From an optimization exercise on the open Yosys and OpenROAD flow, aimed at small area, a short achievable clock period and few clock cycles; shortcuts taken in it are not production practice. At most, simulation tests tie the RTL to the original design; equivalence was not proved. Some runs may be left out. An edit can pass the tests and still lose a function that they never use. No functional check of the RTL was part of runs 2 to 7.

### design/flow/run.sh
#!/bin/bash
# synth_recipe.tcl (not shown) runs the flow's synth.tcl, then flattens the netlist and writes it again
# the make line also repeats each setting of config.mk as NAME=value (left out here)
make -C /OpenROAD-flow-scripts/flow DESIGN_CONFIG=/design/flow/config.mk WORK_HOME=/design/flow/orfs CLKGATE_MAP_FILE= SYNTH_SCRIPT=/design/flow/synth_recipe.tcl finish
### design/flow/config.mk
export PLATFORM = sky130hd
export DESIGN_NAME = aoc_solver_top
export DESIGN_NICKNAME = aoc_solver_top
export VERILOG_FILES = /design/flow/design.v
export SDC_FILE = /design/flow/constraint.sdc
export NUM_CORES = 4
export LEC_CHECK = 0
export CAP_MARGIN = 20
export CORE_MARGIN = 2
export CORE_UTILIZATION = 40
export SLEW_MARGIN = 20
### design/flow/constraint.sdc
create_clock -name core_clock -period 5.0 [get_ports {clock}]
set_input_delay 1.0000 -clock core_clock [delete_from_list [all_inputs] [get_ports {clock}]]
set_output_delay 1.0000 -clock core_clock [all_outputs]
set_load 0.01 [all_outputs]
### design/flow/design.v
module aoc_solver_top #(
    parameter WIDTH    = 32,
    parameter HEIGHT   = 32,
    parameter LOG_SIZE = 10
) (
    input         clear,
    input         clock,
    input  [31:0] reg_wdata,
    input         reg_write_strobe,
    input  [3:0]  reg_addr,
    output [31:0] reg_rdata
);
    localparam LATENCY = WIDTH + 5;
    localparam CELLS   = WIDTH * HEIGHT;
    localparam [2:0] S_START    = 3'd0;
    localparam [2:0] S_LOAD     = 3'd1;
    localparam [2:0] S_PROCESS  = 3'd2;
    localparam [2:0] S_CHECK    = 3'd3;
    localparam [2:0] S_FINISHED = 3'd4;
    reg  [LOG_SIZE-1:0] ram_write_addr;
    wire ram_write_en = reg_write_strobe & (reg_addr == 4'd3);
    wire start        = reg_write_strobe & (reg_addr == 4'd0) & reg_wdata[0];
    always @(posedge clock)
        if (clear)
            ram_write_addr <= {LOG_SIZE{1'b0}};
        else if (reg_write_strobe & (reg_addr == 4'd2))
            ram_write_addr <= reg_wdata[LOG_SIZE-1:0];
    reg [2:0]          state;
    reg [LOG_SIZE-1:0] x_count, y_count, read_addr;
    reg [15:0]         total_removed;
    reg                has_changed;
    wire in_load      = (state == S_LOAD);
    wire in_process   = (state == S_PROCESS);
    wire enable_shift = in_load | in_process;
    reg mem [0:(1<<LOG_SIZE)-1];
    reg rd_q0, rd_q1, rd_q2;
    always @(posedge clock)
        if (clear) begin
            rd_q0 <= 1'b0;
            rd_q1 <= 1'b0;
            rd_q2 <= 1'b0;
        end else begin
            rd_q0 <= mem[read_addr];
            rd_q1 <= rd_q0;
            rd_q2 <= rd_q1;
        end
    wire row0 = rd_q2;
    reg [WIDTH-1:0] line1, line2;
    wire row1 = line1[WIDTH-1];
    wire row2 = line2[WIDTH-1];
    reg r0c1, r0c2, r1c1, r1c2, r2c1, r2c2;
    always @(posedge clock)
        if (clear) begin
            line1 <= {WIDTH{1'b0}};
            line2 <= {WIDTH{1'b0}};
            {r0c1, r0c2, r1c1, r1c2, r2c1, r2c2} <= 6'd0;
        end else if (enable_shift) begin
            line1 <= {line1[WIDTH-2:0], row0};
            line2 <= {line2[WIDTH-2:0], row1};
            r0c1 <= row0; r0c2 <= r0c1;
            r1c1 <= row1; r1c2 <= r1c1;
            r2c1 <= row2; r2c2 <= r2c1;
        end
    reg [LOG_SIZE-1:0] cur_x_pipe [0:LATENCY-2];
    reg [LOG_SIZE-1:0] cur_y_pipe [0:LATENCY-2];
    reg [LOG_SIZE-1:0] waddr_pipe [0:LATENCY-1];
    integer i;
    always @(posedge clock)
        if (clear) begin
            for (i = 0; i < LATENCY - 1; i = i + 1) begin
                cur_x_pipe[i] <= {LOG_SIZE{1'b0}};
                cur_y_pipe[i] <= {LOG_SIZE{1'b0}};
            end
            for (i = 0; i < LATENCY; i = i + 1)
                waddr_pipe[i] <= {LOG_SIZE{1'b0}};
        end else begin
            cur_x_pipe[0] <= x_count;
            cur_y_pipe[0] <= y_count;
            for (i = 1; i < LATENCY - 1; i = i + 1) begin
                cur_x_pipe[i] <= cur_x_pipe[i-1];
                cur_y_pipe[i] <= cur_y_pipe[i-1];
            end
            waddr_pipe[0] <= read_addr;
            for (i = 1; i < LATENCY; i = i + 1)
                waddr_pipe[i] <= waddr_pipe[i-1];
        end
    wire [LOG_SIZE-1:0] cur_x      = cur_x_pipe[LATENCY-2];
    wire [LOG_SIZE-1:0] cur_y      = cur_y_pipe[LATENCY-2];
    wire [LOG_SIZE-1:0] write_addr = waddr_pipe[LATENCY-1];
    wire is_left   = (cur_x == 0);
    wire is_right  = (cur_x == WIDTH - 1);
    wire is_top    = (cur_y == 0);
    wire is_bottom = (cur_y == HEIGHT - 1);
    wire n_ul = r2c2 & ~(is_top | is_left);
    wire n_u  = r2c1 & ~is_top;
    wire n_ur = row2 & ~(is_top | is_right);
    wire n_l  = r1c2 & ~is_left;
    wire n_r  = row1 & ~is_right;
    wire n_dl = r0c2 & ~(is_bottom | is_left);
    wire n_d  = r0c1 & ~is_bottom;
    wire n_dr = row0 & ~(is_bottom | is_right);
    wire [3:0] count_now = n_ul + n_u + n_ur + n_l + n_r + n_dl + n_d + n_dr;
    reg [3:0] neighbours_count;
    reg       center_delayed;
    always @(posedge clock)
        if (clear) begin
            neighbours_count <= 4'd0;
            center_delayed   <= 1'b0;
        end else if (enable_shift) begin
            neighbours_count <= count_now;
            center_delayed   <= r1c1;
        end
    wire remove    = in_process & center_delayed & (neighbours_count < 4'd4);
    wire advancing = in_load | (in_process & (read_addr < CELLS));
    wire                mem_we    = ram_write_en | remove;
    wire [LOG_SIZE-1:0] mem_waddr = remove ? write_addr : ram_write_addr;
    wire                mem_wdata = remove ? 1'b0 : reg_wdata[0];
    always @(posedge clock)
        if (mem_we)
            mem[mem_waddr] <= mem_wdata;
    always @(posedge clock)
        if (clear) begin
            state         <= S_START;
            x_count       <= {LOG_SIZE{1'b0}};
            y_count       <= {LOG_SIZE{1'b0}};
            read_addr     <= {LOG_SIZE{1'b0}};
            total_removed <= 16'd0;
            has_changed   <= 1'b0;
        end else begin
            if (advancing) begin
                read_addr <= read_addr + 1'b1;
                if (x_count == WIDTH - 1) begin
                    x_count <= {LOG_SIZE{1'b0}};
                    y_count <= y_count + 1'b1;
                end else
                    x_count <= x_count + 1'b1;
            end
            case (state)
                S_START:
                    if (start) begin
                        total_removed <= 16'd0;
                        read_addr     <= {LOG_SIZE{1'b0}};
                        x_count       <= {LOG_SIZE{1'b0}};
                        y_count       <= {LOG_SIZE{1'b0}};
                        has_changed   <= 1'b0;
                        state         <= S_LOAD;
                    end
                S_LOAD:
                    if (read_addr == LATENCY - 1)
                        state <= S_PROCESS;
                S_PROCESS: begin
                    if (remove) begin
                        has_changed   <= 1'b1;
                        total_removed <= total_removed + 16'd1;
                    end
                    if (write_addr == CELLS - 1)
                        state <= S_CHECK;
                end
                S_CHECK:
                    if (has_changed) begin
                        has_changed <= 1'b0;
                        read_addr   <= {LOG_SIZE{1'b0}};
                        x_count     <= {LOG_SIZE{1'b0}};
                        y_count     <= {LOG_SIZE{1'b0}};
                        state       <= S_LOAD;
                    end else
                        state <= S_FINISHED;
                default: ;
            endcase
        end
    wire done = (state == S_FINISHED);
    assign reg_rdata = (reg_addr == 4'd1) ? {total_removed, 15'd0, done} : 32'd0;
endmodule
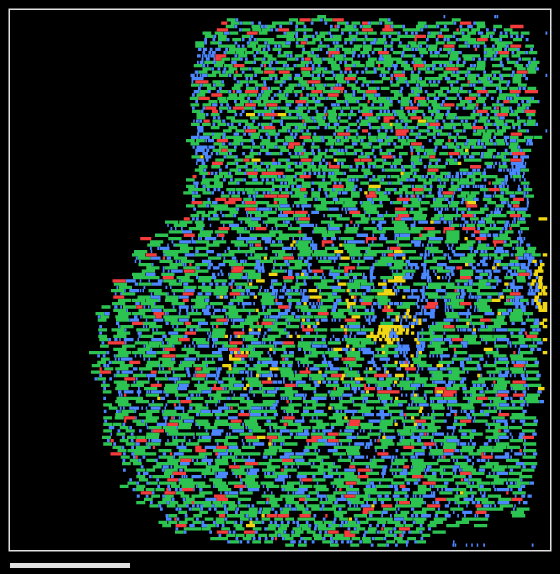
Fig. 1. Placed cells, one color a class (run 1).
The bar under the picture is 100 um long.
[red] clock drivers and dummy loads | cells: 397 | share of their area: 8.5%
[green] flip-flops | cells: 2245 | share of their area: 63%
[blue] all other logic | cells: 3440 | share of their area: 26%
[yellow] other buffers and delay cells | cells: 205 | share of their area: 2.4%

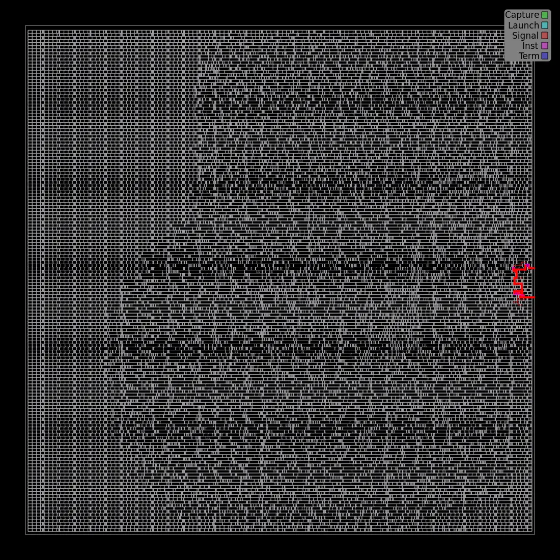
Fig. 2. Critical path on the layout (run 1).
Tmin final: 4.15 ns
Layout Cells excl Fill: 8928
final core utilization: 0.457
setup_tns: 0 ns

==> qor.yml, run 1 <==
cts:
  cts_max_path_buffers: 3
  cts_num_sinks: 2245
  ctsHtreeMaxLevel: 4
  post_cts_buffers: 0
worst_setup_path:
  critPathMaxFanout: 17
  crit_chain: "clkdlybuf4s50_1, nor4b_2, and3_1, clkdlybuf4s50_1"
  crit_family: "simple AND/OR/NAND/NOR gates"
  cp.required_ns: 4.00
  critPathArrivalTime_ns: 3.15
  rr_startpoint: "cur_y_pipe[35][7]"
  crit_top_cell: "clkdlybuf4s50_1"
drt:
  wl_per_cell_um: 18.7
  vias: 44600
  first_pass_iters: 5
sta:
  hold_slack_ns: 0.414
  final_max_slew_viol_count: 0
  final_hold_viol_count: 0
  worst_slew_pin_slew_ns: 1.15
  rsz0062_at_grt: "no"
  setup-violations-final: 0
global_routing:
  grt_max_degree: 172
  grtUsageTotal: 0.162
  grt_pass1_wl_um: 252000
hold_path:
  hp-class: "reg2reg"
  hold_depth: 1
  worstHoldStart: "cur_y_pipe[22][7]"
final_layout:
  final_cell_area_sq_um: 90300
  final_common_cell: "dfxtp_1"
  nets: 6153
floorplan:
  initial_utilization: 0.403
  row_count: 163
  ioPinCount: 71
  die_width_um: 450
logic_synthesis:
  synth_top_cell_by_area: "edfxtp_1"
  synth_seq_cells: 2245
  synth_warnings: 4
  yosys.area.top_type_share: 0.386
job:
  maxCapViolCount: 0
place:
  place_inst: 8529
  io_buffers: 33
outcome:
  status: "no timing/DRC/antenna violations"
Testbench counts for the RTL of run 1, summed over its fixed seeds: cycles 1,697,650.
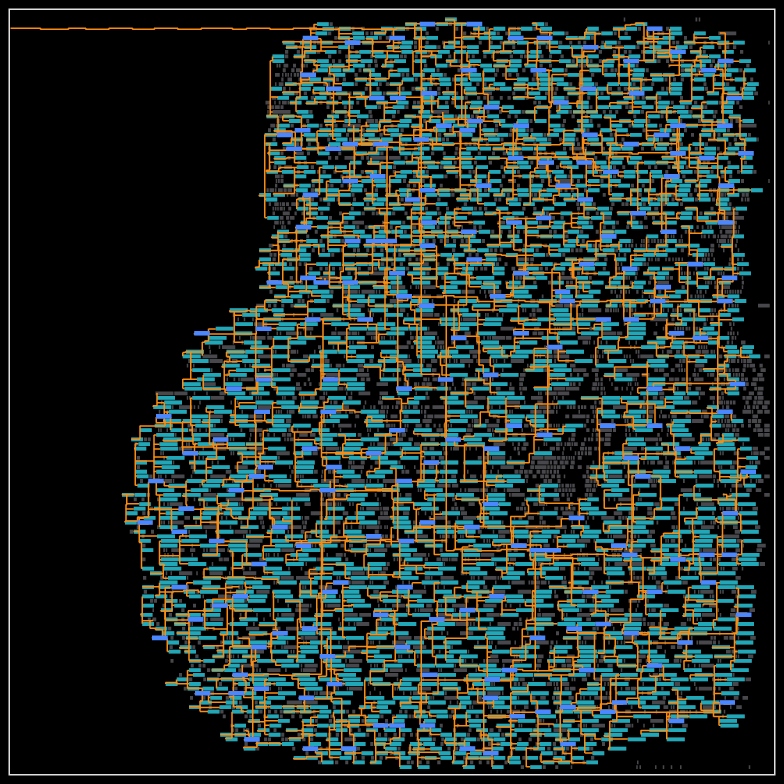
Fig. 3. Clock distribution (run 1).
[cyan] flip-flops | count: 2245
[blue] cells driving clock nets | count: 212
[orange] clock wires | length: 24.4 mm
routed clock nets: 213

==> run 1: state kept, by name, indices dropped and copies added, names as in the netlist, 2 cells and up <==
signal            count
cur_x_pipe          360
cur_y_pipe          360
line1                32
line2                32
mem                1024
neighbours_count      2
ram_write_addr       10
read_addr            10
state                 3
total_removed        16
waddr_pipe          370
x_count              10
y_count              10
==> run 1: stage by stage <==
step	setup TNS (ns)	util
floorplan	-836.78	-
global placement	0	0.419
detailed placement	0	0.419
CTS	0	0.457
global route	0	0.457
finish	0	0.457
==> run 1: cells in the mapped netlist (21+ instances only) <==
| cell | n |
|---|---|
| mux2i_1 | 170 |
| buf_2 | 32 |
| nand2_1 | 261 |
| dfxtp_1 | 1221 |
| nand2b_1 | 21 |
| a221oi_1 | 26 |
| xor2_1 | 22 |
| and2_1 | 23 |
| nand3_1 | 43 |
| mux2_2 | 24 |
| o22ai_1 | 28 |
| a21oi_1 | 110 |
| buf_4 | 22 |
| edfxtp_1 | 1024 |
| o221ai_1 | 47 |
| mux4_2 | 186 |
| o21ai_0 | 29 |
| nor3_1 | 40 |
| buf_1 | 73 |
| nor2_1 | 1116 |
| nor2b_1 | 1091 |
| clkbuf_1 | 313 |
==> run 1: worst max path at each step <==
stage | startpoint | endpoint | slack (ns) | cells past startpoint
floorplan | reg_wdata[0] | mem[0] | -0.82 | 1
global placement | cur_x_pipe[35][7] | neighbours_count[2] | 0.92 | 16
detailed placement | reg_addr[1] | reg_rdata[0] | 0.83 | 4
CTS | reg_addr[1] | reg_rdata[0] | 0.83 | 4
global route | reg_addr[1] | reg_rdata[0] | 0.65 | 4
finish | reg_addr[1] | reg_rdata[0] | 0.85 | 4
==> run 1: routing by layer <==
layer / share of wire / GRT usage / vias up
met4: 0.027 / 0.0497 / 2
li1: - / - / 20700
met5: 0.000078 / 0 / -
met3: 0.077 / 0.0310 / 283
met1: 0.43 / 0.221 / 22200
met2: 0.46 / 0.260 / 1411
==> run 1: area by class of cell <==
class,count,share of cell area
Tap cell,2640,0.0366
Timing Repair Buffer,205,0.0235
Clock inverter,84,0.0117
Sequential cell,2245,0.612
Inverter,16,0.000679
Clock buffer,313,0.0704
Antenna cell,1,0.0000277
Multi-Input combinational cell,3424,0.246
==> run 1: cells by family after synthesis <==
kind of cell,Yosys count,synth area share
simple gates,2661,0.165
flops,2245,0.693
buf+inv,491,0.0304
mux,389,0.0795
compound gates,308,0.0263
xor+xnor,41,0.00451
fa+ha+maj,10,0.00185
other cells,1,0.0000471
## Run 2: files that changed since run 1, shown whole
==> design/flow/design.v <==
module aoc_solver_top (
    input         clear,
    input         clock,
    input  [31:0] reg_wdata,
    input         reg_write_strobe,
    input  [3:0]  reg_addr,
    output [31:0] reg_rdata
);
    reg       in_aw, in_dw, in_start;
    reg [9:0] in_a;
    always @(posedge clock) begin
        in_aw    <= ~clear & reg_write_strobe & (reg_addr == 4'd2);
        in_dw    <= ~clear & reg_write_strobe & (reg_addr == 4'd3);
        in_start <= ~clear & reg_write_strobe & (reg_addr == 4'd0) & reg_wdata[0];
        in_a     <= reg_wdata[9:0];
    end
    reg [4:0] off, ax, pr;
    reg       a_up, a_dn, b_up, b_dn;
    always @(posedge clock)
        if (clear) begin
            off  <= 5'd0;
            ax   <= 5'd0;
            pr   <= 5'd1;
            a_up <= 1'b1;
            a_dn <= 1'b0;
            b_up <= 1'b1;
            b_dn <= 1'b1;
        end else begin
            off  <= off + 5'd1;
            a_up <= off != 5'd30;
            a_dn <= off != 5'd31;
            b_up <= off != 5'd14;
            b_dn <= off != 5'd15;
            if (in_aw) begin
                ax <= in_a[4:0];
                pr <= in_a[9:5] + off + 5'd2;
            end else
                pr <= pr + 5'd1;
        end
    reg  [1023:0] ring;     
    wire [31:0]   outA, outB, rmA, rmB;
    wire          en;
    aoc_row_proc pa (.en(en),
        .up(ring[32*30 +: 32] & {32{a_up}}), .mid(ring[32*31 +: 32]),
        .dn(ring[0 +: 32] & {32{a_dn}}), .out(outA), .rm(rmA));
    aoc_row_proc pb (.en(en),
        .up(ring[32*14 +: 32] & {32{b_up}}), .mid(ring[32*15 +: 32]),
        .dn(ring[32*16 +: 32] & {32{b_dn}}), .out(outB), .rm(rmB));
    reg       pend_v, pend_d;
    reg [4:0] pend_x;
    reg [3:0] pend_p;
    always @(posedge clock) begin
        pend_v <= ~clear & in_dw & pr[0];
        pend_d <= in_a[0];
        pend_x <= ax;
        pend_p <= pr[4:1] + 4'd1;
    end
    wire        now_v   = in_dw & ~pr[0];
    wire        wr_v    = now_v | pend_v;
    wire        wr_d    = now_v ? in_a[0] : pend_d;
    wire [4:0]  wr_x    = now_v ? ax : pend_x;
    wire [3:0]  wr_p    = now_v ? pr[4:1] : pend_p;
    wire [31:0] col_sel = 32'd1 << wr_x;
    genvar p;
    generate
        for (p = 0; p < 32; p = p + 1) begin : g_row
            wire [31:0] prev;
            if (p == 0)       assign prev = outA;
            else if (p == 16) assign prev = outB;
            else              assign prev = ring[32*(p-1) +: 32];
            if (p % 2 == 0) begin : g_wr
                wire        rsel = wr_v & (wr_p == p / 2);
                wire [31:0] wsel = col_sel & {32{rsel}};
                always @(posedge clock)
                    ring[32*p +: 32] <= (prev & ~wsel) | ({32{wr_d}} & wsel);
            end else begin : g_nowr
                always @(posedge clock)
                    ring[32*p +: 32] <= prev;
            end
        end
    endgenerate
    wire [63:0] cin = {ring[32*31 +: 32], ring[32*15 +: 32]};
    reg  [3:0]  part [0:7];
    reg         v1, rq1;
    integer i;
    always @(posedge clock) begin
        for (i = 0; i < 8; i = i + 1)
            part[i] <= ((cin[8*i] + cin[8*i+1]) + (cin[8*i+2] + cin[8*i+3]))
                     + ((cin[8*i+4] + cin[8*i+5]) + (cin[8*i+6] + cin[8*i+7]));
        rq1 <= |{rmA, rmB};
    end
    reg [6:0] psum;
    reg       v2, rq2;
    always @(posedge clock)
        psum <= ((part[0] + part[1]) + (part[2] + part[3]))
              + ((part[4] + part[5]) + (part[6] + part[7]));
    reg        solving, done, blk0, bq;
    reg [3:0]  bc;
    reg [10:0] b0, removed;    
    wire       bq_now = (bc == 4'd0) ? rq2 : (bq | rq2);
    assign en = solving;
    always @(posedge clock)
        if (clear) begin
            v1      <= 1'b0;
            v2      <= 1'b0;
            rq2     <= 1'b0;
            solving <= 1'b0;
            done    <= 1'b0;
            blk0    <= 1'b1;
            bq      <= 1'b0;
            bc      <= 4'd0;
            b0      <= 11'd0;
            removed <= 11'd0;
        end else begin
            v1  <= en & ~done;
            v2  <= v1 & ~done;
            rq2 <= rq1;
            if (in_start & ~done)
                solving <= 1'b1;
            if (v2 & ~done) begin
                bc <= bc + 4'd1;
                bq <= bq_now;
                if (blk0)
                    b0 <= b0 + psum;
                else
                    removed <= ((bc == 4'd0) ? b0 : removed) - psum;
                if (bc == 4'd15) begin
                    blk0 <= 1'b0;
                    if (~bq_now) begin
                        solving <= 1'b0;
                        done    <= 1'b1;
                    end
                end
            end
        end
    assign reg_rdata = (reg_addr == 4'd1) ? {5'd0, removed, 15'd0, done} : 32'd0;
endmodule
module aoc_row_proc (
    input         en,
    input  [31:0] up,
    input  [31:0] mid,
    input  [31:0] dn,
    output [31:0] out,
    output [31:0] rm
);
    wire [33:0] u  = {1'b0, up, 1'b0};
    wire [33:0] m  = {1'b0, mid, 1'b0};
    wire [33:0] d  = {1'b0, dn, 1'b0};
    wire [33:0] cs = u ^ m ^ d;
    wire [33:0] cc = (u & m) | (u & d) | (m & d);
    genvar x;
    generate
        for (x = 0; x < 32; x = x + 1) begin : g_col
            wire c0 = cc[x], c1 = cc[x+1], c2 = cc[x+2];
            wire s0 = cs[x], s1 = cs[x+1], s2 = cs[x+2];
            wire ge5 = (((c0 & c1) | (c0 & c2) | (c1 & c2)) & (s0 | s1 | s2 | (c0 & c1 & c2)))
                     | ((c0 | c1 | c2) & s0 & s1 & s2);
            assign rm[x] = en & mid[x] & ~ge5;
        end
    endgenerate
    assign out = mid & ~rm;
endmodule
==> design/flow/config.mk <==
export PLATFORM = sky130hd
export DESIGN_NAME = aoc_solver_top
export DESIGN_NICKNAME = aoc_solver_top
export VERILOG_FILES = /design/flow/design.v
export SDC_FILE = /design/flow/constraint.sdc
export NUM_CORES = 4
export LEC_CHECK = 0
export ABC_CLOCK_PERIOD_IN_PS = 2700
export CAP_MARGIN = 20
export CORE_MARGIN = 2
export CORE_UTILIZATION = 40
export SETUP_SLACK_MARGIN = 2.3
export SLEW_MARGIN = 20
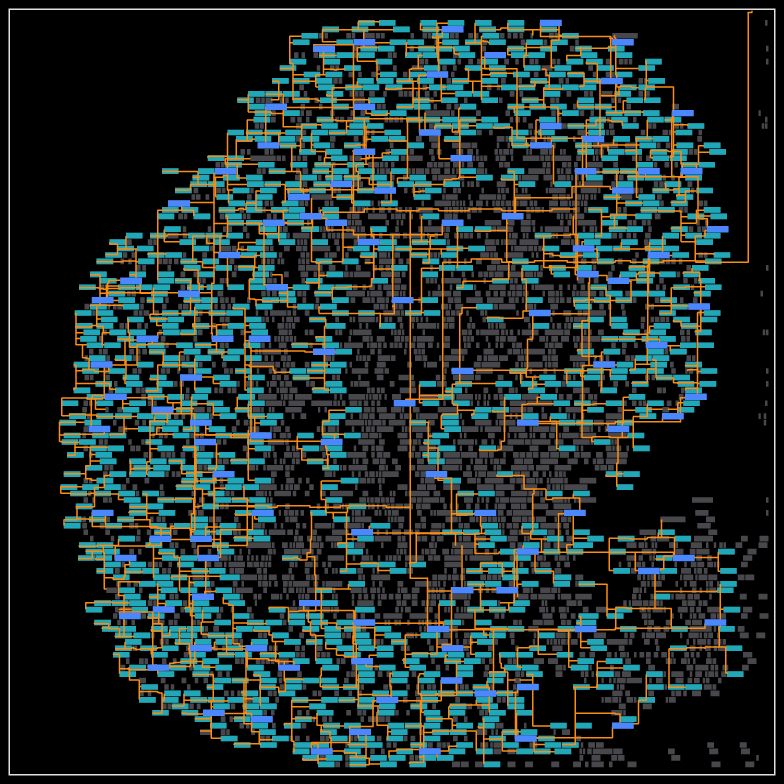
Fig. 4. Clock distribution (run 2).
[blue] cells driving clock nets | count: 108
[cyan] flip-flops | count: 1140
[orange] clock wires | length: 12600 um
routed clock nets: 109
flops lie: widely spread

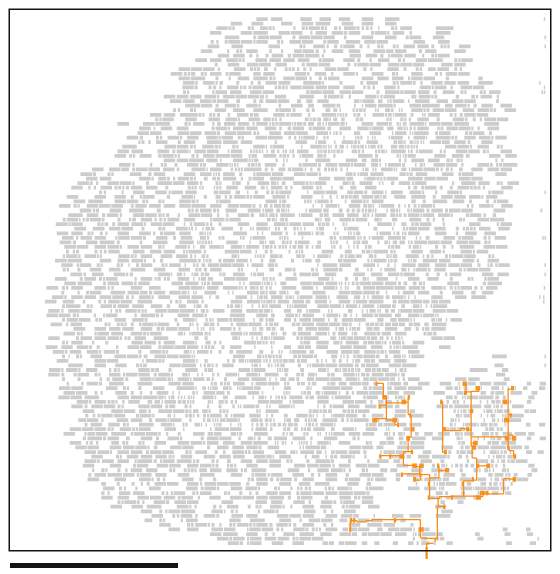
Fig. 5. I/O nets highlighted (run 2).
The bar under the picture is 100 um long.
[orange] clear | direction: input | edge: bottom | end cells: 57 | buffers: 2 | wire: 605 um

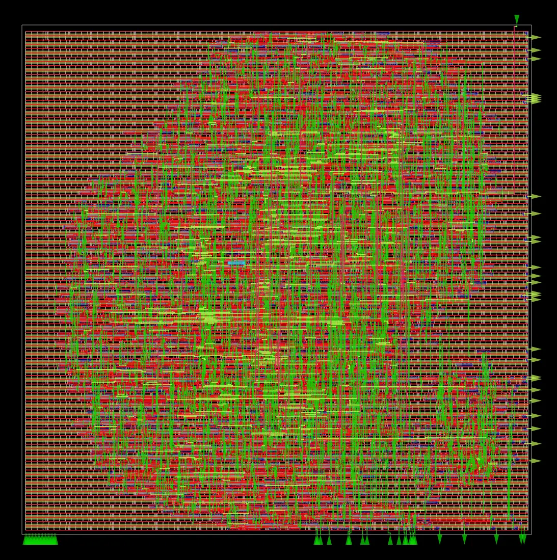
Fig. 6. Wires after detailed routing (run 2).
vias: 29.3k
M1 WL: 48800 um
met3 WL: 5950 um
met2 wire length: 48200 um
total track usage: 0.199

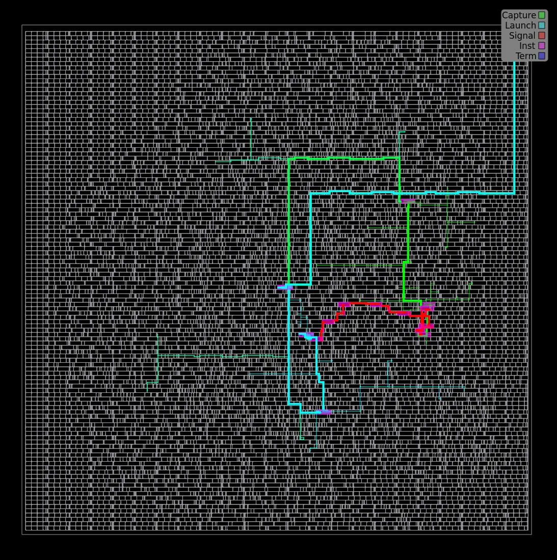
Fig. 7. Critical path on the layout (run 2).
setup ws final: 1.63 ns
Tmin final: 3.37 ns
Layout Cells excl Fill: 5467
final core utilization: 0.474

==> run 2 against run 1 <==
Still clean on timing, DRC and antenna. Non-clock buffer count is 6 higher. Worst setup slack better by 0.78 ns. Die area down 49%.
==> qor.yml, run 2 <==
cts:
  cts_max_path_buffers: 3
  cts_num_sinks: 1140
logic_synthesis:
  synth_seq_cells: 1140
  synth_warnings: 2
  yosysMostFrequentCell: "dfxtp_1"
  synth_top_cell_by_area: "dfxtp_1"
  synth_common_cells: "dfxtp_1 (1140), a21oi_1 (557), a31oi_1 (461)"
outcome:
  status: "no timing/DRC/antenna violations"
worst_setup_path:
  rr_startpoint: "part[0][2]"
  cp.required_ns: 5.58
  critPathMaxFanout: 2
  critPathArrivalTime_ns: 3.95
final_layout:
  regMostFlops: "ring"
  nets: 4244
  final_common_cell: "dfxtp_1"
global_routing:
  grt_pass1_wl_um: 162000
place:
  place_inst: 5162
hold_path:
  worstHoldStart: "ring[134]"
  hp-class: "reg2reg"
floorplan:
  row_count: 116
  die_width_um: 322
  ioPinCount: 71
  initial_utilization: 0.404
drt:
  first_pass_iters: 5
  wl_per_cell_um: 19.4
sta:
  final_hold_viol_count: 0
  final_max_slew_viol_count: 0
  rsz0062_at_grt: "yes"
  worst_slew_pin_slew_ns: 1.18
  setup-violations-final: 0
==> run 2: cell count changes in the layout (fill, tap and decap cells not counted), moves of 42 or more <==
cell	before	now
nor2_1	1115	76
edfxtp_1	1024	0
nand2_1	259	330
dfxtp_1	1215	1113
o221ai_1	47	3
mux4_2	186	0
inv_1	13	168
nand3_1	43	85
nor2b_1	1089	20
a21oi_1	110	552
mux2i_1	170	37
clkbuf_16	222	111
fa_1	3	81
a31oi_1	8	457
==> run 2: cell families after synthesis <==
logic type	synth area share
xor gates and xnor gates	0.00670
muxes	0.0115
AOI/OAI and AO/OA	0.183
adders and majority gates	0.0861
other	0.0000925
DFF	0.563
and+or+nand+nor	0.0916
buffers and inverters	0.0575
==> run 2: worst min-delay path by stage <==
stage / endpoint / slack, ns / cells after the start
after CTS: ring[166] / 0.30 / 0
after global placement: ring[245] / 0.31 / 0
after floorplan: ring[100] / 0.31 / 0
after detailed placement: ring[103] / 0.31 / 0
final: ring[166] / 0.31 / 0
after global routing: ring[166] / 0.31 / 0
==> run 2: layout make-up <==
class / instances / area [sq um] / share of cell area
antenna: 1 / 2.50 / 0.0000526
clock buffer: 153 / 3180 / 0.0670
clock inverter: 43 / 520 / 0.0109
inverter: 193 / 724 / 0.0152
multi-input combinational: 2369 / 16300 / 0.344
sequential: 1140 / 22900 / 0.481
tap: 1357 / 1700 / 0.0357
timing repair buffer: 211 / 2180 / 0.0459
==> run 2: timing repair <==
action,4_1_cts,5_1_grt
pin swaps,52,52
cloned,6,4
gates resized for setup,232,98
buffers inserted,53,45
endpoints found under the setup margin,542,223
==> run 2: critical path: stages, from the launching register on <==
cell	delay, ns
dfxtp_2	0.32
inv_2	0.03
fa_1	0.55
inv_2	0.05
fa_1	0.51
fa_1	0.50
inv_1	0.05
fa_1	0.44
inv_2	0.08
ha_4	0.13
inv_2	0.03
fa_2	0.33
buf_4	0.14
xnor2_1	0.11
==> run 2: per-stage QoR <==
stage	area (sq um)	hold WS, ns	worst slack (ns)
2_1_floorplan	40800	0.310	1.74
5_1_grt	47500	0.306	1.53
3_5_place_dp	42000	0.312	1.08
4_1_cts	46800	0.305	1.65
3_3_place_gp	41900	0.310	1.21
6_report	47500	0.305	1.63
==> run 2: layer usage <==
layer	wire length [um]	up-vias	track usage
li1	-	14100	-
met1	48800	14200	0.276
met2	48200	829	0.315
met3	5950	173	0.0328
met4	3040	2	0.0677
met5	9	-	0
==> run 3, diff against run 2 <==
--- a/design/flow/config.mk
+++ b/design/flow/config.mk
@@ -6,8 +6,7 @@
 export NUM_CORES = 4
 export LEC_CHECK = 0
-export ABC_CLOCK_PERIOD_IN_PS = 2700
 export CAP_MARGIN = 20
 export CORE_MARGIN = 2
 export CORE_UTILIZATION = 40
-export SETUP_SLACK_MARGIN = 2.3
+export SETUP_SLACK_MARGIN = 1.8
 export SLEW_MARGIN = 20
==> run 3 against run 2 <==
Worst hold slack lost 0.023 ns. Worst setup slack lost 0.035 ns. Maximum frequency shrank 1.0%. Synthesized area is the same. Critical path type unchanged. Largest cell class unchanged.
==> qor.yml, run 3 <==
sta:
  final_max_slew_viol_count: 0
  final_hold_viol_count: 0
  rsz0062_at_grt: "yes"
  period_minus_slack_ns: 3.41
  setup-violations-final: 0
  worst_slew_pin_slew_ns: 1.02
  setup_tns_ns: 0
logic_synthesis:
  avgSynthCellArea_sq_um: 10.0
  yosys.area.top_type_share: 0.563
  ys_seq_area_frac: 0.563
  synth_common_cells: "dfxtp_1 (1140), a21oi_1 (557), a31oi_1 (461)"
  synth_warnings: 2
  synth_seq_cells: 1140
  yosysMostFrequentCell: "dfxtp_1"
  synth_top_cell_by_area: "dfxtp_1"
cts:
  ctsHtreeMaxLevel: 3
  cts_max_path_buffers: 3
  cts_num_sinks: 1140
drt:
  first_pass_iters: 5
  wl_per_cell_um: 18.2
  vias: 28500
  wirelength_um: 98200
place:
  hpwl_um: 63500
  dp_slack_ns: 1.18
  place_inst: 5162
global_routing:
  grt_pass1_vias: 26900
  grt_max_degree: 116
  grt_pass1_wl_um: 154000
  grtUsageTotal: 0.187
final_layout:
  final_common_cell: "dfxtp_1"
  seqCellArea_sq_um: 22800
  largestRegisters: "ring: 1024 flops, part: 32 flops"
  largest_reg_flops: 1024
  nets: 4156
  regMostFlops: "ring"
  multiInputGateArea_sq_um: 15800
hold_path:
  hp-class: "reg2reg"
outcome:
  status: "no timing/DRC/antenna violations"
floorplan:
  initial_utilization: 0.404
  die-area_sq_um: 104000
worst_setup_path:
  critPathArrivalTime_ns: 3.98
  cp.required_ns: 5.57
  critPathMaxFanout: 17
job:
  maxCapViolCount: 0
[run 3: cell counts after synthesis]
No cell type changed its count.
[run 3: critical path: stages (launching register included)]
cell and delay [ns]:
dfxtp_4 0.56, buf_4 0.34, nand2_1 0.12, fa_1 0.61
or2_2 0.37, o311a_1 0.33, o31a_1 0.10, o21ai_0 0.12
nand4_1 0.25, nor4_1 0.35, nand4_1 0.13
[run 3: path summary, 6_finish.rpt]
path,cells after the start,slack [ns],to,start
hold reg to reg,0,0.28,ring[765],ring[733]
setup reg to reg,10,1.59,rq1,a_dn
hold / removal,0,0.28,ring[765],ring[733]
setup / recovery,10,1.59,rq1,a_dn
[run 3: repair_timing]
action	in CTS	in global routing
setup endpoints to repair	59	106
gates resized for setup	70	37
pin swaps	22	10
gates cloned	2	0
setup buffers	10	5
[run 3: logic make-up after synthesis]
kind of cell / synth area share
and+or+nand+nor: 0.0916
other: 0.0000925
adders and majority gates: 0.0861
AOI/OAI and AO/OA: 0.183
muxes: 0.0115
xor gates and xnor gates: 0.00670
DFF: 0.563
buffers and inverters: 0.0575
[run 3: per-layer routing]
| metal | GRT usage | share of wire | up-vias |
|---|---|---|---|
| met1 | 0.262 | 0.48 | 13800 |
| met2 | 0.298 | 0.45 | 651 |
| met4 | 0.0628 | 0.028 | 0 |
| met3 | 0.0249 | 0.041 | 150 |
| li1 | - | - | 13900 |
| met5 | 0 | 0 | - |
[run 3: cell type report]
class,count,area share
Inverter,193,0.0157
Clock inverter,55,0.0177
Timing Repair Buffer,127,0.0242
Sequential cell,1140,0.495
Tap cell,1357,0.0368
Clock buffer,149,0.0682
Antenna cell,2,0.000108
Multi-Input combinational cell,2363,0.343
[run 3: stage by stage]
step           instance area, sq um  hold WS, ns
4_1_cts                       46100        0.288
3_3_place_gp                  41900        0.310
5_1_grt                       46200        0.293
2_1_floorplan                 40600        0.310
6_report                      46200        0.283
3_5_place_dp                  41900        0.312
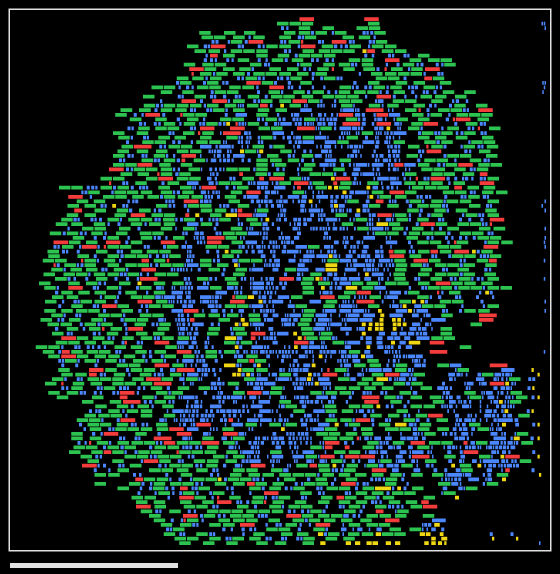
Fig. 8. Placed cells, one color a class (run 3).
The bar under the picture is 100 um long.
Cell Rows: 116
final core utilization: 0.460
final instance area: 46200 sq um

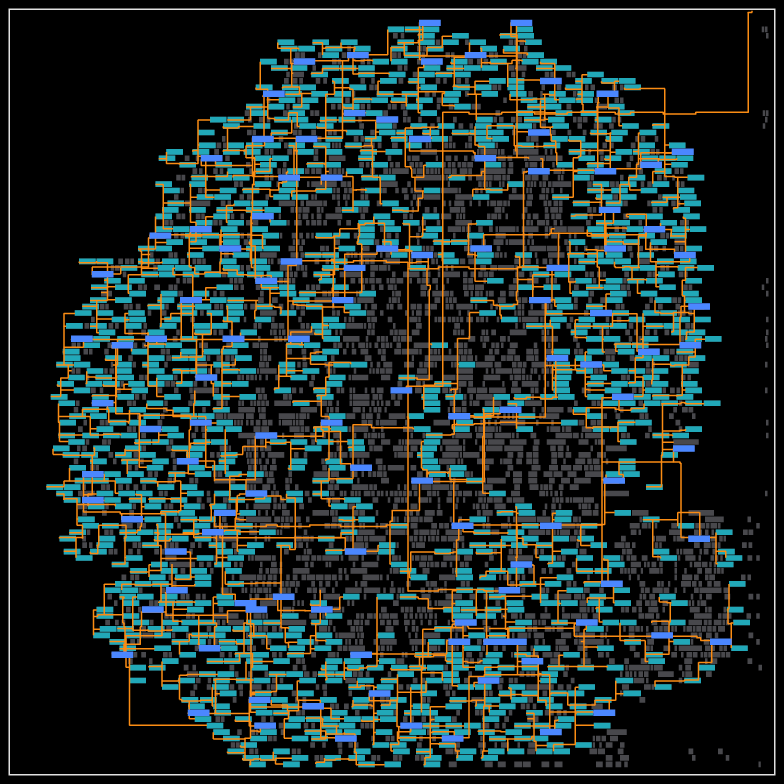
Fig. 9. Clock distribution (run 3).
clk latency of the worst-skew pair: 0.70 ns
clock skew: 0.0528 ns

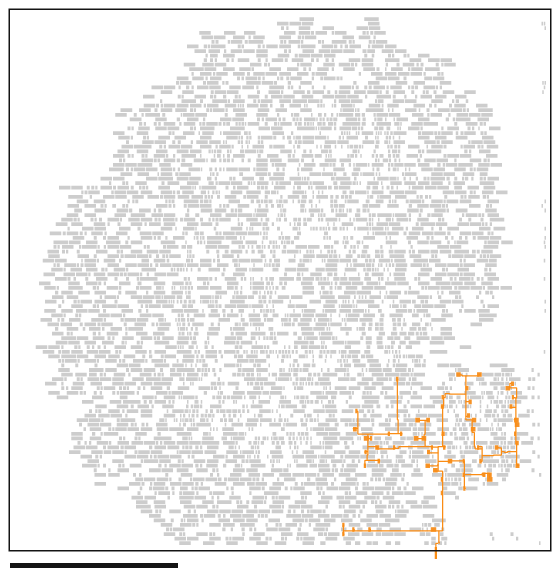
Fig. 10. I/O nets highlighted (run 3).
The bar under the picture is 100 um long.
PortBufs: 28
I/O pin cnt: 71

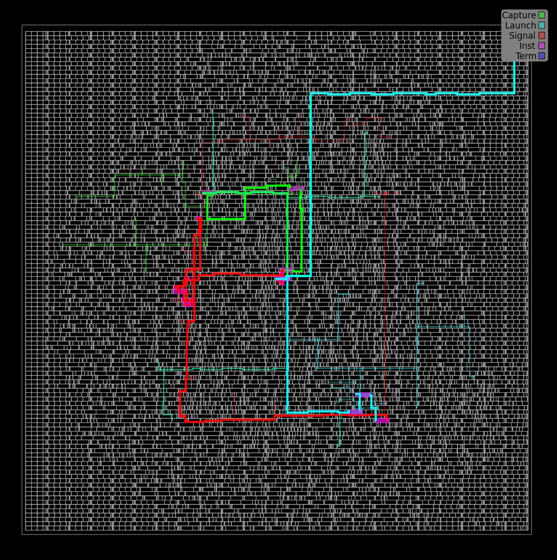
Fig. 11. Critical path on the layout (run 3).
setup ws final: 1.59 ns
Layout Cells excl Fill: 5386

==> run 4, diff against run 3 <==
--- a/design/flow/design.v
+++ b/design/flow/design.v
@@ -81,6 +81,7 @@
     endgenerate
     wire [63:0] cin = {ring[32*31 +: 32], ring[32*15 +: 32]};
+    wire [63:0] rmv = {rmA, rmB};
     reg  [3:0]  part [0:7];
-    reg         v1, rq1;
+    reg  [3:0]  ro;
     integer i;
     always @(posedge clock) begin
@@ -88,51 +89,60 @@
             part[i] <= ((cin[8*i] + cin[8*i+1]) + (cin[8*i+2] + cin[8*i+3]))
                      + ((cin[8*i+4] + cin[8*i+5]) + (cin[8*i+6] + cin[8*i+7]));
-        rq1 <= |{rmA, rmB};
+        for (i = 0; i < 4; i = i + 1)
+            ro[i] <= |rmv[16*i +: 16];
     end
+    reg [5:0] q0, q1;
     reg [6:0] psum;
-    reg       v2, rq2;
-    always @(posedge clock)
-        psum <= ((part[0] + part[1]) + (part[2] + part[3]))
-              + ((part[4] + part[5]) + (part[6] + part[7]));
-    reg        solving, done, blk0, bq;
+    reg       rq2, rq3;
+    always @(posedge clock) begin
+        q0   <= (part[0] + part[1]) + (part[2] + part[3]);
+        q1   <= (part[4] + part[5]) + (part[6] + part[7]);
+        psum <= q0 + q1;
+        rq2  <= |ro;
+        rq3  <= rq2;
+    end
+    reg        solving, fin, done, blk0, cp, bq;
+    reg [2:0]  vs;            
     reg [3:0]  bc;
-    reg [10:0] b0, removed;    
-    wire       bq_now = (bc == 4'd0) ? rq2 : (bq | rq2);
+    reg [10:0] bs, b0;
+    wire       go     = vs[2] & ~fin;
+    wire       bq_now = (bc == 4'd0) ? rq3 : (bq | rq3);
     assign en = solving;
     always @(posedge clock)
         if (clear) begin
-            v1      <= 1'b0;
-            v2      <= 1'b0;
-            rq2     <= 1'b0;
             solving <= 1'b0;
+            fin     <= 1'b0;
             done    <= 1'b0;
             blk0    <= 1'b1;
+            cp      <= 1'b0;
             bq      <= 1'b0;
+            vs      <= 3'd0;
             bc      <= 4'd0;
+            bs      <= 11'd0;
             b0      <= 11'd0;
-            removed <= 11'd0;
         end else begin
-            v1  <= en & ~done;
-            v2  <= v1 & ~done;
-            rq2 <= rq1;
-            if (in_start & ~done)
+            vs <= {vs[1:0], solving & ~fin};
+            if (in_start & ~solving & ~fin & ~done)
                 solving <= 1'b1;
-            if (v2 & ~done) begin
+            cp <= go & blk0 & (bc == 4'd15);
+            if (go) begin
                 bc <= bc + 4'd1;
                 bq <= bq_now;
-                if (blk0)
-                    b0 <= b0 + psum;
-                else
-                    removed <= ((bc == 4'd0) ? b0 : removed) - psum;
+                bs <= ((bc == 4'd0) ? 11'd0 : bs) + psum;
                 if (bc == 4'd15) begin
                     blk0 <= 1'b0;
                     if (~bq_now) begin
                         solving <= 1'b0;
-                        done    <= 1'b1;
+                        fin     <= 1'b1;
                     end
                 end
             end
+            if (fin & ~done) begin
+                done <= 1'b1;
+                b0   <= cp ? 11'd0 : (b0 - bs);
+            end else if (cp)
+                b0 <= bs;
         end
-    assign reg_rdata = (reg_addr == 4'd1) ? {5'd0, removed, 15'd0, done} : 32'd0;
+    assign reg_rdata = (reg_addr == 4'd1) ? {5'd0, b0, 15'd0, done} : 32'd0;
 endmodule
 module aoc_row_proc (
--- a/design/flow/config.mk
+++ b/design/flow/config.mk
@@ -6,7 +6,8 @@
 export NUM_CORES = 4
 export LEC_CHECK = 0
+export ABC_CLOCK_PERIOD_IN_PS = 2500
 export CAP_MARGIN = 20
 export CORE_MARGIN = 2
 export CORE_UTILIZATION = 40
-export SETUP_SLACK_MARGIN = 1.8
+export SETUP_SLACK_MARGIN = 2.5
 export SLEW_MARGIN = 20
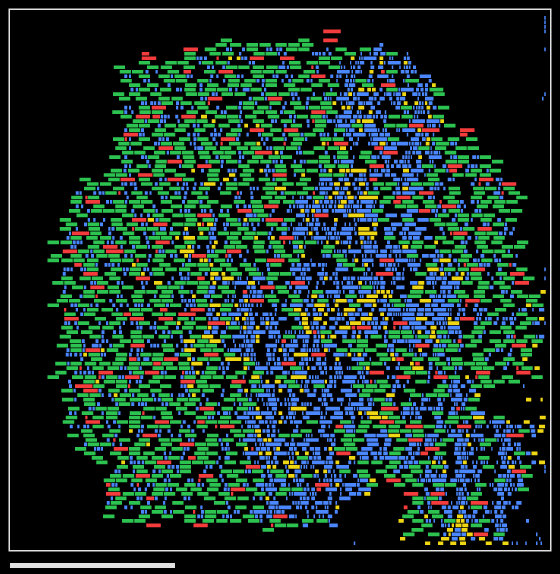
Fig. 12. Placed cells, one color a class (run 4).
The bar under the picture is 100 um long.
Cell Rows: 118
final instance area: 50600 sq um

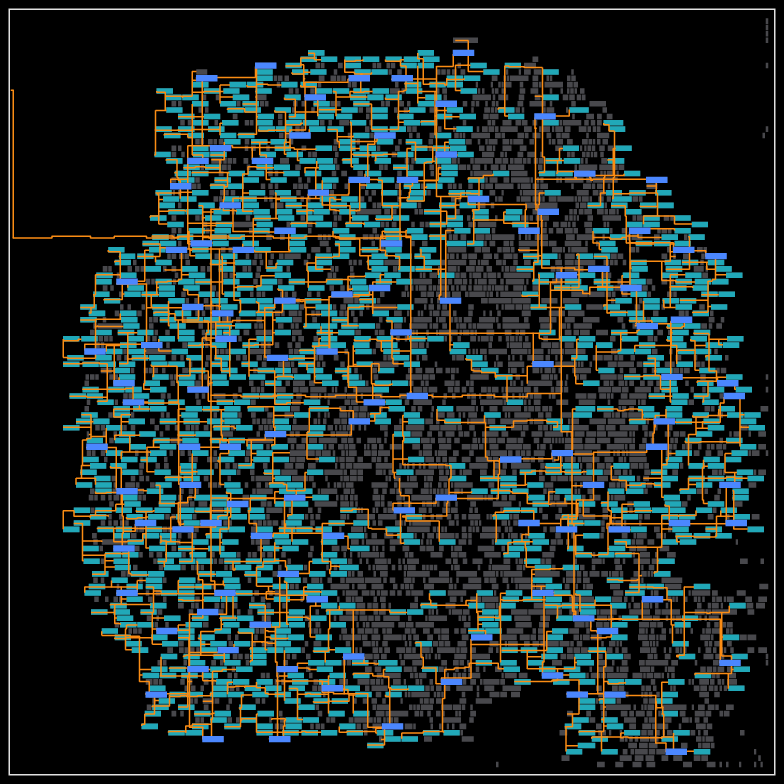
Fig. 13. Clock distribution (run 4).
clock skew: 0.0287 ns

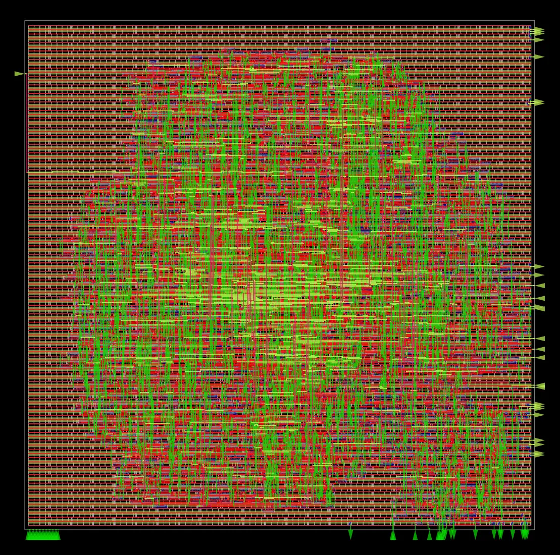
Fig. 14. Wires after detailed routing (run 4).
met3 WL: 8430 um
highest metal layer with signal wires: met4
total track usage: 0.209
WL final: 117000 um
routed length per placed instance: 20.8 um

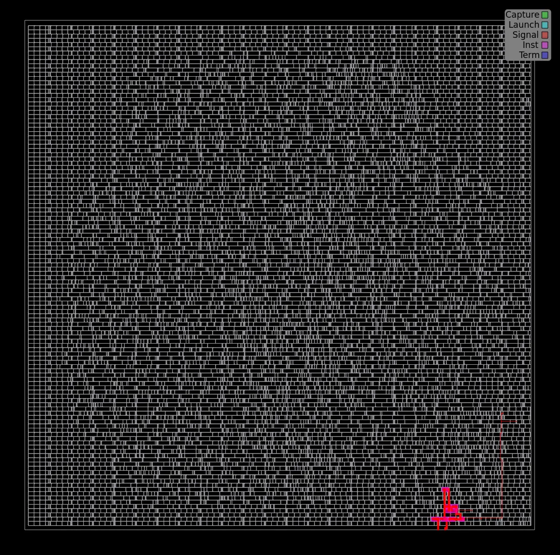
Fig. 15. Critical path on the layout (run 4).
setup ws final: 2.08 ns
final core utilization: 0.488
Tmin final: 2.92 ns

==> run 4 against run 3 <==
Largest cell class unchanged. Still clean. Highest routed layer unchanged. Critical path depth decreased by 1. Utilization increased by 2.8 points.
==> qor.yml, run 4 <==
floorplan:
  die-area_sq_um: 107000
  ioPinCount: 71
logic_synthesis:
  yosysMostFrequentCell: "dfxtp_1"
  synth_warnings: 2
  synth_top_cell_by_area: "dfxtp_1"
  synth_common_cells: "dfxtp_1 (1159), a21oi_1 (501), a31oi_1 (379)"
  ys_seq_area_frac: 0.556
  synth_seq_cells: 1159
  yosys.area.top_type_share: 0.556
place:
  io_buffers: 28
  dp_slack_ns: 1.36
  placed_area_sq_um: 43000
  place_inst: 5220
worst_setup_path:
  slowest_delay_ns: 0.13
  cp-endpoint: "reg_rdata[26]"
  rr_startpoint: "ring[497]"
  reg2reg_depth: 9
  crit_family: "buffers and inverters"
final_layout:
  nets: 4387
  layout.cells.non_filler: 5637
  largestRegisters: "ring: 1024 flops, part: 32 flops"
global_routing:
  grt_max_degree: 84
hold_path:
  hold_depth: 0
job:
  maxCapViolCount: 0
drt:
  vias: 31000
outcome:
  status: "no timing/DRC/antenna violations"
cts:
  clk_latency_ns: 0.70
sta:
  final_hold_viol_count: 0
-- run 4: worst min path at each step --
stage / from / endpoint / slack, ns
floorplan: ring[68] / ring[100] / 0.31
global placement: ring[273] / ring[305] / 0.31
detailed placement: ring[832] / ring[864] / 0.31
finish: ring[669] / ring[701] / 0.32
CTS: ring[77] / ring[109] / 0.32
global route: ring[407] / ring[439] / 0.32
-- run 4: cell families after synthesis --
kind of cell / share of synthesized area
AOI/OAI and AO/OA: 0.208
xor gates and xnor gates: 0.00839
adders and majority gates: 0.0801
buffers and inverters: 0.0577
DFF: 0.556
muxes: 0.0114
other: 0.0000898
and+or+nand+nor: 0.0788
-- run 4: per-layer routing --
layer | vias up | global-route usage | wire [um] | part of all wire
li1 | 14600 | - | - | -
met1 | 15200 | 0.292 | 53000 | 0.45
met3 | 193 | 0.0416 | 8430 | 0.072
met5 | - | 0 | 0 | 0
met2 | 994 | 0.325 | 52500 | 0.45
met4 | 0 | 0.0665 | 3130 | 0.027
-- run 4: timing repair --
item,in CTS,in global routing
setup endpoints to repair,555,332
cloned,15,3
pin swaps,85,128
buffers inserted,111,75
gates resized for setup,308,217
-- run 4: layout make-up --
cell class	instances	area [sq um]	share of cell area
multi-input combinational	2401	17700	0.350
tap	1380	1730	0.0342
clock inverter	55	736	0.0146
antenna	3	7.51	0.000148
timing repair buffer	307	3220	0.0636
inverter	177	667	0.0132
clock buffer	155	3220	0.0637
sequential	1159	23300	0.460
-- run 4: metrics by stage --
stage,util
after floorplan,-
after global placement,0.416
after detailed placement,0.416
after CTS,0.474
after global routing,0.488
final,0.488
-- run 4: worst register-to-register path, cell delays in order (launching register included) --
cell and delay [ns]:
dfxtp_4 0.35, fa_1 0.56, inv_2 0.04, fa_1 0.54, fa_2 0.45, inv_2 0.09
ha_4 0.14, inv_2 0.04, fa_2 0.52, inv_1 0.03
==> run 5, diff against run 4 <==
--- a/design/flow/config.mk
+++ b/design/flow/config.mk
@@ -6,8 +6,8 @@
 export NUM_CORES = 4
 export LEC_CHECK = 0
-export ABC_CLOCK_PERIOD_IN_PS = 2500
+export ABC_AREA = 1
 export CAP_MARGIN = 20
 export CORE_MARGIN = 2
 export CORE_UTILIZATION = 40
-export SETUP_SLACK_MARGIN = 2.5
+export SETUP_SLACK_MARGIN = 2.2
 export SLEW_MARGIN = 20
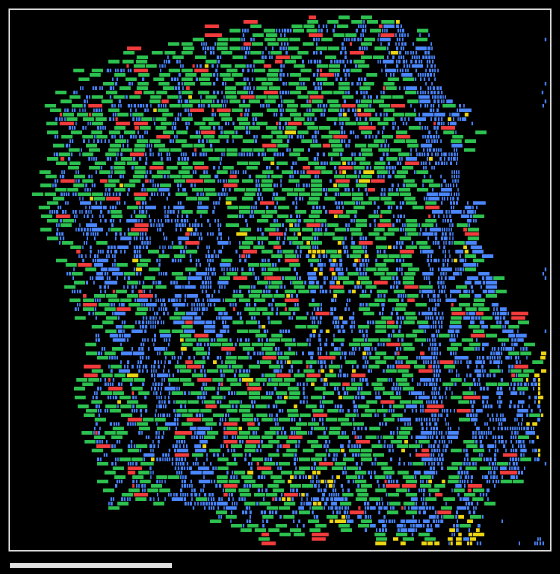
Fig. 16. Placed cells, one color a class (run 5).
The bar under the picture is 100 um long.
[yellow] other buffers and delay cells | cells: 133 | share of their area: 2.5%
[blue] all other logic | cells: 3737 | share of their area: 40%
[green] flip-flops | cells: 1159 | share of their area: 49%
[red] clock drivers and dummy loads | cells: 207 | share of their area: 8.2%

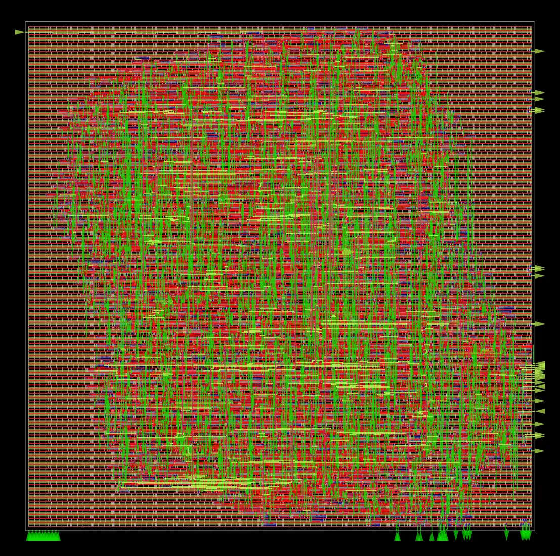
Fig. 17. Wires after detailed routing (run 5).
M1 WL: 54900 um
WL final: 117000 um
total track usage: 0.210
met2 wire length: 52600 um

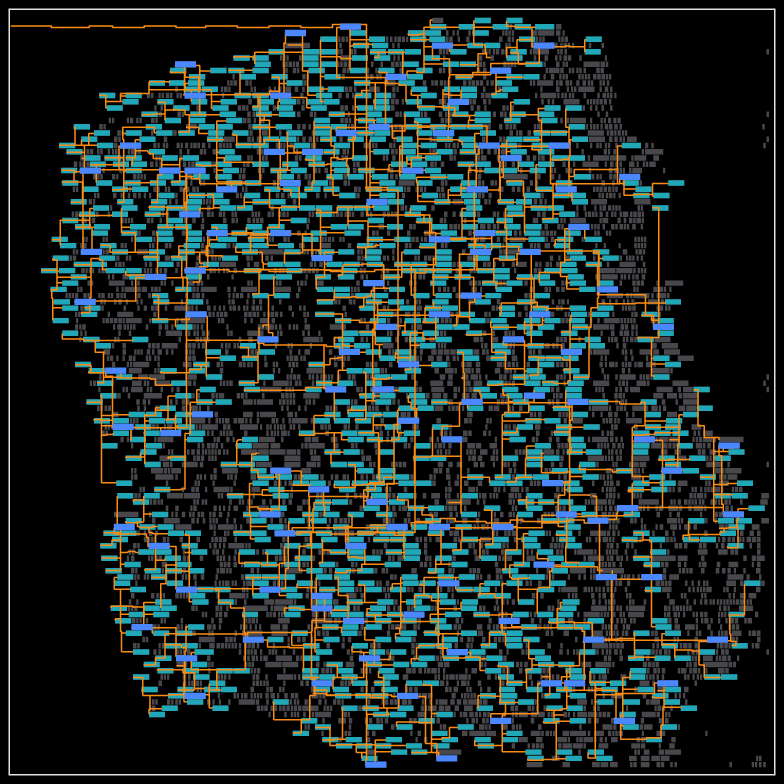
Fig. 18. Clock distribution (run 5).
[blue] cells driving clock nets | count: 113
[cyan] flip-flops | count: 1159
[orange] clock wires | length: 13400 um
routed clock nets: 114

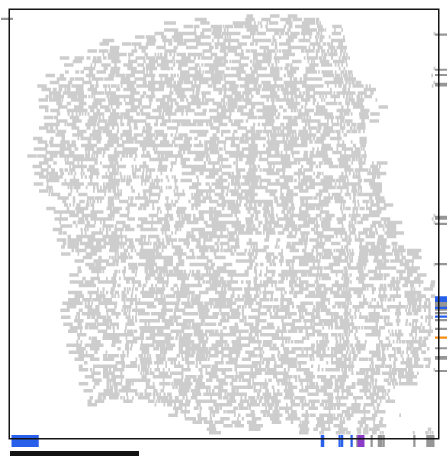
Fig. 19. I/O pins on the die edge (run 5).
The bar under the picture is 100 um long. Pins as bars across the die edge, other pins in gray.
[orange] clear | pins: 1 | direction: input | edge: right
[purple] reg_addr | pins: 4 | direction: input | edge: bottom
[blue] reg_wdata | pins: 32 | direction: input | edge: 27 bottom, 5 right

==> run 5 against run 4 <==
Wire length fell by 0.22%. Critical path depth unchanged. Final cell count is 18% higher. Global-route usage rose by 0.067 points. Flip-flop and latch count is the same. Worst setup slack better by 0.091 ns. Synthesized cell count grew 26%.
==> qor.yml, run 5 <==
hold_path:
  hp-class: "reg2reg"
  hold_depth: 0
  worstHoldEndpoint: "ring[232]"
final_layout:
  nets: 5371
  largest_reg_flops: 1024
  layout.cells.non_filler: 6641
  final_common_cell: "nand2_1"
  multiInputGateArea_sq_um: 17400
  seqCellArea_sq_um: 23200
  largestRegisters: "ring: 1024 flops, part: 32 flops"
worst_setup_path:
  r2r_end: "part[7][1]"
  rr_startpoint: "ring[1016]"
  cp.required_ns: 5.60
  slowest_delay_ns: 0.54
  r2r_slack_ns: 2.17
  critPathArrivalTime_ns: 3.43
  critPathMaxFanout: 2
  crit_chain: "fa_1, inv_1, fa_1, fa_1, inv_1, ha_2, inv_2, fa_2, inv_1"
  slowest_stage: "fa_1"
  reg2reg_depth: 9
place:
  hpwl_um: 76100
  place_inst: 6395
sta:
  final_max_slew_viol_count: 0
  final_hold_viol_count: 0
  worst_slew_pin_slew_ns: 1.13
  clock_skew_ns: 0.0229
  setup-violations-final: 0
  rsz0062_at_grt: "yes"
  setup_tns_ns: 0
floorplan:
  die-area_sq_um: 110000
  row_count: 120
  ioPinCount: 71
logic_synthesis:
  yosys.area.top_type_share: 0.538
  yosysMostFrequentCell: "nand2_1"
  synth_common_cells: "nand2_1 (1460), dfxtp_1 (1159), nand3_1 (687)"
  synth_top_cell_by_area: "dfxtp_1"
  avgSynthCellArea_sq_um: 8.35
cts:
  cts_max_path_buffers: 3
  ctsHtreeMaxLevel: 3
  cts_num_sinks: 1159
global_routing:
  grt_pass1_vias: 31500
  grt_max_degree: 93
outcome:
  status: "no timing/DRC/antenna violations"
drt:
  wl_per_cell_um: 17.6
## run 5: timing repair
| action | CTS | global route |
|---|---|---|
| gates resized for setup | 140 | 53 |
| setup endpoints to repair | 346 | 481 |
| pin swaps | 32 | 17 |
| cloned | 6 | 0 |
| buffers inserted | 24 | 7 |
| hold buffers | 0 | 0 |
## run 5: how the worst max path moves through the flow
stage / start / endpoint / slack, ns / depth (start not counted)
after detailed placement: reg_addr[3] / reg_rdata[26] / 1.17 / 5
final: ring[1016] / part[7][1] / 2.17 / 9
after floorplan: ring[1000] / part[5][2] / 2.28 / 8
after global routing: pr[0] / ring[863] / 2.08 / 9
after global placement: reg_addr[3] / reg_rdata[20] / 1.19 / 5
after CTS: pr[0] / ring[530] / 2.03 / 9
## run 5: layout make-up
cell class | count | share of cell area
flip-flops and latches | 1159 | 0.475
inverters | 397 | 0.0311
repair inverters | 3 | 0.000409
clock buffers | 160 | 0.0667
diodes | 2 | 0.000102
multi-input cells | 3337 | 0.355
clock inverters | 47 | 0.0124
repair buffers | 133 | 0.0238
well taps | 1403 | 0.0358
## run 5: kinds of logic (layout without fill, tap and decap cells)
group	after synthesis	in the layout	share of synthesized area
AOI/OAI and AO/OA	588	588	0.0700
xor gates and xnor gates	27	27	0.00548
adders and majority gates	188	188	0.0747
buffers and inverters	690	740	0.0678
DFF	1159	1159	0.538
other	1	22	0.0000870
and+or+nand+nor	2511	2514	0.244
## run 5: stage by stage
stage / hold WS, ns / util / setup WS [ns] / area [sq um]
floorplan: 0.310 / - / 2.28 / 43200
global placement: 0.309 / 0.415 / 1.19 / 44500
detailed placement: 0.312 / 0.415 / 1.17 / 44500
CTS: 0.311 / 0.455 / 2.03 / 48800
global route: 0.316 / 0.457 / 2.08 / 49000
finish: 0.312 / 0.457 / 2.17 / 49000
## run 5: layer usage
layer / up-vias / GRT usage / part of all wire
met5: - / 0 / 0
met4: 0 / 0.0647 / 0.026
met3: 192 / 0.0309 / 0.054
met2: 861 / 0.337 / 0.45
met1: 15400 / 0.291 / 0.47
li1: 16400 / - / -
## run 5: worst max-delay path: cells and delay by family (launching register included)
family,cells,cell delay [ns]
adder cells (fa/ha/maj),5,2.16
flip-flops,1,0.36
buffers and inverters,4,0.20
==> run 6, diff against run 5 <==
--- a/design/flow/config.mk
+++ b/design/flow/config.mk
@@ -10,4 +10,5 @@
 export CORE_MARGIN = 2
 export CORE_UTILIZATION = 40
+export CTS_BUF_LIST = sky130_fd_sc_hd__clkbuf_4 sky130_fd_sc_hd__clkbuf_8
 export SETUP_SLACK_MARGIN = 2.2
 export SLEW_MARGIN = 20
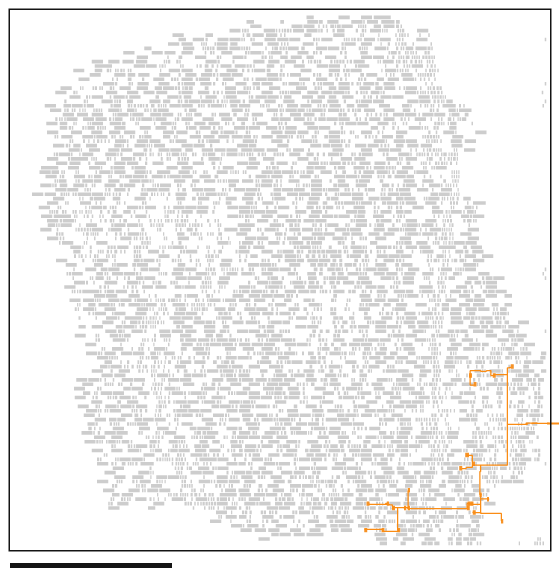
Fig. 20. I/O nets highlighted (run 6).
The bar under the picture is 100 um long.
[orange] clear | direction: input | edge: right | end cells: 23 | buffers: 2 | wire: 358 um

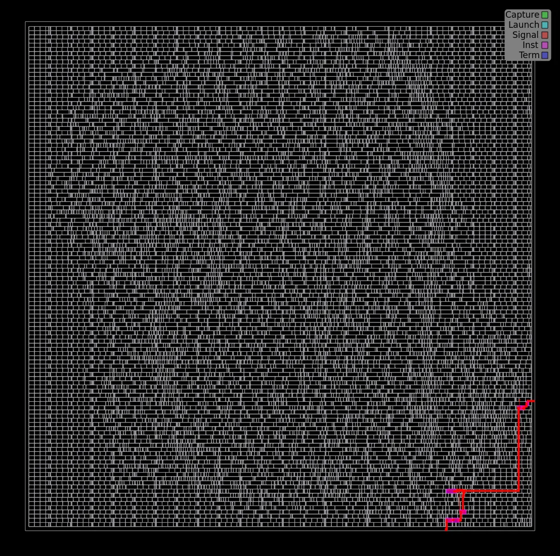
Fig. 21. Critical path on the layout (run 6).
Layout Cells excl Fill: 6774
Tmin final: 2.79 ns
final core utilization: 0.461

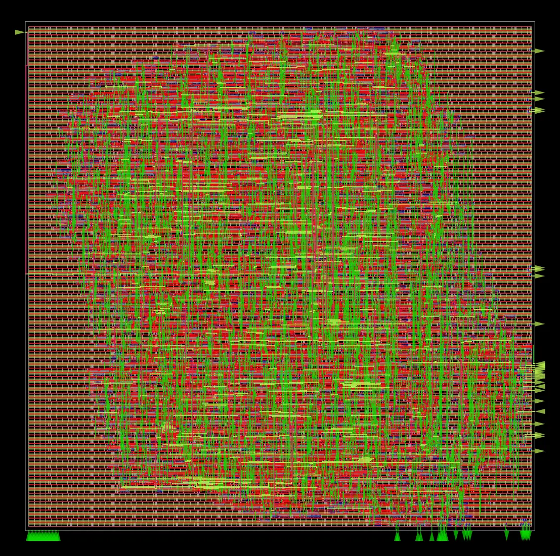
Fig. 22. Wires after detailed routing (run 6).
total track usage: 0.213
WL final: 118000 um

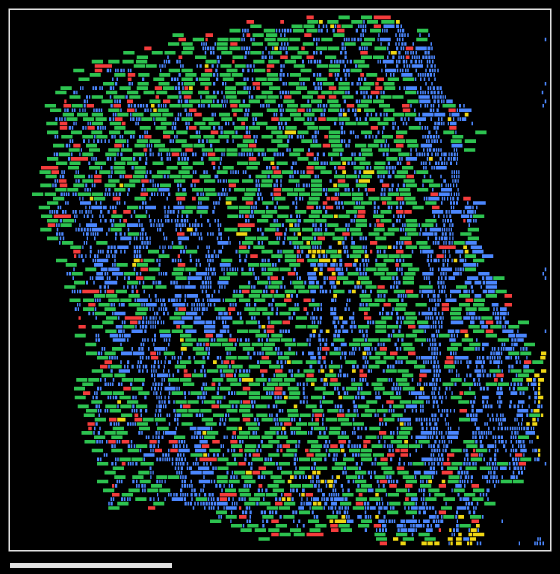
Fig. 23. Placed cells, one color a class (run 6).
The bar under the picture is 100 um long.
[yellow] other buffers and delay cells | cells: 144 | share of their area: 2.6%
[green] flip-flops | cells: 1159 | share of their area: 49%
[red] clock drivers and dummy loads | cells: 327 | share of their area: 8.8%
[blue] all other logic | cells: 3737 | share of their area: 40%

==> run 6 against run 5 <==
Still clean on timing, DRC and antenna. Global-route usage up 0.31 points. Wire length up 0.96%. Worst setup slack better by 0.040 ns. Synthesized area unchanged. Highest routed layer unchanged.
==> qor.yml, run 6 <==
global_routing:
  grt_pass1_vias: 32300
  grt_max_degree: 93
logic_synthesis:
  synth_top_cell_by_area: "dfxtp_1"
  synth_common_cells: "nand2_1 (1460), dfxtp_1 (1159), nand3_1 (687)"
  yosys.area.top_type_share: 0.538
  avgSynthCellArea_sq_um: 8.35
  synth_compound_area_frac: 0.0700
  synth_warnings: 2
  synth_top_family_by_area: "simple AND/OR/NAND/NOR gates"
  synth-simple-area-share: 0.244
  ys_seq_area_frac: 0.538
  yosysMostFrequentCell: "nand2_1"
  synth_mux_area_frac: 0
sta:
  setup-violations-final: 0
  clock_skew_ns: 0.0586
  setup_tns_ns: 0
  rsz0062_at_grt: "yes"
  final_max_slew_viol_count: 0
  setup_ws_ns: 2.21
drt:
  first_pass_iters: 6
  wl_per_cell_um: 17.4
  vias: 33500
place:
  dp_slack_ns: 1.17
cts:
  ctsHoldBuffers: 0
  clk_latency_ns: 0.88
floorplan:
  ioPinCount: 71
  die-area_sq_um: 110000
  die_width_um: 332
worst_setup_path:
  critPathArrivalTime_ns: 1.79
  critPathMaxFanout: 5
  cp.required_ns: 4.00
final_layout:
  largest_reg_flops: 1024
  largestRegisters: "ring: 1024 flops, part: 32 flops"
  seqCellArea_sq_um: 23200
  multiInputGateArea_sq_um: 17400
  nets: 5453
outcome:
  status: "no timing/DRC/antenna violations"
job:
  maxCapViolCount: 0
==> run 6: cell counts after synthesis <==
Identical to the previous run, type by type.
==> run 6: cell type report <==
type / count / share of cell area
Timing Repair inverter: 3 / 0.000405
Timing Repair Buffer: 144 / 0.0252
Sequential cell: 1159 / 0.471
Inverter: 397 / 0.0308
Antenna cell: 4 / 0.000203
Multi-Input combinational cell: 3337 / 0.353
Tap cell: 1403 / 0.0355
Clock buffer: 282 / 0.0721
Clock inverter: 45 / 0.0127
==> run 6: layer usage <==
metal | routed length, um | part of all wire | GRT usage
met5 | 0 | 0 | 0
met4 | 3170 | 0.027 | 0.0715
met1 | 54700 | 0.46 | 0.291
met2 | 53500 | 0.45 | 0.340
met3 | 6710 | 0.057 | 0.0372
==> run 6: path summary, 6_finish.rpt <==
check,cells after the start,end,from,slack [ns]
worst max-delay path,7,reg_rdata[16],reg_addr[3],2.21
worst min-delay path,0,ring[309],ring[277],0.31
worst max register to register,9,part[2][1],ring[499],2.22
worst min register to register,0,ring[309],ring[277],0.31
==> run 6: cells by family after synthesis <==
family | after synthesis
compound gates | 588
xor+xnor | 27
other cells | 1
buf+inv | 690
fa+ha+maj | 188
flops | 1159
simple gates | 2511
==> run 6: critical path: stages <==
cell and delay (ns):
buf_6 0.09, nor2_4 0.11, buf_6 0.11, nand3_4 0.10, buf_4 0.16, nor2_1 0.08
buf_2 0.13
==> run 6: through the flow <==
step | cell area (sq um) | hold slack (ns) | utilization | cells
2_1_floorplan | 43200 | 0.310 | - | 5183
3_3_place_gp | 44500 | 0.309 | 0.415 | 6395
3_5_place_dp | 44500 | 0.312 | 0.415 | 6395
4_1_cts | 49100 | 0.293 | 0.459 | 6755
5_1_grt | 49400 | 0.310 | 0.461 | 6772
6_report | 49400 | 0.306 | 0.461 | 6774
==> run 6: timing repair <==
item,in CTS,in global routing
gates cloned,6,0
pin swaps,36,24
setup endpoints to repair,338,466
buffers inserted,27,15
resized for setup,139,67
Fig. 24: run 6, I/O pins on the die edge
The bar under the picture is 100 um long. Pins as bars across the die edge, other pins in gray.
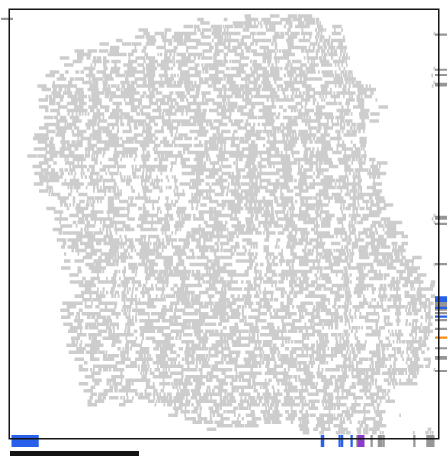

==> run 7, diff against run 6 <==
--- a/design/flow/config.mk
+++ b/design/flow/config.mk
@@ -10,5 +10,6 @@
 export CORE_MARGIN = 2
 export CORE_UTILIZATION = 40
-export CTS_BUF_LIST = sky130_fd_sc_hd__clkbuf_4 sky130_fd_sc_hd__clkbuf_8
+export CTS_BUF_LIST = sky130_fd_sc_hd__clkbuf_8
+export CTS_CLUSTER_SIZE = 30
 export SETUP_SLACK_MARGIN = 2.2
 export SLEW_MARGIN = 20
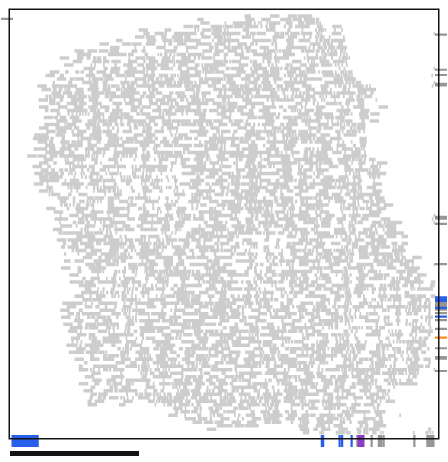
Fig. 25. I/O pins on the die edge (run 7).
The bar under the picture is 100 um long. Pins as bars across the die edge, other pins in gray.
Die Span Y: 332 um
Chip Width: 332 um

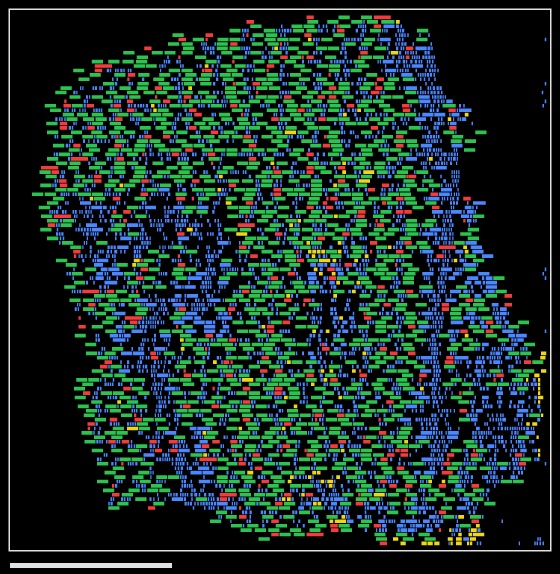
Fig. 26. Placed cells, one color a class (run 7).
The bar under the picture is 100 um long.
Seq/total area: 0.473
final core utilization: 0.459
Cell Rows: 120
Core Footprint: 107000 sq um

==> run 7 against run 6 <==
Still clean on timing, DRC and antenna. Synthesized area unchanged. Synthesized cell count unchanged. Die area unchanged. Final cell count about the same. Critical path depth increased by 1. Utilization decreased by 0.22 points. Non-clock buffer count decreased by 3. Design area decreased by 0.48%. Worst setup slack got worse by 0.021 ns. Worst hold slack improved by 0.0022 ns. Critical path type is now reg2reg. Largest cell class unchanged. Highest routed layer unchanged.
==> qor.yml, run 7 <==
worst_setup_path:
  critPathArrivalTime_ns: 3.50
  slowest_delay_ns: 0.67
  crit_top_cell: "nand2_1"
  cp.required_ns: 5.68
  crit_chain: "inv_2, nand2_4, nand2_1, nand2_1, inv_2, nand2_1, o21ai_0, nand2_1"
  slowest_stage: "nand2_1"
drt:
  wl_per_cell_um: 17.4
  first_pass_iters: 6
  wirelength_um: 118000
global_routing:
  grtUsageTotal: 0.212
  grt_pass1_wl_um: 185000
  grt_pass1_vias: 32200
logic_synthesis:
  synth_top_cell_by_area: "dfxtp_1"
  yosys.area.top_type_share: 0.538
  yosysMostFrequentCell: "nand2_1"
cts:
  cts_num_sinks: 1159
  cts_max_path_buffers: 3
floorplan:
  initial_utilization: 0.403
place:
  hpwl_um: 76100
  io_buffers: 28
sta:
  final_max_slew_viol_count: 0
  setup_tns_ns: 0
  clock_skew_ns: 0.0621
  final_hold_viol_count: 0
  setup-violations-final: 0
final_layout:
  largest_reg_flops: 1024
outcome:
  status: "no timing/DRC/antenna violations"
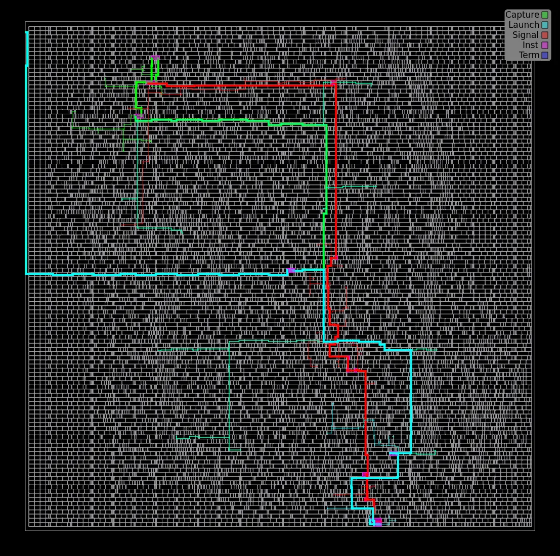
Fig. 27. Critical path on the layout (run 7).
Tmin final: 2.81 ns
Layout Cells excl Fill: 6770
setup ws final: 2.19 ns

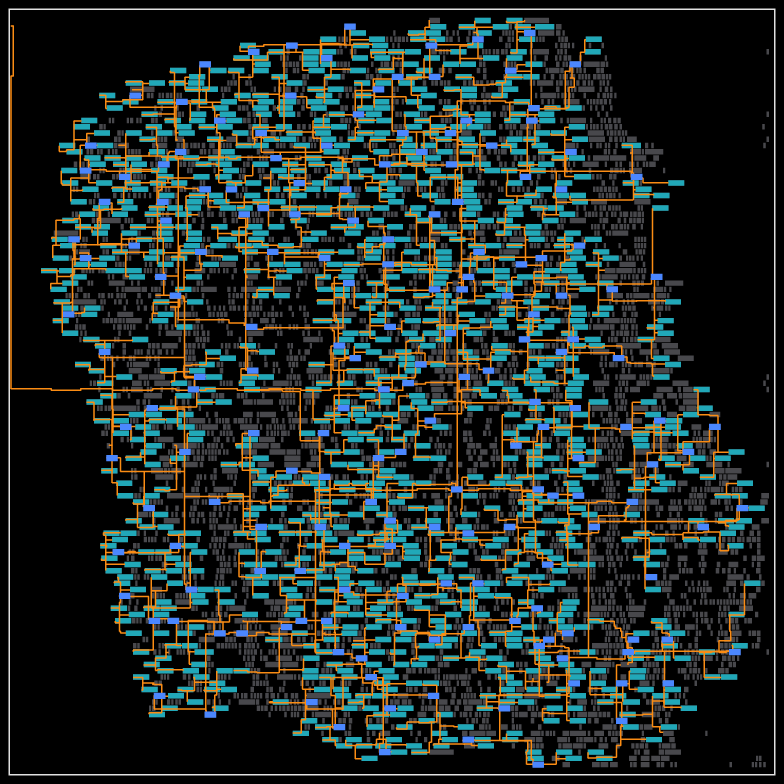
Fig. 28. Clock distribution (run 7).
[cyan] flip-flops | count: 1159
[orange] clock wires | length: 14300 um
[blue] cells driving clock nets | count: 184
routed clock nets: 185

==> run 7: cell counts after synthesis <==
No cell type changed its count.
==> run 7: what timing repair did <==
| item | 4_1_cts | 5_1_grt |
|---|---|---|
| pin swaps | 36 | 23 |
| resized for setup | 136 | 61 |
| buffers inserted | 24 | 15 |
| hold buffers | 0 | 0 |
| cloned | 5 | 0 |
| endpoints found under the setup margin | 339 | 431 |
==> run 7: through the flow <==
stage               setup slack (ns)  instances   util  hold slack (ns)  instance area (sq um)
floorplan                       2.28       5183      -            0.310                  43200
global placement                1.19       6395  0.415            0.309                  44500
detailed placement              1.17       6395  0.415            0.312                  44500
CTS                             2.12       6751  0.456            0.294                  48900
global route                    2.01       6768  0.459            0.309                  49200
finish                          2.19       6770  0.459            0.308                  49200
==> run 7: final cells by class <==
type                       instances  area, sq um
multi-input combinational       3337        17400
fill                           10300        57900
clock buffer                     231         3180
tap                             1403         1760
inverter                         397         1520
timing repair buffer             141         1220
sequential                      1159        23200
clock inverter                    96          817
timing repair inverter             2         12.5
antenna                            4         10.0
==> run 7: logic make-up after synthesis <==
| group | after synthesis | synth area share |
|---|---|---|
| AND/OR/NAND/NOR | 2511 | 0.244 |
| AO/OA/AOI/OAI | 588 | 0.0700 |
| XOR/XNOR | 27 | 0.00548 |
| other | 1 | 0.0000870 |
| adder cells (fa/ha/maj) | 188 | 0.0747 |
| flip-flops | 1159 | 0.538 |
| buffers and inverters | 690 | 0.0678 |
==> run 7: final timing paths <==
kind	start	end	slack, ns
hold reg to reg	ring[403]	ring[435]	0.31
setup / recovery	pr[0]	ring[578]	2.19
hold / removal	ring[403]	ring[435]	0.31
setup reg to reg	pr[0]	ring[578]	2.19
==> run 7: critical path: cells and delay by family, from the launching register on <==
kind,cells,cell delay [ns]
AO/OA/AOI/OAI,1,0.35
buffers and inverters,2,0.67
AND/OR/NAND/NOR,5,1.22
flip-flops,1,0.36
==> run 7: metal layers <==
metal	GRT usage	share of wire
met3	0.0365	0.055
met4	0.0744	0.028
met2	0.336	0.45
met5	0	0
met1	0.291	0.47
==> run 8, diff against run 7 <==
--- a/design/flow/design.v
+++ b/design/flow/design.v
@@ -80,13 +80,14 @@
         end
     endgenerate
-    wire [63:0] cin = {ring[32*31 +: 32], ring[32*15 +: 32]};
+    wire [63:0] cin = {ring[32*30 +: 32], ring[32*14 +: 32]};
     wire [63:0] rmv = {rmA, rmB};
-    reg  [3:0]  part [0:7];
+    reg  [2:0]  part [0:8];
+    reg         part9;
     reg  [3:0]  ro;
     integer i;
     always @(posedge clock) begin
-        for (i = 0; i < 8; i = i + 1)
-            part[i] <= ((cin[8*i] + cin[8*i+1]) + (cin[8*i+2] + cin[8*i+3]))
-                     + ((cin[8*i+4] + cin[8*i+5]) + (cin[8*i+6] + cin[8*i+7]));
+        for (i = 0; i < 9; i = i + 1)
+            part[i] <= pop7(cin[7*i +: 7]);
+        part9 <= cin[63];
         for (i = 0; i < 4; i = i + 1)
             ro[i] <= |rmv[16*i +: 16];
@@ -94,18 +95,17 @@
     reg [5:0] q0, q1;
     reg [6:0] psum;
-    reg       rq2, rq3;
+    reg       rq2;
     always @(posedge clock) begin
-        q0   <= (part[0] + part[1]) + (part[2] + part[3]);
-        q1   <= (part[4] + part[5]) + (part[6] + part[7]);
+        q0   <= ((part[0] + part[1]) + (part[2] + part[3])) + part[4];
+        q1   <= ((part[5] + part[6]) + (part[7] + part[8])) + part9;
         psum <= q0 + q1;
         rq2  <= |ro;
-        rq3  <= rq2;
     end
     reg        solving, fin, done, blk0, cp, bq;
-    reg [2:0]  vs;            
+    reg [1:0]  vs;            
     reg [3:0]  bc;
     reg [10:0] bs, b0;
-    wire       go     = vs[2] & ~fin;
-    wire       bq_now = (bc == 4'd0) ? rq3 : (bq | rq3);
+    wire       go     = vs[1] & ~fin;
+    wire       bq_now = (bc == 4'd0) ? rq2 : (bq | rq2);
     assign en = solving;
     always @(posedge clock)
@@ -117,10 +117,10 @@
             cp      <= 1'b0;
             bq      <= 1'b0;
-            vs      <= 3'd0;
+            vs      <= 2'd0;
             bc      <= 4'd0;
             bs      <= 11'd0;
             b0      <= 11'd0;
         end else begin
-            vs <= {vs[1:0], solving & ~fin};
+            vs <= {vs[0], solving & ~fin};
             if (in_start & ~solving & ~fin & ~done)
                 solving <= 1'b1;
@@ -144,4 +144,13 @@
                 b0 <= bs;
         end
+    function [2:0] pop7(input [6:0] b);
+        reg c1, s1, c2, s2, c3, s3;
+        begin
+            {c1, s1} = b[0] + b[1] + b[2];
+            {c2, s2} = b[3] + b[4] + b[5];
+            {c3, s3} = s1 + s2 + b[6];
+            pop7 = {2'b00, s3} + ({1'b0, c1} + c2 + c3) * 2;
+        end
+    endfunction
     assign reg_rdata = (reg_addr == 4'd1) ? {5'd0, b0, 15'd0, done} : 32'd0;
 endmodule
--- a/design/flow/config.mk
+++ b/design/flow/config.mk
@@ -10,6 +10,4 @@
 export CORE_MARGIN = 2
 export CORE_UTILIZATION = 40
-export CTS_BUF_LIST = sky130_fd_sc_hd__clkbuf_8
-export CTS_CLUSTER_SIZE = 30
 export SETUP_SLACK_MARGIN = 2.2
 export SLEW_MARGIN = 20
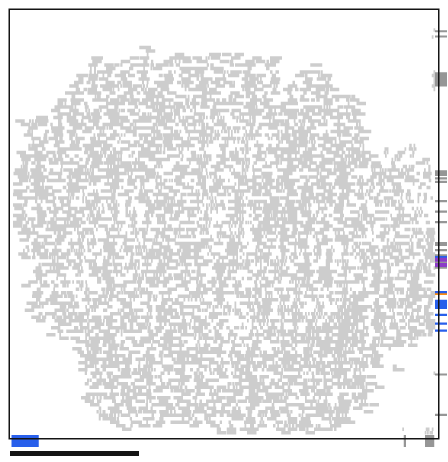
Fig. 29. I/O pins on the die edge (run 8).
The bar under the picture is 100 um long. Pins as bars across the die edge, other pins in gray.
Die Span Y: 332 um
Chip Width: 332 um

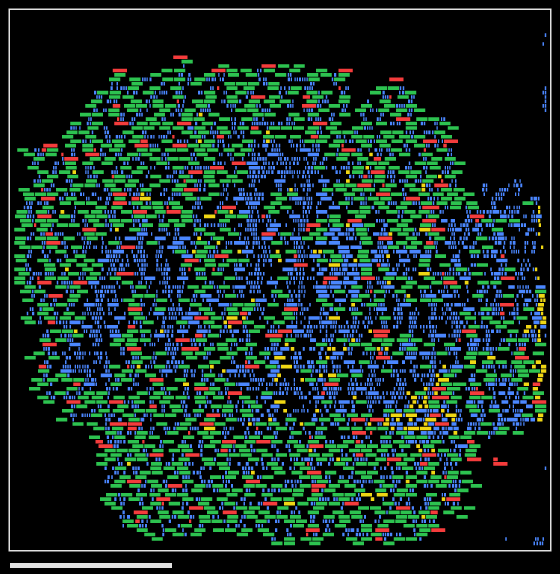
Fig. 30. Placed cells, one color a class (run 8).
The bar under the picture is 100 um long.
[blue] all other logic | cells: 3884 | share of their area: 40%
[red] clock drivers and dummy loads | cells: 203 | share of their area: 7.8%
[green] flip-flops | cells: 1151 | share of their area: 49%
[yellow] other buffers and delay cells | cells: 157 | share of their area: 3.1%

==> run 8 against run 7 <==
Still clean on timing, DRC and antenna. Critical path depth up 1. Sequential share of layout area down 0.44 points. Synthesized cell count up 2.6%. First-iteration DRC count down 8.4%. Die area about the same.
==> qor.yml, run 8 <==
outcome:
  status: "no timing/DRC/antenna violations"
worst_setup_path:
  cp.required_ns: 5.64
  critPathMaxFanout: 27
  r2r_end: "ring[540]"
logic_synthesis:
  yosysMostFrequentCell: "nand2_1"
  ys_seq_area_frac: 0.534
cts:
  ctsHtreeMaxLevel: 3
  clk_latency_ns: 0.70
  cts_num_sinks: 1151
floorplan:
  initial_utilization: 0.403
  core_sq_um: 107000
  ioPinCount: 71
sta:
  setup-violations-final: 0
  rsz0062_at_grt: "yes"
  setup_tns_ns: 0
drt:
  first_pass_iters: 6
hold_path:
  hp-class: "reg2reg"
global_routing:
  grtUsageTotal: 0.207
  grt_pass1_wl_um: 180000
  grt_use_met1: 0.277
  grt_busiest_layer: "met2"
final_layout:
  largest_reg_flops: 1024
  final_common_cell: "nand2_1"
  largestRegisters: "ring: 1024 flops, part: 27 flops"
  fillCellCount: 10200
job:
  maxCapViolCount: 0
place:
  hpwl_um: 73900
Testbench counts for the RTL of run 8, summed over its fixed seeds: cycles 148,160.
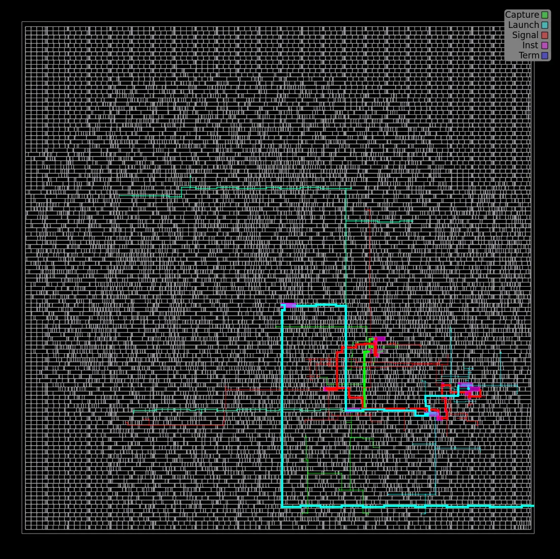
Fig. 31. Critical path on the layout (run 8).
final core utilization: 0.460
Layout Cells excl Fill: 6798

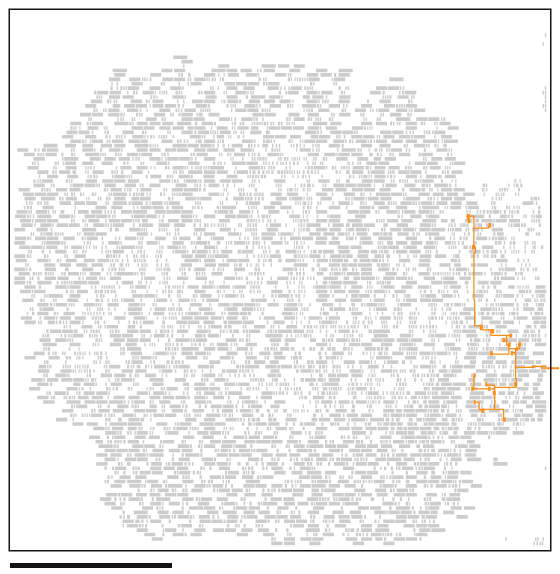
Fig. 32. I/O nets highlighted (run 8).
The bar under the picture is 100 um long.

-- run 8: cell count changes after synthesis, sizes merged, moves of 10 or more --
cell | previous run | this run
a21oi | 95 | 107
nor2 | 284 | 274
nand2 | 1464 | 1743
buf | 147 | 162
clkbuf | 146 | 134
inv | 397 | 456
ha | 72 | 46
o21ai | 458 | 288
-- run 8: worst max-delay path, cell delays in order (launching register included) --
cell,delay (ns)
dfxtp_1,0.34
inv_2,0.09
nand2_4,0.20
inv_2,0.25
nor2_1,0.07
inv_1,0.19
nand3_2,0.44
nor2_2,0.95
nand3_1,0.17
nand2_1,0.11
-- run 8: timing repair --
action,CTS,global route
buffers inserted,39,25
cloned,7,6
gates resized for setup,78,59
pin swaps,23,22
endpoints found under the setup margin,330,225
-- run 8: worst min-delay path by stage --
stage	cells past startpoint	slack (ns)	to	startpoint
final	0	0.32	ring[431]	ring[399]
after global routing	0	0.32	ring[881]	ring[849]
after CTS	0	0.32	ring[755]	ring[723]
after detailed placement	0	0.31	ring[183]	ring[151]
after global placement	0	0.31	ring[248]	ring[216]
after floorplan	0	0.31	ring[100]	ring[68]
-- run 8: kinds of logic after synthesis --
logic type	count (synthesis)	synth area share
fa+ha+maj	165	0.0686
simple gates	2772	0.268
flops	1151	0.534
buf+inv	752	0.0720
other cells	1	0.0000870
xor+xnor	20	0.00406
compound gates	438	0.0533
-- run 8: layout make-up --
cell class                 instances  area (sq um)  area share
inverter                         456          1730      0.0351
timing repair buffer             157          1480      0.0301
sequential                      1151         23100       0.468
tap                             1403          1760      0.0357
clock inverter                    44           473     0.00961
clock buffer                     159          3250      0.0660
multi-input combinational       3428         17500       0.355
-- run 8: per-stage QoR --
stage                     setup WS [ns]  std cells  utilization  hold WS (ns)
final                              2.13       6798        0.460         0.315
after global routing               2.01       6798        0.460         0.323
after CTS                          1.89       6766        0.455         0.318
after detailed placement           1.31       6517        0.416         0.312
after global placement             1.34       6517        0.416         0.310
after floorplan                    2.29       5318            -         0.310
-- run 8: metal layers --
metal / share of wire / up-vias
li1: - / 16600
met1: 0.45 / 15700
met2: 0.45 / 911
met3: 0.058 / 237
met4: 0.044 / 0
met5: 0 / -
Fig. 33: run 8, clock distribution
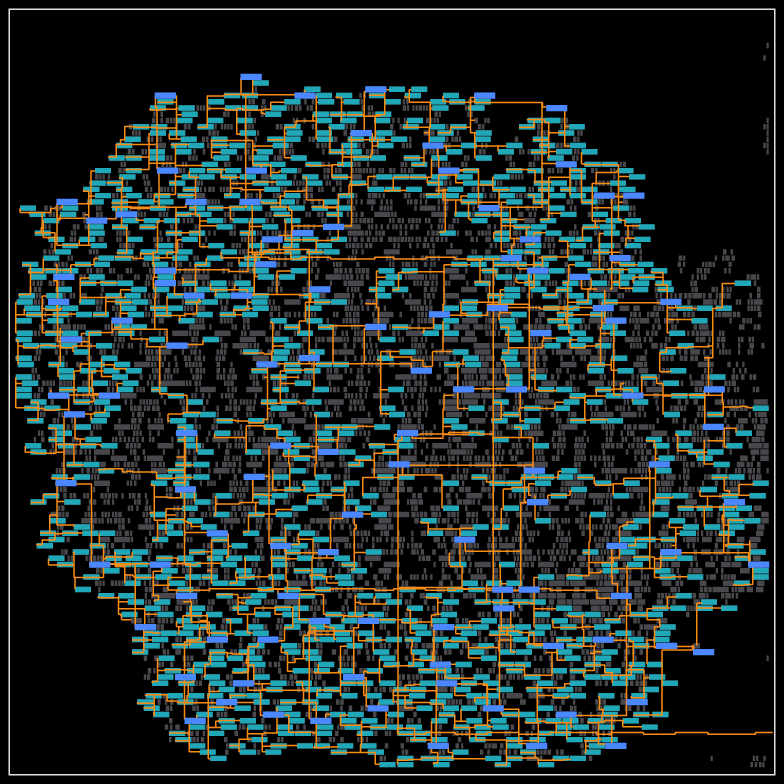

==> run 9, diff against run 8 <==
--- a/design/flow/config.mk
+++ b/design/flow/config.mk
@@ -10,4 +10,6 @@
 export CORE_MARGIN = 2
 export CORE_UTILIZATION = 40
+export CTS_CLUSTER_DIAMETER = 80
+export CTS_CLUSTER_SIZE = 24
 export SETUP_SLACK_MARGIN = 2.2
 export SLEW_MARGIN = 20
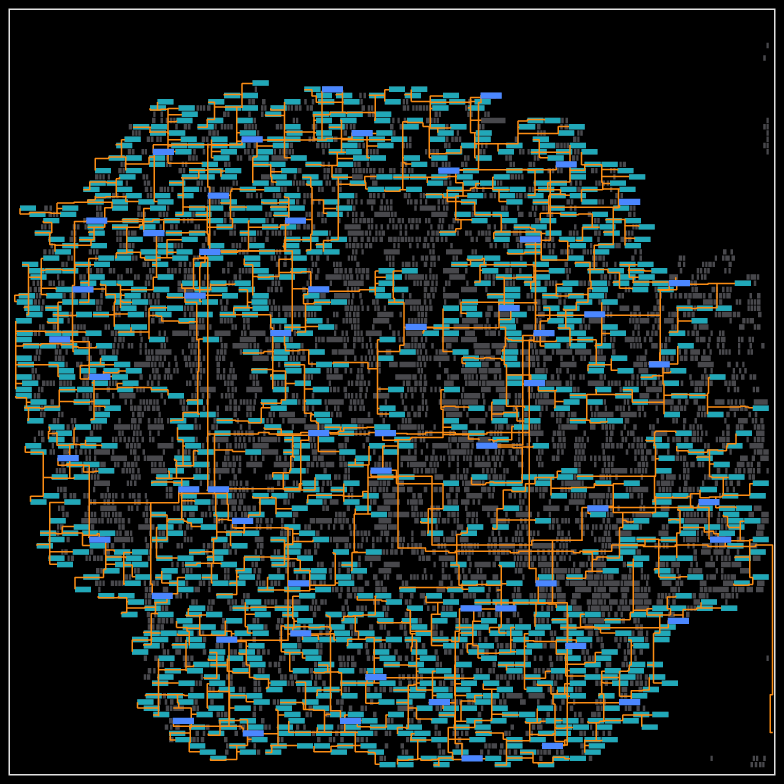
Fig. 34. Clock distribution (run 9).

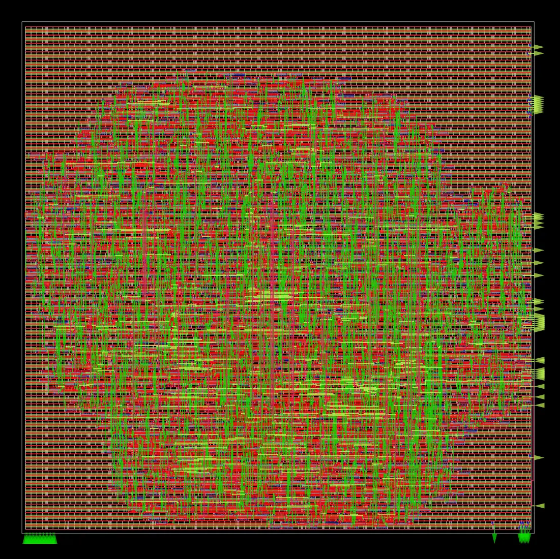
Fig. 35. Wires after detailed routing (run 9).
routed length per placed instance: 17.3 um
total track usage: 0.201
met2 wire length: 52100 um

==> run 9 against run 8 <==
Sequential share of layout area increased by 2.1 points. Critical path type unchanged. Largest cell class unchanged. Worst hold slack gained 0.00087 ns. Utilization is 1.9 points lower.
==> qor.yml, run 9 <==
drt:
  first_pass_iters: 7
  wirelength_um: 115000
logic_synthesis:
  yosys.area.top_type_share: 0.534
  avgSynthCellArea_sq_um: 8.14
  synth_top_cell_by_area: "dfxtp_1"
  yosysMostFrequentCell: "nand2_1"
final_layout:
  final_cell_area_sq_um: 47100
  nets: 5452
  multiInputGateArea_sq_um: 17400
  largestRegisters: "ring: 1024 flops, part: 27 flops"
  seqCellArea_sq_um: 23100
  fillCellCount: 10500
  regMostFlops: "ring"
floorplan:
  ioPinCount: 71
  die-area_sq_um: 110000
worst_setup_path:
  r2r_slack_ns: 2.20
  crit_chain: "inv_2, fa_2, fa_1, inv_2, fa_1, ha_2, fa_2, xor2_1"
  r2r_end: "q0[3]"
  critPathArrivalTime_ns: 3.35
  slowest_stage: "fa_1"
place:
  io_buffers: 28
outcome:
  status: "no timing/DRC/antenna violations"
job:
  maxCapViolCount: 0
hold_path:
  worstHoldEndpoint: "ring[883]"
  worstHoldStart: "ring[851]"
cts:
  ctsHtreeMaxLevel: 2
  ctsHoldBuffers: 0
global_routing:
  grt_pass1_vias: 30900
  grt_pass1_wl_um: 177000
  gr-usage-met2: 0.327
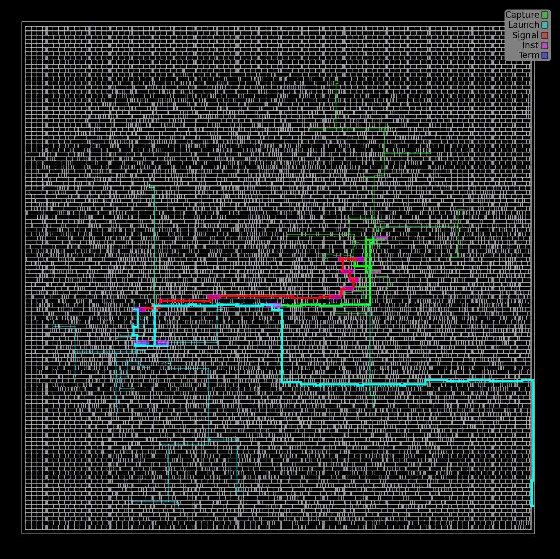
Fig. 36. Critical path on the layout (run 9).
Layout Cells excl Fill: 6667
setup ws final: 2.20 ns
Tmin final: 2.80 ns
final core utilization: 0.440

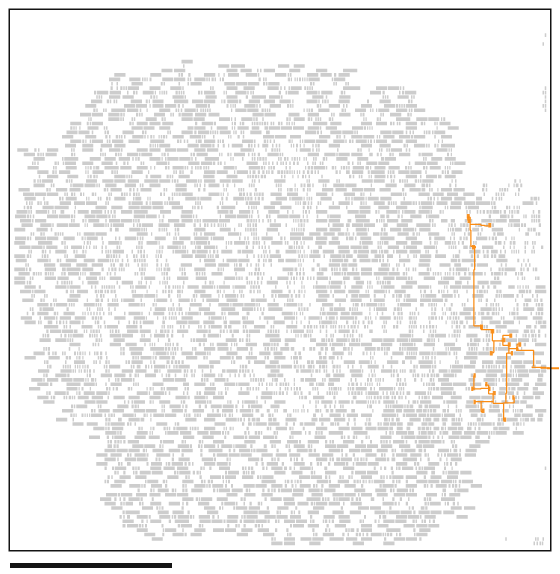
Fig. 37. I/O nets highlighted (run 9).
The bar under the picture is 100 um long.
[orange] clear | direction: input | edge: right | end cells: 22 | buffers: 2 | wire: 300 um

==> run 9: changes by cell type in the layout (fill, tap and decap cells not counted), moves of 7 or more <==
cell / delta
buf_4: -8
clkbuf_1: -20
clkbuf_16: -55
clkbuf_8: -23
clkinv_2: -15
clkinvlp_4: -7
==> run 9: cell families (layout without fill, tap and decap cells) <==
group | after synthesis | count (layout) | share of synthesized area
buffers and inverters | 752 | 684 | 0.0720
AND/OR/NAND/NOR | 2772 | 2785 | 0.268
flip-flops | 1151 | 1151 | 0.534
adder cells (fa/ha/maj) | 165 | 165 | 0.0686
XOR/XNOR | 20 | 20 | 0.00406
other | 1 | 21 | 0.0000870
AO/OA/AOI/OAI | 438 | 438 | 0.0533
==> run 9: cell type report <==
type	count	area share
flip-flops and latches	1151	0.489
multi-input cells	3428	0.370
well taps	1403	0.0372
inverters	456	0.0368
repair buffers	155	0.0323
clock buffers	60	0.0311
clock inverters	13	0.00329
diodes	1	0.0000531
==> run 9: worst max-delay path by stage <==
stage / from / to / slack (ns) / cells past startpoint
after detailed placement: reg_addr[3] / reg_rdata[19] / 1.31 / 5
after CTS: pr[0] / ring[900] / 1.86 / 11
after floorplan: part[0][1] / q0[3] / 2.29 / 8
after global placement: reg_addr[3] / reg_rdata[26] / 1.34 / 5
final: part[0][1] / q0[3] / 2.20 / 8
after global routing: part[0][1] / q0[3] / 2.14 / 8
==> run 9: critical path: cells and delay by family (launching register included) <==
family	cells	cell delay, ns
buffers and inverters	2	0.09
XOR/XNOR	1	0.15
flip-flops	1	0.34
adder cells (fa/ha/maj)	5	2.11
==> run 9: layer usage <==
metal	vias to the layer above	part of all wire
met3	188	0.047
met4	0	0.040
met5	-	0
li1	16400	-
met1	15600	0.46
met2	766	0.45
==> run 9: metrics by stage <==
stage          utilization  hold slack [ns]
2_1_floorplan            -            0.310
3_3_place_gp         0.416            0.310
3_5_place_dp         0.416            0.312
4_1_cts              0.436            0.311
5_1_grt              0.440            0.315
6_report             0.440            0.316
==> run 9: timing repair <==
action / in CTS / in global routing
setup endpoints to repair: 358 / 265
resized for setup: 78 / 56
setup buffers: 40 / 22
endpoints found under the hold margin: 0 / 0
pin swaps: 29 / 20
gates cloned: 7 / 6
==> run 10, diff against run 9 <==
--- a/design/flow/config.mk
+++ b/design/flow/config.mk
@@ -6,10 +6,9 @@
 export NUM_CORES = 4
 export LEC_CHECK = 0
-export ABC_AREA = 1
 export CAP_MARGIN = 20
 export CORE_MARGIN = 2
 export CORE_UTILIZATION = 40
-export CTS_CLUSTER_DIAMETER = 80
-export CTS_CLUSTER_SIZE = 24
+export CTS_CLUSTER_DIAMETER = 100
+export CTS_CLUSTER_SIZE = 30
 export SETUP_SLACK_MARGIN = 2.2
 export SLEW_MARGIN = 20
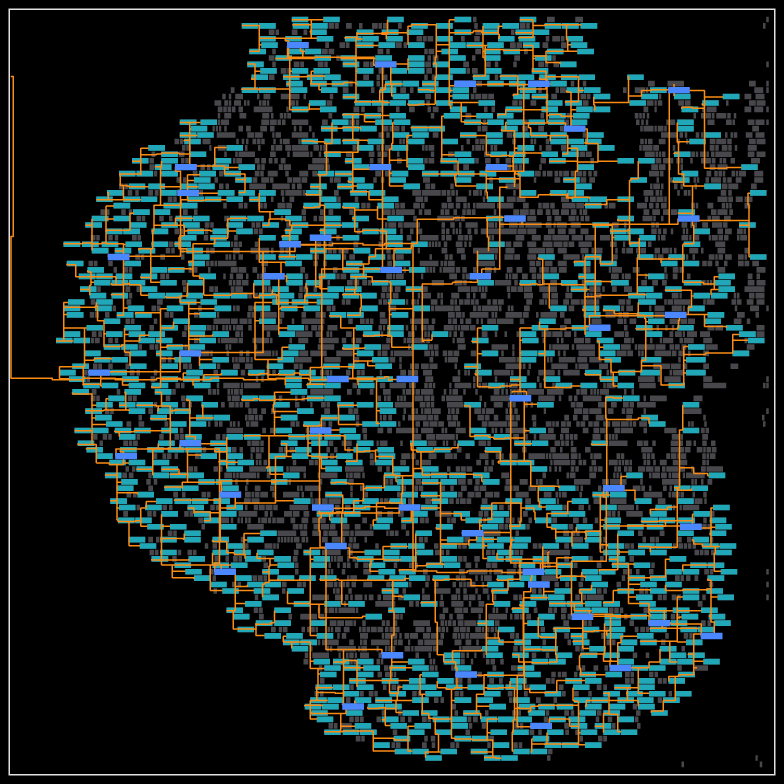
Fig. 38. Clock distribution (run 10).
[cyan] flip-flops | count: 1151
[orange] clock wires | length: 11300 um
[blue] cells driving clock nets | count: 46
flops lie: widely spread
routed clock nets: 47

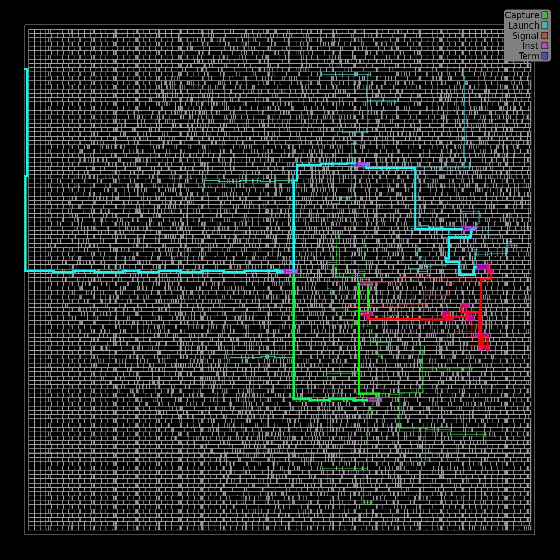
Fig. 39. Critical path on the layout (run 10).
Tmin final: 3.19 ns
setup ws final: 1.81 ns
final core utilization: 0.445

==> run 10 against run 9 <==
Register-to-register slack worse by 0.40 ns. Synthesized area down 5.3%. Maximum frequency down 12%. Synthesized cell count down 23%. Non-clock buffer count up 47. Design area down 4.1%. Still clean on timing, DRC and antenna. Worst hold slack worse by 0.0027 ns. Global-route usage down 1.0 points. Flip-flop and latch count unchanged.
==> qor.yml, run 10 <==
cts:
  cts_max_path_buffers: 3
  ctsHoldBuffers: 0
  cts_num_sinks: 1151
  ctsHtreeMaxLevel: 2
final_layout:
  fillCellCount: 9625
  largestRegisters: "ring: 1024 flops, part: 27 flops"
  regMostFlops: "ring"
  largest_reg_flops: 1024
  final_common_cell: "dfxtp_1"
  nets: 4153
sta:
  clock_skew_ns: 0.0476
  hold_slack_ns: 0.313
  rsz0062_at_grt: "yes"
  final_hold_viol_count: 0
  worst_slew_pin_slew_ns: 1.12
  final_max_slew_viol_count: 0
  setup-violations-final: 0
logic_synthesis:
  yosysMostFrequentCell: "dfxtp_1"
  synth_common_cells: "dfxtp_1 (1151), a21oi_1 (478), a31oi_1 (368)"
  ys_seq_area_frac: 0.564
  yosys.area.top_type_share: 0.564
  synth_top_cell_by_area: "dfxtp_1"
worst_setup_path:
  crit_chain: "buf_6, nand2_1, fa_2, buf_2, a311o_1, o2111ai_2, a21oi_4, or4_1, or4b_4, or3_1"
  critPathArrivalTime_ns: 3.74
  slowest_stage: "or4b_4"
  slowest_delay_ns: 0.51
outcome:
  status: "no timing/DRC/antenna violations"
hold_path:
  hp-class: "reg2reg"
global_routing:
  grt_max_degree: 150
  grtUsageTotal: 0.191
place:
  io_buffers: 28
  hpwl_um: 62300
floorplan:
  die-area_sq_um: 105000
  row_count: 117
  dieHeight_um: 324
  initial_utilization: 0.402
  core_sq_um: 102000
drt:
  wirelength_um: 102000
  first_pass_iters: 6
job:
  maxCapViolCount: 0
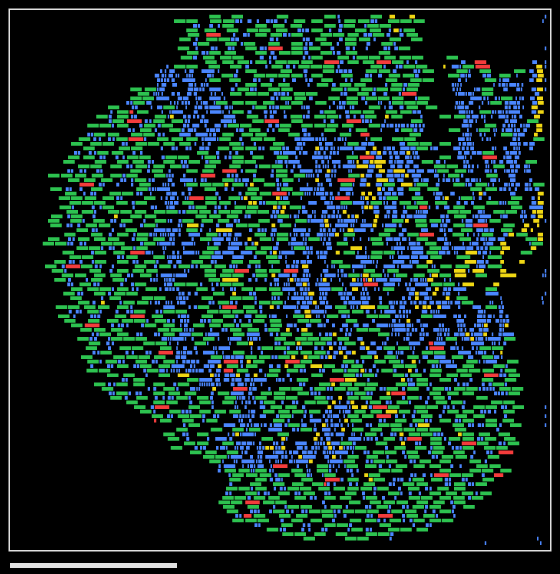
Fig. 40. Placed cells, one color a class (run 10).
The bar under the picture is 100 um long.
Seq/total area: 0.510
final instance area: 45200 sq um

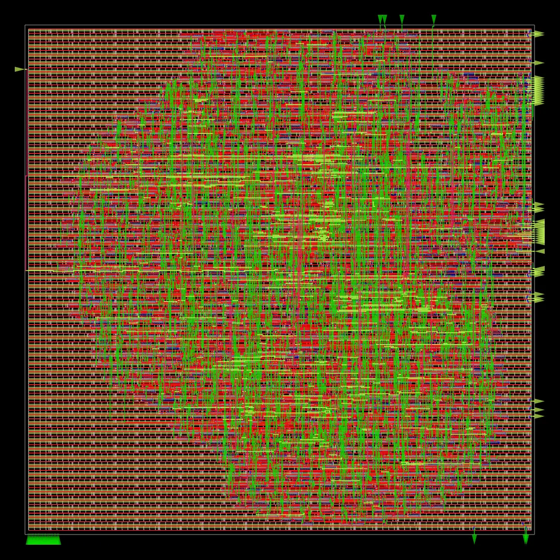
Fig. 41. Wires after detailed routing (run 10).
vias: 28.9k
routed length per placed instance: 19.2 um

run 10: repair_timing:
action | in CTS | in global routing
endpoints found under the setup margin | 531 | 156
setup buffers | 74 | 14
pin swaps | 58 | 28
gates cloned | 5 | 2
resized for setup | 203 | 75
run 10: cells by family after synthesis:
logic type | synth area share
buffers and inverters | 0.0584
flip-flops | 0.564
AND/OR/NAND/NOR | 0.0785
adder cells (fa/ha/maj) | 0.0756
AO/OA/AOI/OAI | 0.209
other | 0.0000918
multiplexers | 0.00839
XOR/XNOR | 0.00643
run 10: worst max-delay path: cells and delay by family, from the launching register on:
kind                     cells  cell delay [ns]
buffers and inverters        2             0.35
adder cells (fa/ha/maj)      1             0.49
AO/OA/AOI/OAI                3             0.47
flip-flops                   1             0.44
AND/OR/NAND/NOR              4             1.34
run 10: cell type report:
cell class	instances	area, sq um	share of cell area
flip-flops and latches	1151	23100	0.510
multi-input cells	2338	16300	0.361
repair buffers	202	1960	0.0435
well taps	1368	1710	0.0379
clock buffers	51	1210	0.0268
inverters	210	788	0.0174
clock inverters	8	120	0.00266
diodes	1	2.50	0.0000554
run 10: final timing paths:
check                  from   endpoint  slack (ns)  cells past startpoint
setup reg to reg       b_dn      ro[0]        1.81                     10
hold reg to reg   ring[770]  ring[802]        0.31                      0
hold / removal    ring[770]  ring[802]        0.31                      0
setup / recovery       b_dn      ro[0]        1.81                     10
run 10: layer usage:
| layer | global-route usage | routed length (um) |
|---|---|---|
| met4 | 0.0530 | 2780 |
| met2 | 0.303 | 46100 |
| met1 | 0.275 | 48400 |
| met3 | 0.0235 | 5090 |
| met5 | 0 | 0 |
run 10: per-stage QoR:
step	area (sq um)	setup WS [ns]	utilization	instances
2_1_floorplan	41000	1.92	-	4079
3_3_place_gp	42300	1.13	0.416	5174
3_5_place_dp	42300	1.14	0.416	5174
4_1_cts	44800	1.81	0.441	5312
5_1_grt	45200	1.68	0.445	5328
6_report	45200	1.81	0.445	5329
==> run 11, diff against run 10 <==
--- a/design/flow/config.mk
+++ b/design/flow/config.mk
@@ -6,4 +6,5 @@
 export NUM_CORES = 4
 export LEC_CHECK = 0
+export ABC_AREA = 1
 export CAP_MARGIN = 20
 export CORE_MARGIN = 2
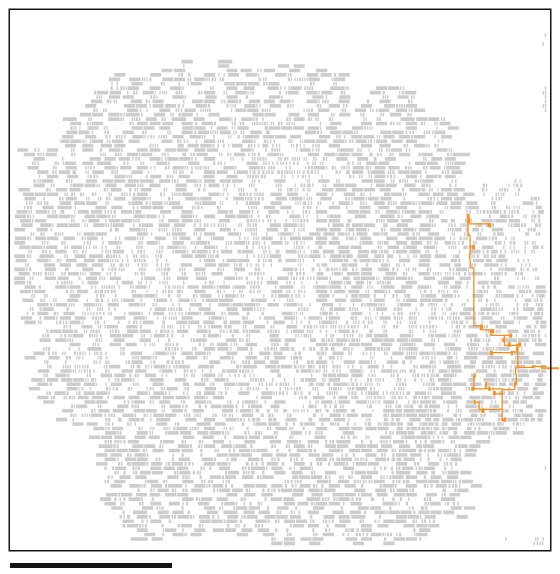
Fig. 42. I/O nets highlighted (run 11).
The bar under the picture is 100 um long.
[orange] clear | direction: input | edge: right | end cells: 22 | buffers: 2 | wire: 291 um

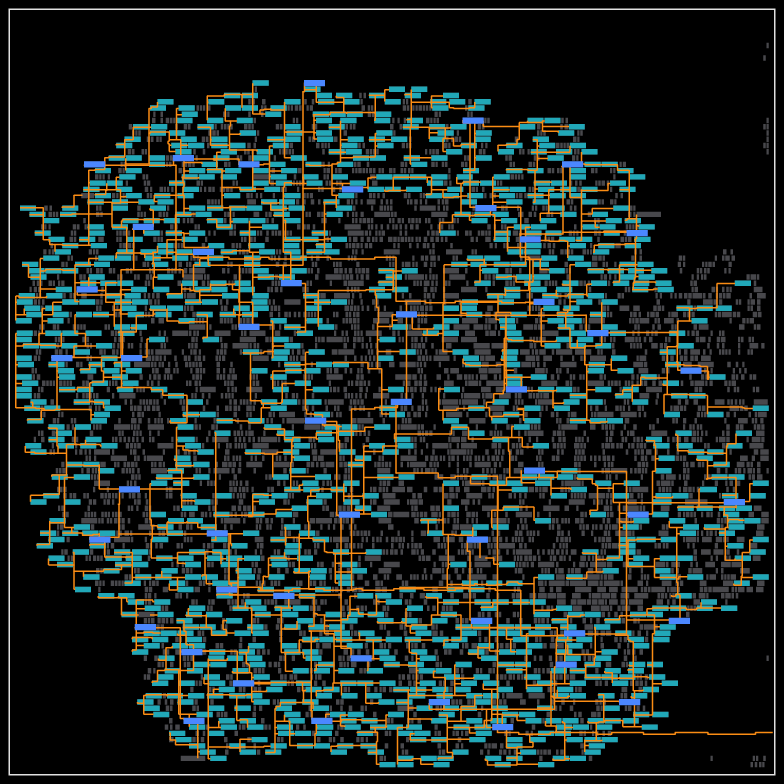
Fig. 43. Clock distribution (run 11).
clock skew: 0.0284 ns
clk latency of the worst-skew pair: 0.68 ns

==> run 11 against run 10 <==
Critical path type unchanged. Critical endpoint is now q0[3]. Largest cell class unchanged. Wire length up 13%. Highest routed layer unchanged. Clock skew down 0.019 ns. Utilization down 0.63 points. Die area up 5.5%. Design area up 3.9%. Clock-buffer cell count down 2. Via count up 14%. Synthesized cell count up 31%. Flip-flop and latch count unchanged. First-iteration DRC count down 6.4%.
==> qor.yml, run 11 <==
final_layout:
  nets: 5442
  largestRegisters: "ring: 1024 flops, part: 27 flops"
  regMostFlops: "ring"
  final_common_cell: "nand2_1"
  largest_reg_flops: 1024
sta:
  period_minus_slack_ns: 2.79
  setup_tns_ns: 0
  final_hold_viol_count: 0
  worst_slew_pin_slew_ns: 0.941
  hold_slack_ns: 0.296
  setup-violations-final: 0
  rsz0062_at_grt: "yes"
hold_path:
  hp-class: "reg2reg"
global_routing:
  grt_pass1_vias: 30700
  grtUsageTotal: 0.202
  grt_max_degree: 120
logic_synthesis:
  synth_top_cell_by_area: "dfxtp_1"
  synth_warnings: 2
  yosys.area.top_type_share: 0.534
  synth_seq_cells: 1151
  yosysMostFrequentCell: "nand2_1"
  avgSynthCellArea_sq_um: 8.14
  synth_common_cells: "nand2_1 (1736), dfxtp_1 (1151), nand3_1 (679)"
  ys_seq_area_frac: 0.534
place:
  io_buffers: 28
  hpwl_um: 73900
  place_inst: 6517
  placed_area_sq_um: 44600
floorplan:
  core_sq_um: 107000
  initial_utilization: 0.403
  row_count: 120
  die-area_sq_um: 110000
  die_width_um: 332
worst_setup_path:
  cp.required_ns: 5.56
  critPathArrivalTime_ns: 3.35
  critPathMaxFanout: 2
cts:
  cts_num_sinks: 1151
  cts_max_path_buffers: 3
  ctsHoldBuffers: 0
drt:
  wirelength_um: 116000
  vias: 32900
outcome:
  status: "no timing/DRC/antenna violations"
job:
  maxCapViolCount: 0
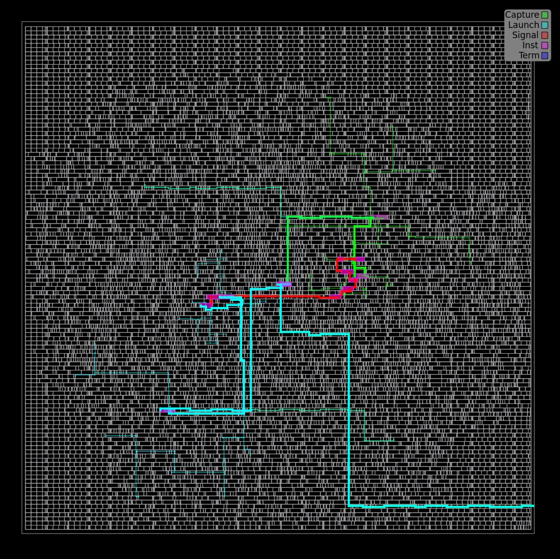
Fig. 44. Critical path on the layout (run 11).
Layout Cells excl Fill: 6654
final core utilization: 0.438

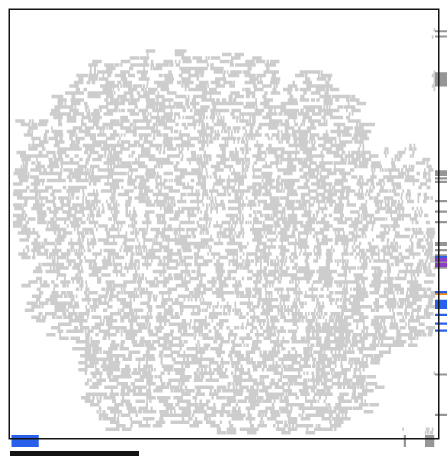
Fig. 45. I/O pins on the die edge (run 11).
The bar under the picture is 100 um long. Pins as bars across the die edge, other pins in gray.

## run 11: changes by cell type in the layout (fill, tap and decap cells not counted), moves of 42 or more
cell,change
a21oi_1,-363
a31oi_1,-346
fa_1,+42
fa_2,-42
inv_1,+215
nand2_1,+1434
nand3_1,+638
nor2_1,+135
o21ai_0,+53
o21ai_1,+44
o31ai_1,-113
## run 11: area by class of cell
cell class                      count  area (sq um)  area share
Sequential cell                  1151         23100       0.491
Multi-Input combinational cell   3428         17500       0.373
Tap cell                         1403          1760      0.0374
Inverter                          456          1730      0.0369
Timing Repair Buffer              154          1510      0.0321
Clock buffer                       49          1200      0.0257
Clock inverter                     12           184     0.00392
Antenna cell                        1          2.50   0.0000533
## run 11: metal layers
| metal | global-route usage | part of all wire |
|---|---|---|
| met5 | 0 | 0 |
| met1 | 0.279 | 0.46 |
| met2 | 0.325 | 0.45 |
| met3 | 0.0236 | 0.051 |
| met4 | 0.0740 | 0.040 |
## run 11: cell families (layout without fill, tap and decap cells)
group / after synthesis / in the layout / share of synthesized area
fa+ha+maj: 165 / 165 / 0.0686
buf+inv: 752 / 671 / 0.0720
flops: 1151 / 1151 / 0.534
other cells: 1 / 21 / 0.0000870
xor+xnor: 20 / 20 / 0.00406
compound gates: 438 / 438 / 0.0533
simple gates: 2772 / 2785 / 0.268
## run 11: stage by stage
step / worst slack [ns] / utilization
after global placement: 1.34 / 0.416
after CTS: 1.89 / 0.434
after floorplan: 2.29 / -
after detailed placement: 1.31 / 0.416
after global routing: 2.13 / 0.438
final: 2.21 / 0.438
## run 11: final timing paths
| check | startpoint | end | slack [ns] | cells past startpoint |
|---|---|---|---|---|
| max | part[2][1] | q0[3] | 2.21 | 8 |
| min reg2reg | ring[711] | ring[743] | 0.30 | 0 |
| max reg2reg | part[2][1] | q0[3] | 2.21 | 8 |
| min | ring[711] | ring[743] | 0.30 | 0 |
## run 11: worst max-delay path, stage by stage, from the launching register on
cell     delay [ns]
dfxtp_2        0.34
inv_2          0.03
fa_2           0.62
fa_1           0.42
inv_1          0.08
fa_1           0.42
ha_2           0.22
fa_2           0.36
xor2_1         0.17
## run 11: what timing repair did
item	in CTS	in global routing
pin swaps	23	16
gates cloned	7	6
setup buffers	39	22
endpoints found under the setup margin	353	251
gates resized for setup	79	71
==> run 12, diff against run 11 <==
--- a/design/flow/config.mk
+++ b/design/flow/config.mk
@@ -9,5 +9,5 @@
 export CAP_MARGIN = 20
 export CORE_MARGIN = 2
-export CORE_UTILIZATION = 40
+export CORE_UTILIZATION = 60
 export CTS_CLUSTER_DIAMETER = 100
 export CTS_CLUSTER_SIZE = 30
==> run 12 against run 11 <==
Largest cell class unchanged. Wire length grew 0.67%. Critical endpoint unchanged. Worst hold slack gained 0.029 ns. Critical path depth is the same. Highest routed layer unchanged. Maximum frequency shrank 4.5%.
==> qor.yml, run 12 <==
worst_setup_path:
  critPathMaxFanout: 2
  cp.required_ns: 5.54
  path_buf_inv: 2
  cp.depth: 8
  crit_family: "adder cells"
  r2r_end: "q0[3]"
  critPathArrivalTime_ns: 3.46
  rr_startpoint: "part[1][1]"
  crit_top_cell: "fa_1"
  crit_start: "part[1][1]"
  slowest_stage: "fa_1"
final_layout:
  largestRegisters: "ring: 1024 flops, part: 27 flops"
  fillCellCount: 6094
  regMostFlops: "ring"
  antennaDiodeCount: 0
  largest_reg_flops: 1024
  final_common_cell: "nand2_1"
  nets: 5470
global_routing:
  grtUsageTotal: 0.298
  grt_max_degree: 130
  grt_pass1_vias: 30100
  grt_pass1_wl_um: 172000
floorplan:
  dieHeight_um: 272
  die-area_sq_um: 74000
  initial_utilization: 0.604
  die_width_um: 272
logic_synthesis:
  ys_seq_area_frac: 0.534
  synth_top_cell_by_area: "dfxtp_1"
  synth_warnings: 2
  synth_seq_cells: 1151
  yosysMostFrequentCell: "nand2_1"
  avgSynthCellArea_sq_um: 8.14
  yosys.area.top_type_share: 0.534
sta:
  setup_tns_ns: 0
  final_max_slew_viol_count: 0
  worst_slew_pin_slew_ns: 1.06
place:
  hpwl_um: 71800
  placed_area_sq_um: 44000
  dp_slack_ns: 1.30
  io_buffers: 28
hold_path:
  worstHoldStart: "ring[645]"
  worstHoldEndpoint: "ring[677]"
  hp-class: "reg2reg"
job:
  maxCapViolCount: 0
drt:
  wl_per_cell_um: 18.7
  vias: 33600
cts:
  ctsHtreeMaxLevel: 2
  cts_max_path_buffers: 3
outcome:
  status: "no timing/DRC/antenna violations"
## run 12: changes by cell type in the layout (fill, tap and decap cells not counted), sizes merged
cell and delta:
inv +2, clkbuf -6, diode -1, nor2 +6
buf +26, bufinv -1, clkinv -3, clkdlybuf4s15 +1
## run 12: area by class of cell
type,instances,area [sq um],share of cell area
multi-input combinational,3434,17600,0.376
inverter,456,1740,0.0372
clock buffer,47,1180,0.0251
tap,950,1190,0.0254
sequential,1151,23100,0.493
timing repair buffer,177,1900,0.0405
clock inverter,10,123,0.00262
## run 12: kinds of logic (layout without fill, tap and decap cells)
family                     Yosys count  count (layout)  synth area share
buffers and inverters              752             690            0.0720
DFF                               1151            1151             0.534
other                                1              20         0.0000870
adders and majority gates          165             165            0.0686
xor gates and xnor gates            20              20           0.00406
AOI/OAI and AO/OA                  438             438            0.0533
and+or+nand+nor                   2772            2791             0.268
## run 12: what timing repair did
action,4_1_cts,5_1_grt
endpoints found under the setup margin,359,464
pin swaps,30,41
buffers inserted,33,54
cloned,6,13
hold endpoints to repair,0,0
resized for setup,84,77
## run 12: layer usage
layer,vias to the layer above,GRT usage,wire [um]
met1,15900,0.428,52200
met5,-,0,0
met2,1083,0.467,52000
met3,192,0.0381,8420
met4,0,0.101,3850
li1,16500,-,-
## run 12: worst reg2reg max path: stages (launching register included)
cell	delay (ns)
dfxtp_2	0.34
inv_2	0.03
fa_1	0.52
fa_1	0.59
inv_2	0.06
fa_1	0.49
ha_2	0.23
fa_2	0.41
xor2_1	0.16
## run 12: how the worst max path moves through the flow
stage                     slack (ns)             to
final                           2.08          q0[3]
after global placement          1.35  reg_rdata[20]
after floorplan                 2.29          q0[3]
after global routing            2.01          q0[4]
after CTS                       1.94      ring[732]
after detailed placement        1.30  reg_rdata[21]
## run 12: metrics by stage
stage | hold slack [ns]
2_1_floorplan | 0.310
3_3_place_gp | 0.310
3_5_place_dp | 0.312
4_1_cts | 0.331
5_1_grt | 0.331
6_report | 0.325
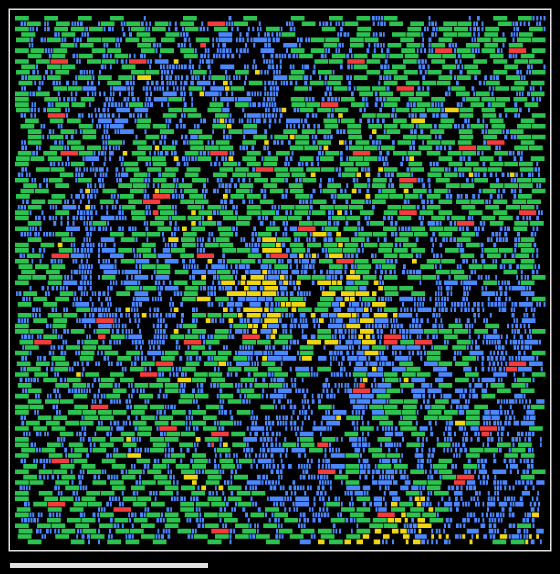
Fig. 46. Placed cells, one color a class (run 12).
The bar under the picture is 100 um long.
[blue] all other logic | cells: 3890 | share of their area: 42%
[red] clock drivers and dummy loads | cells: 57 | share of their area: 2.8%
[yellow] other buffers and delay cells | cells: 177 | share of their area: 4.2%
[green] flip-flops | cells: 1151 | share of their area: 51%

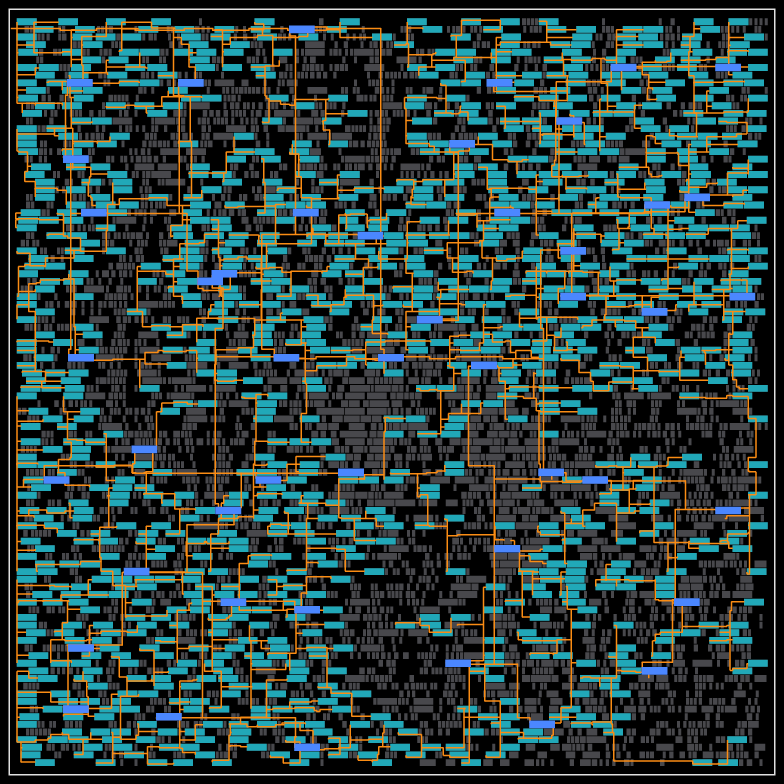
Fig. 47. Clock distribution (run 12).
clock skew: 0.0255 ns
clk latency of the worst-skew pair: 0.65 ns

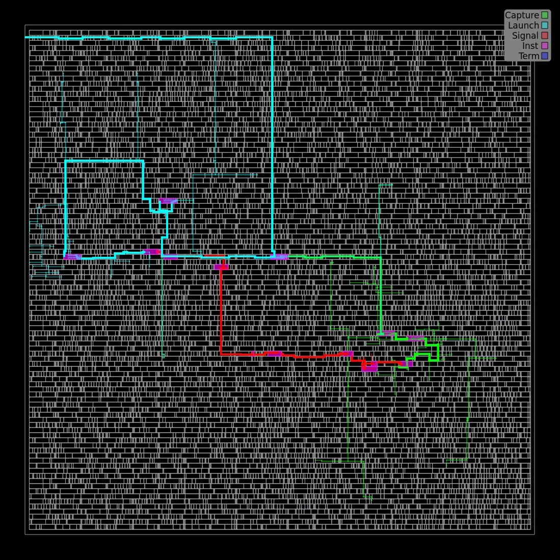
Fig. 48. Critical path on the layout (run 12).
final core utilization: 0.656
Layout Cells excl Fill: 6225
setup ws final: 2.08 ns
Tmin final: 2.92 ns

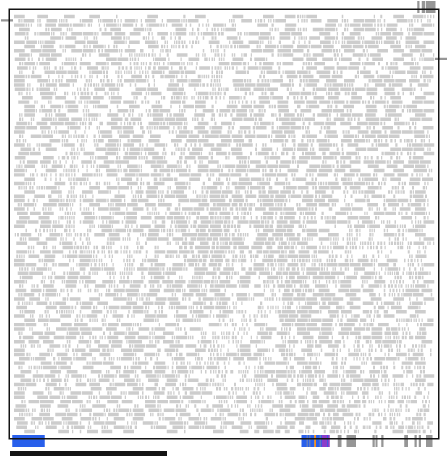
Fig. 49. I/O pins on the die edge (run 12).
The bar under the picture is 100 um long. Pins as bars across the die edge, other pins in gray.
[purple] reg_addr | pins: 4 | direction: input | edge: bottom
[orange] clear | pins: 1 | direction: input | edge: bottom
[blue] reg_wdata | pins: 32 | direction: input | edge: bottom

[separate check: timing with driven ports]
The results above use ideal ports. As a check the final layouts listed here were re-extracted and re-timed, cells and wires unchanged.
Step 1 assumes that a clkbuf_16 drives the clock port and a buf_2 every other input.
Step 2 moves the port delays by t, midway between the first and last clock arrival at a register: inputs arrive t later, outputs are due t later. That takes back most of the time a late clock gives input paths.
Slacks: ideal / step 1 / step 2; pairs: ideal / step 1.
run | t, ns | setup WS [ns] | worst setup path after step 2
run 1 | 0.925 | 0.850 / 0.822 / 0.822 | input to output
run 2 | 0.752 | 1.626 / 1.626 / 1.626 | register to register
run 3 | 0.746 | 1.590 / 1.590 / 1.590 | register to register
run 4 | 0.758 | 2.078 / 2.038 / 2.038 | input to output
run 5 | 0.758 | 2.169 / 2.169 / 2.169 | register to register
run 6 | 0.915 | 2.208 / 2.177 / 2.177 | input to output
run 7 | 0.915 | 2.188 / 2.188 / 2.188 | register to register
run 8 | 0.756 | 2.128 / 2.128 / 2.128 | register to register
run 9 | 0.741 | 2.205 / 2.205 / 2.205 | register to register
run 10 | 0.705 | 1.808 / 1.808 / 1.808 | register to register
run 11 | 0.748 | 2.207 / 2.207 / 2.207 | register to register
run 12 | 0.701 | 2.075 / 2.075 / 2.075 | register to register
After both steps every run listed still meets setup and hold. The setup slack of run 4, which loses most, moves by -0.040 ns with the drivers and by -0.040 ns with both steps.
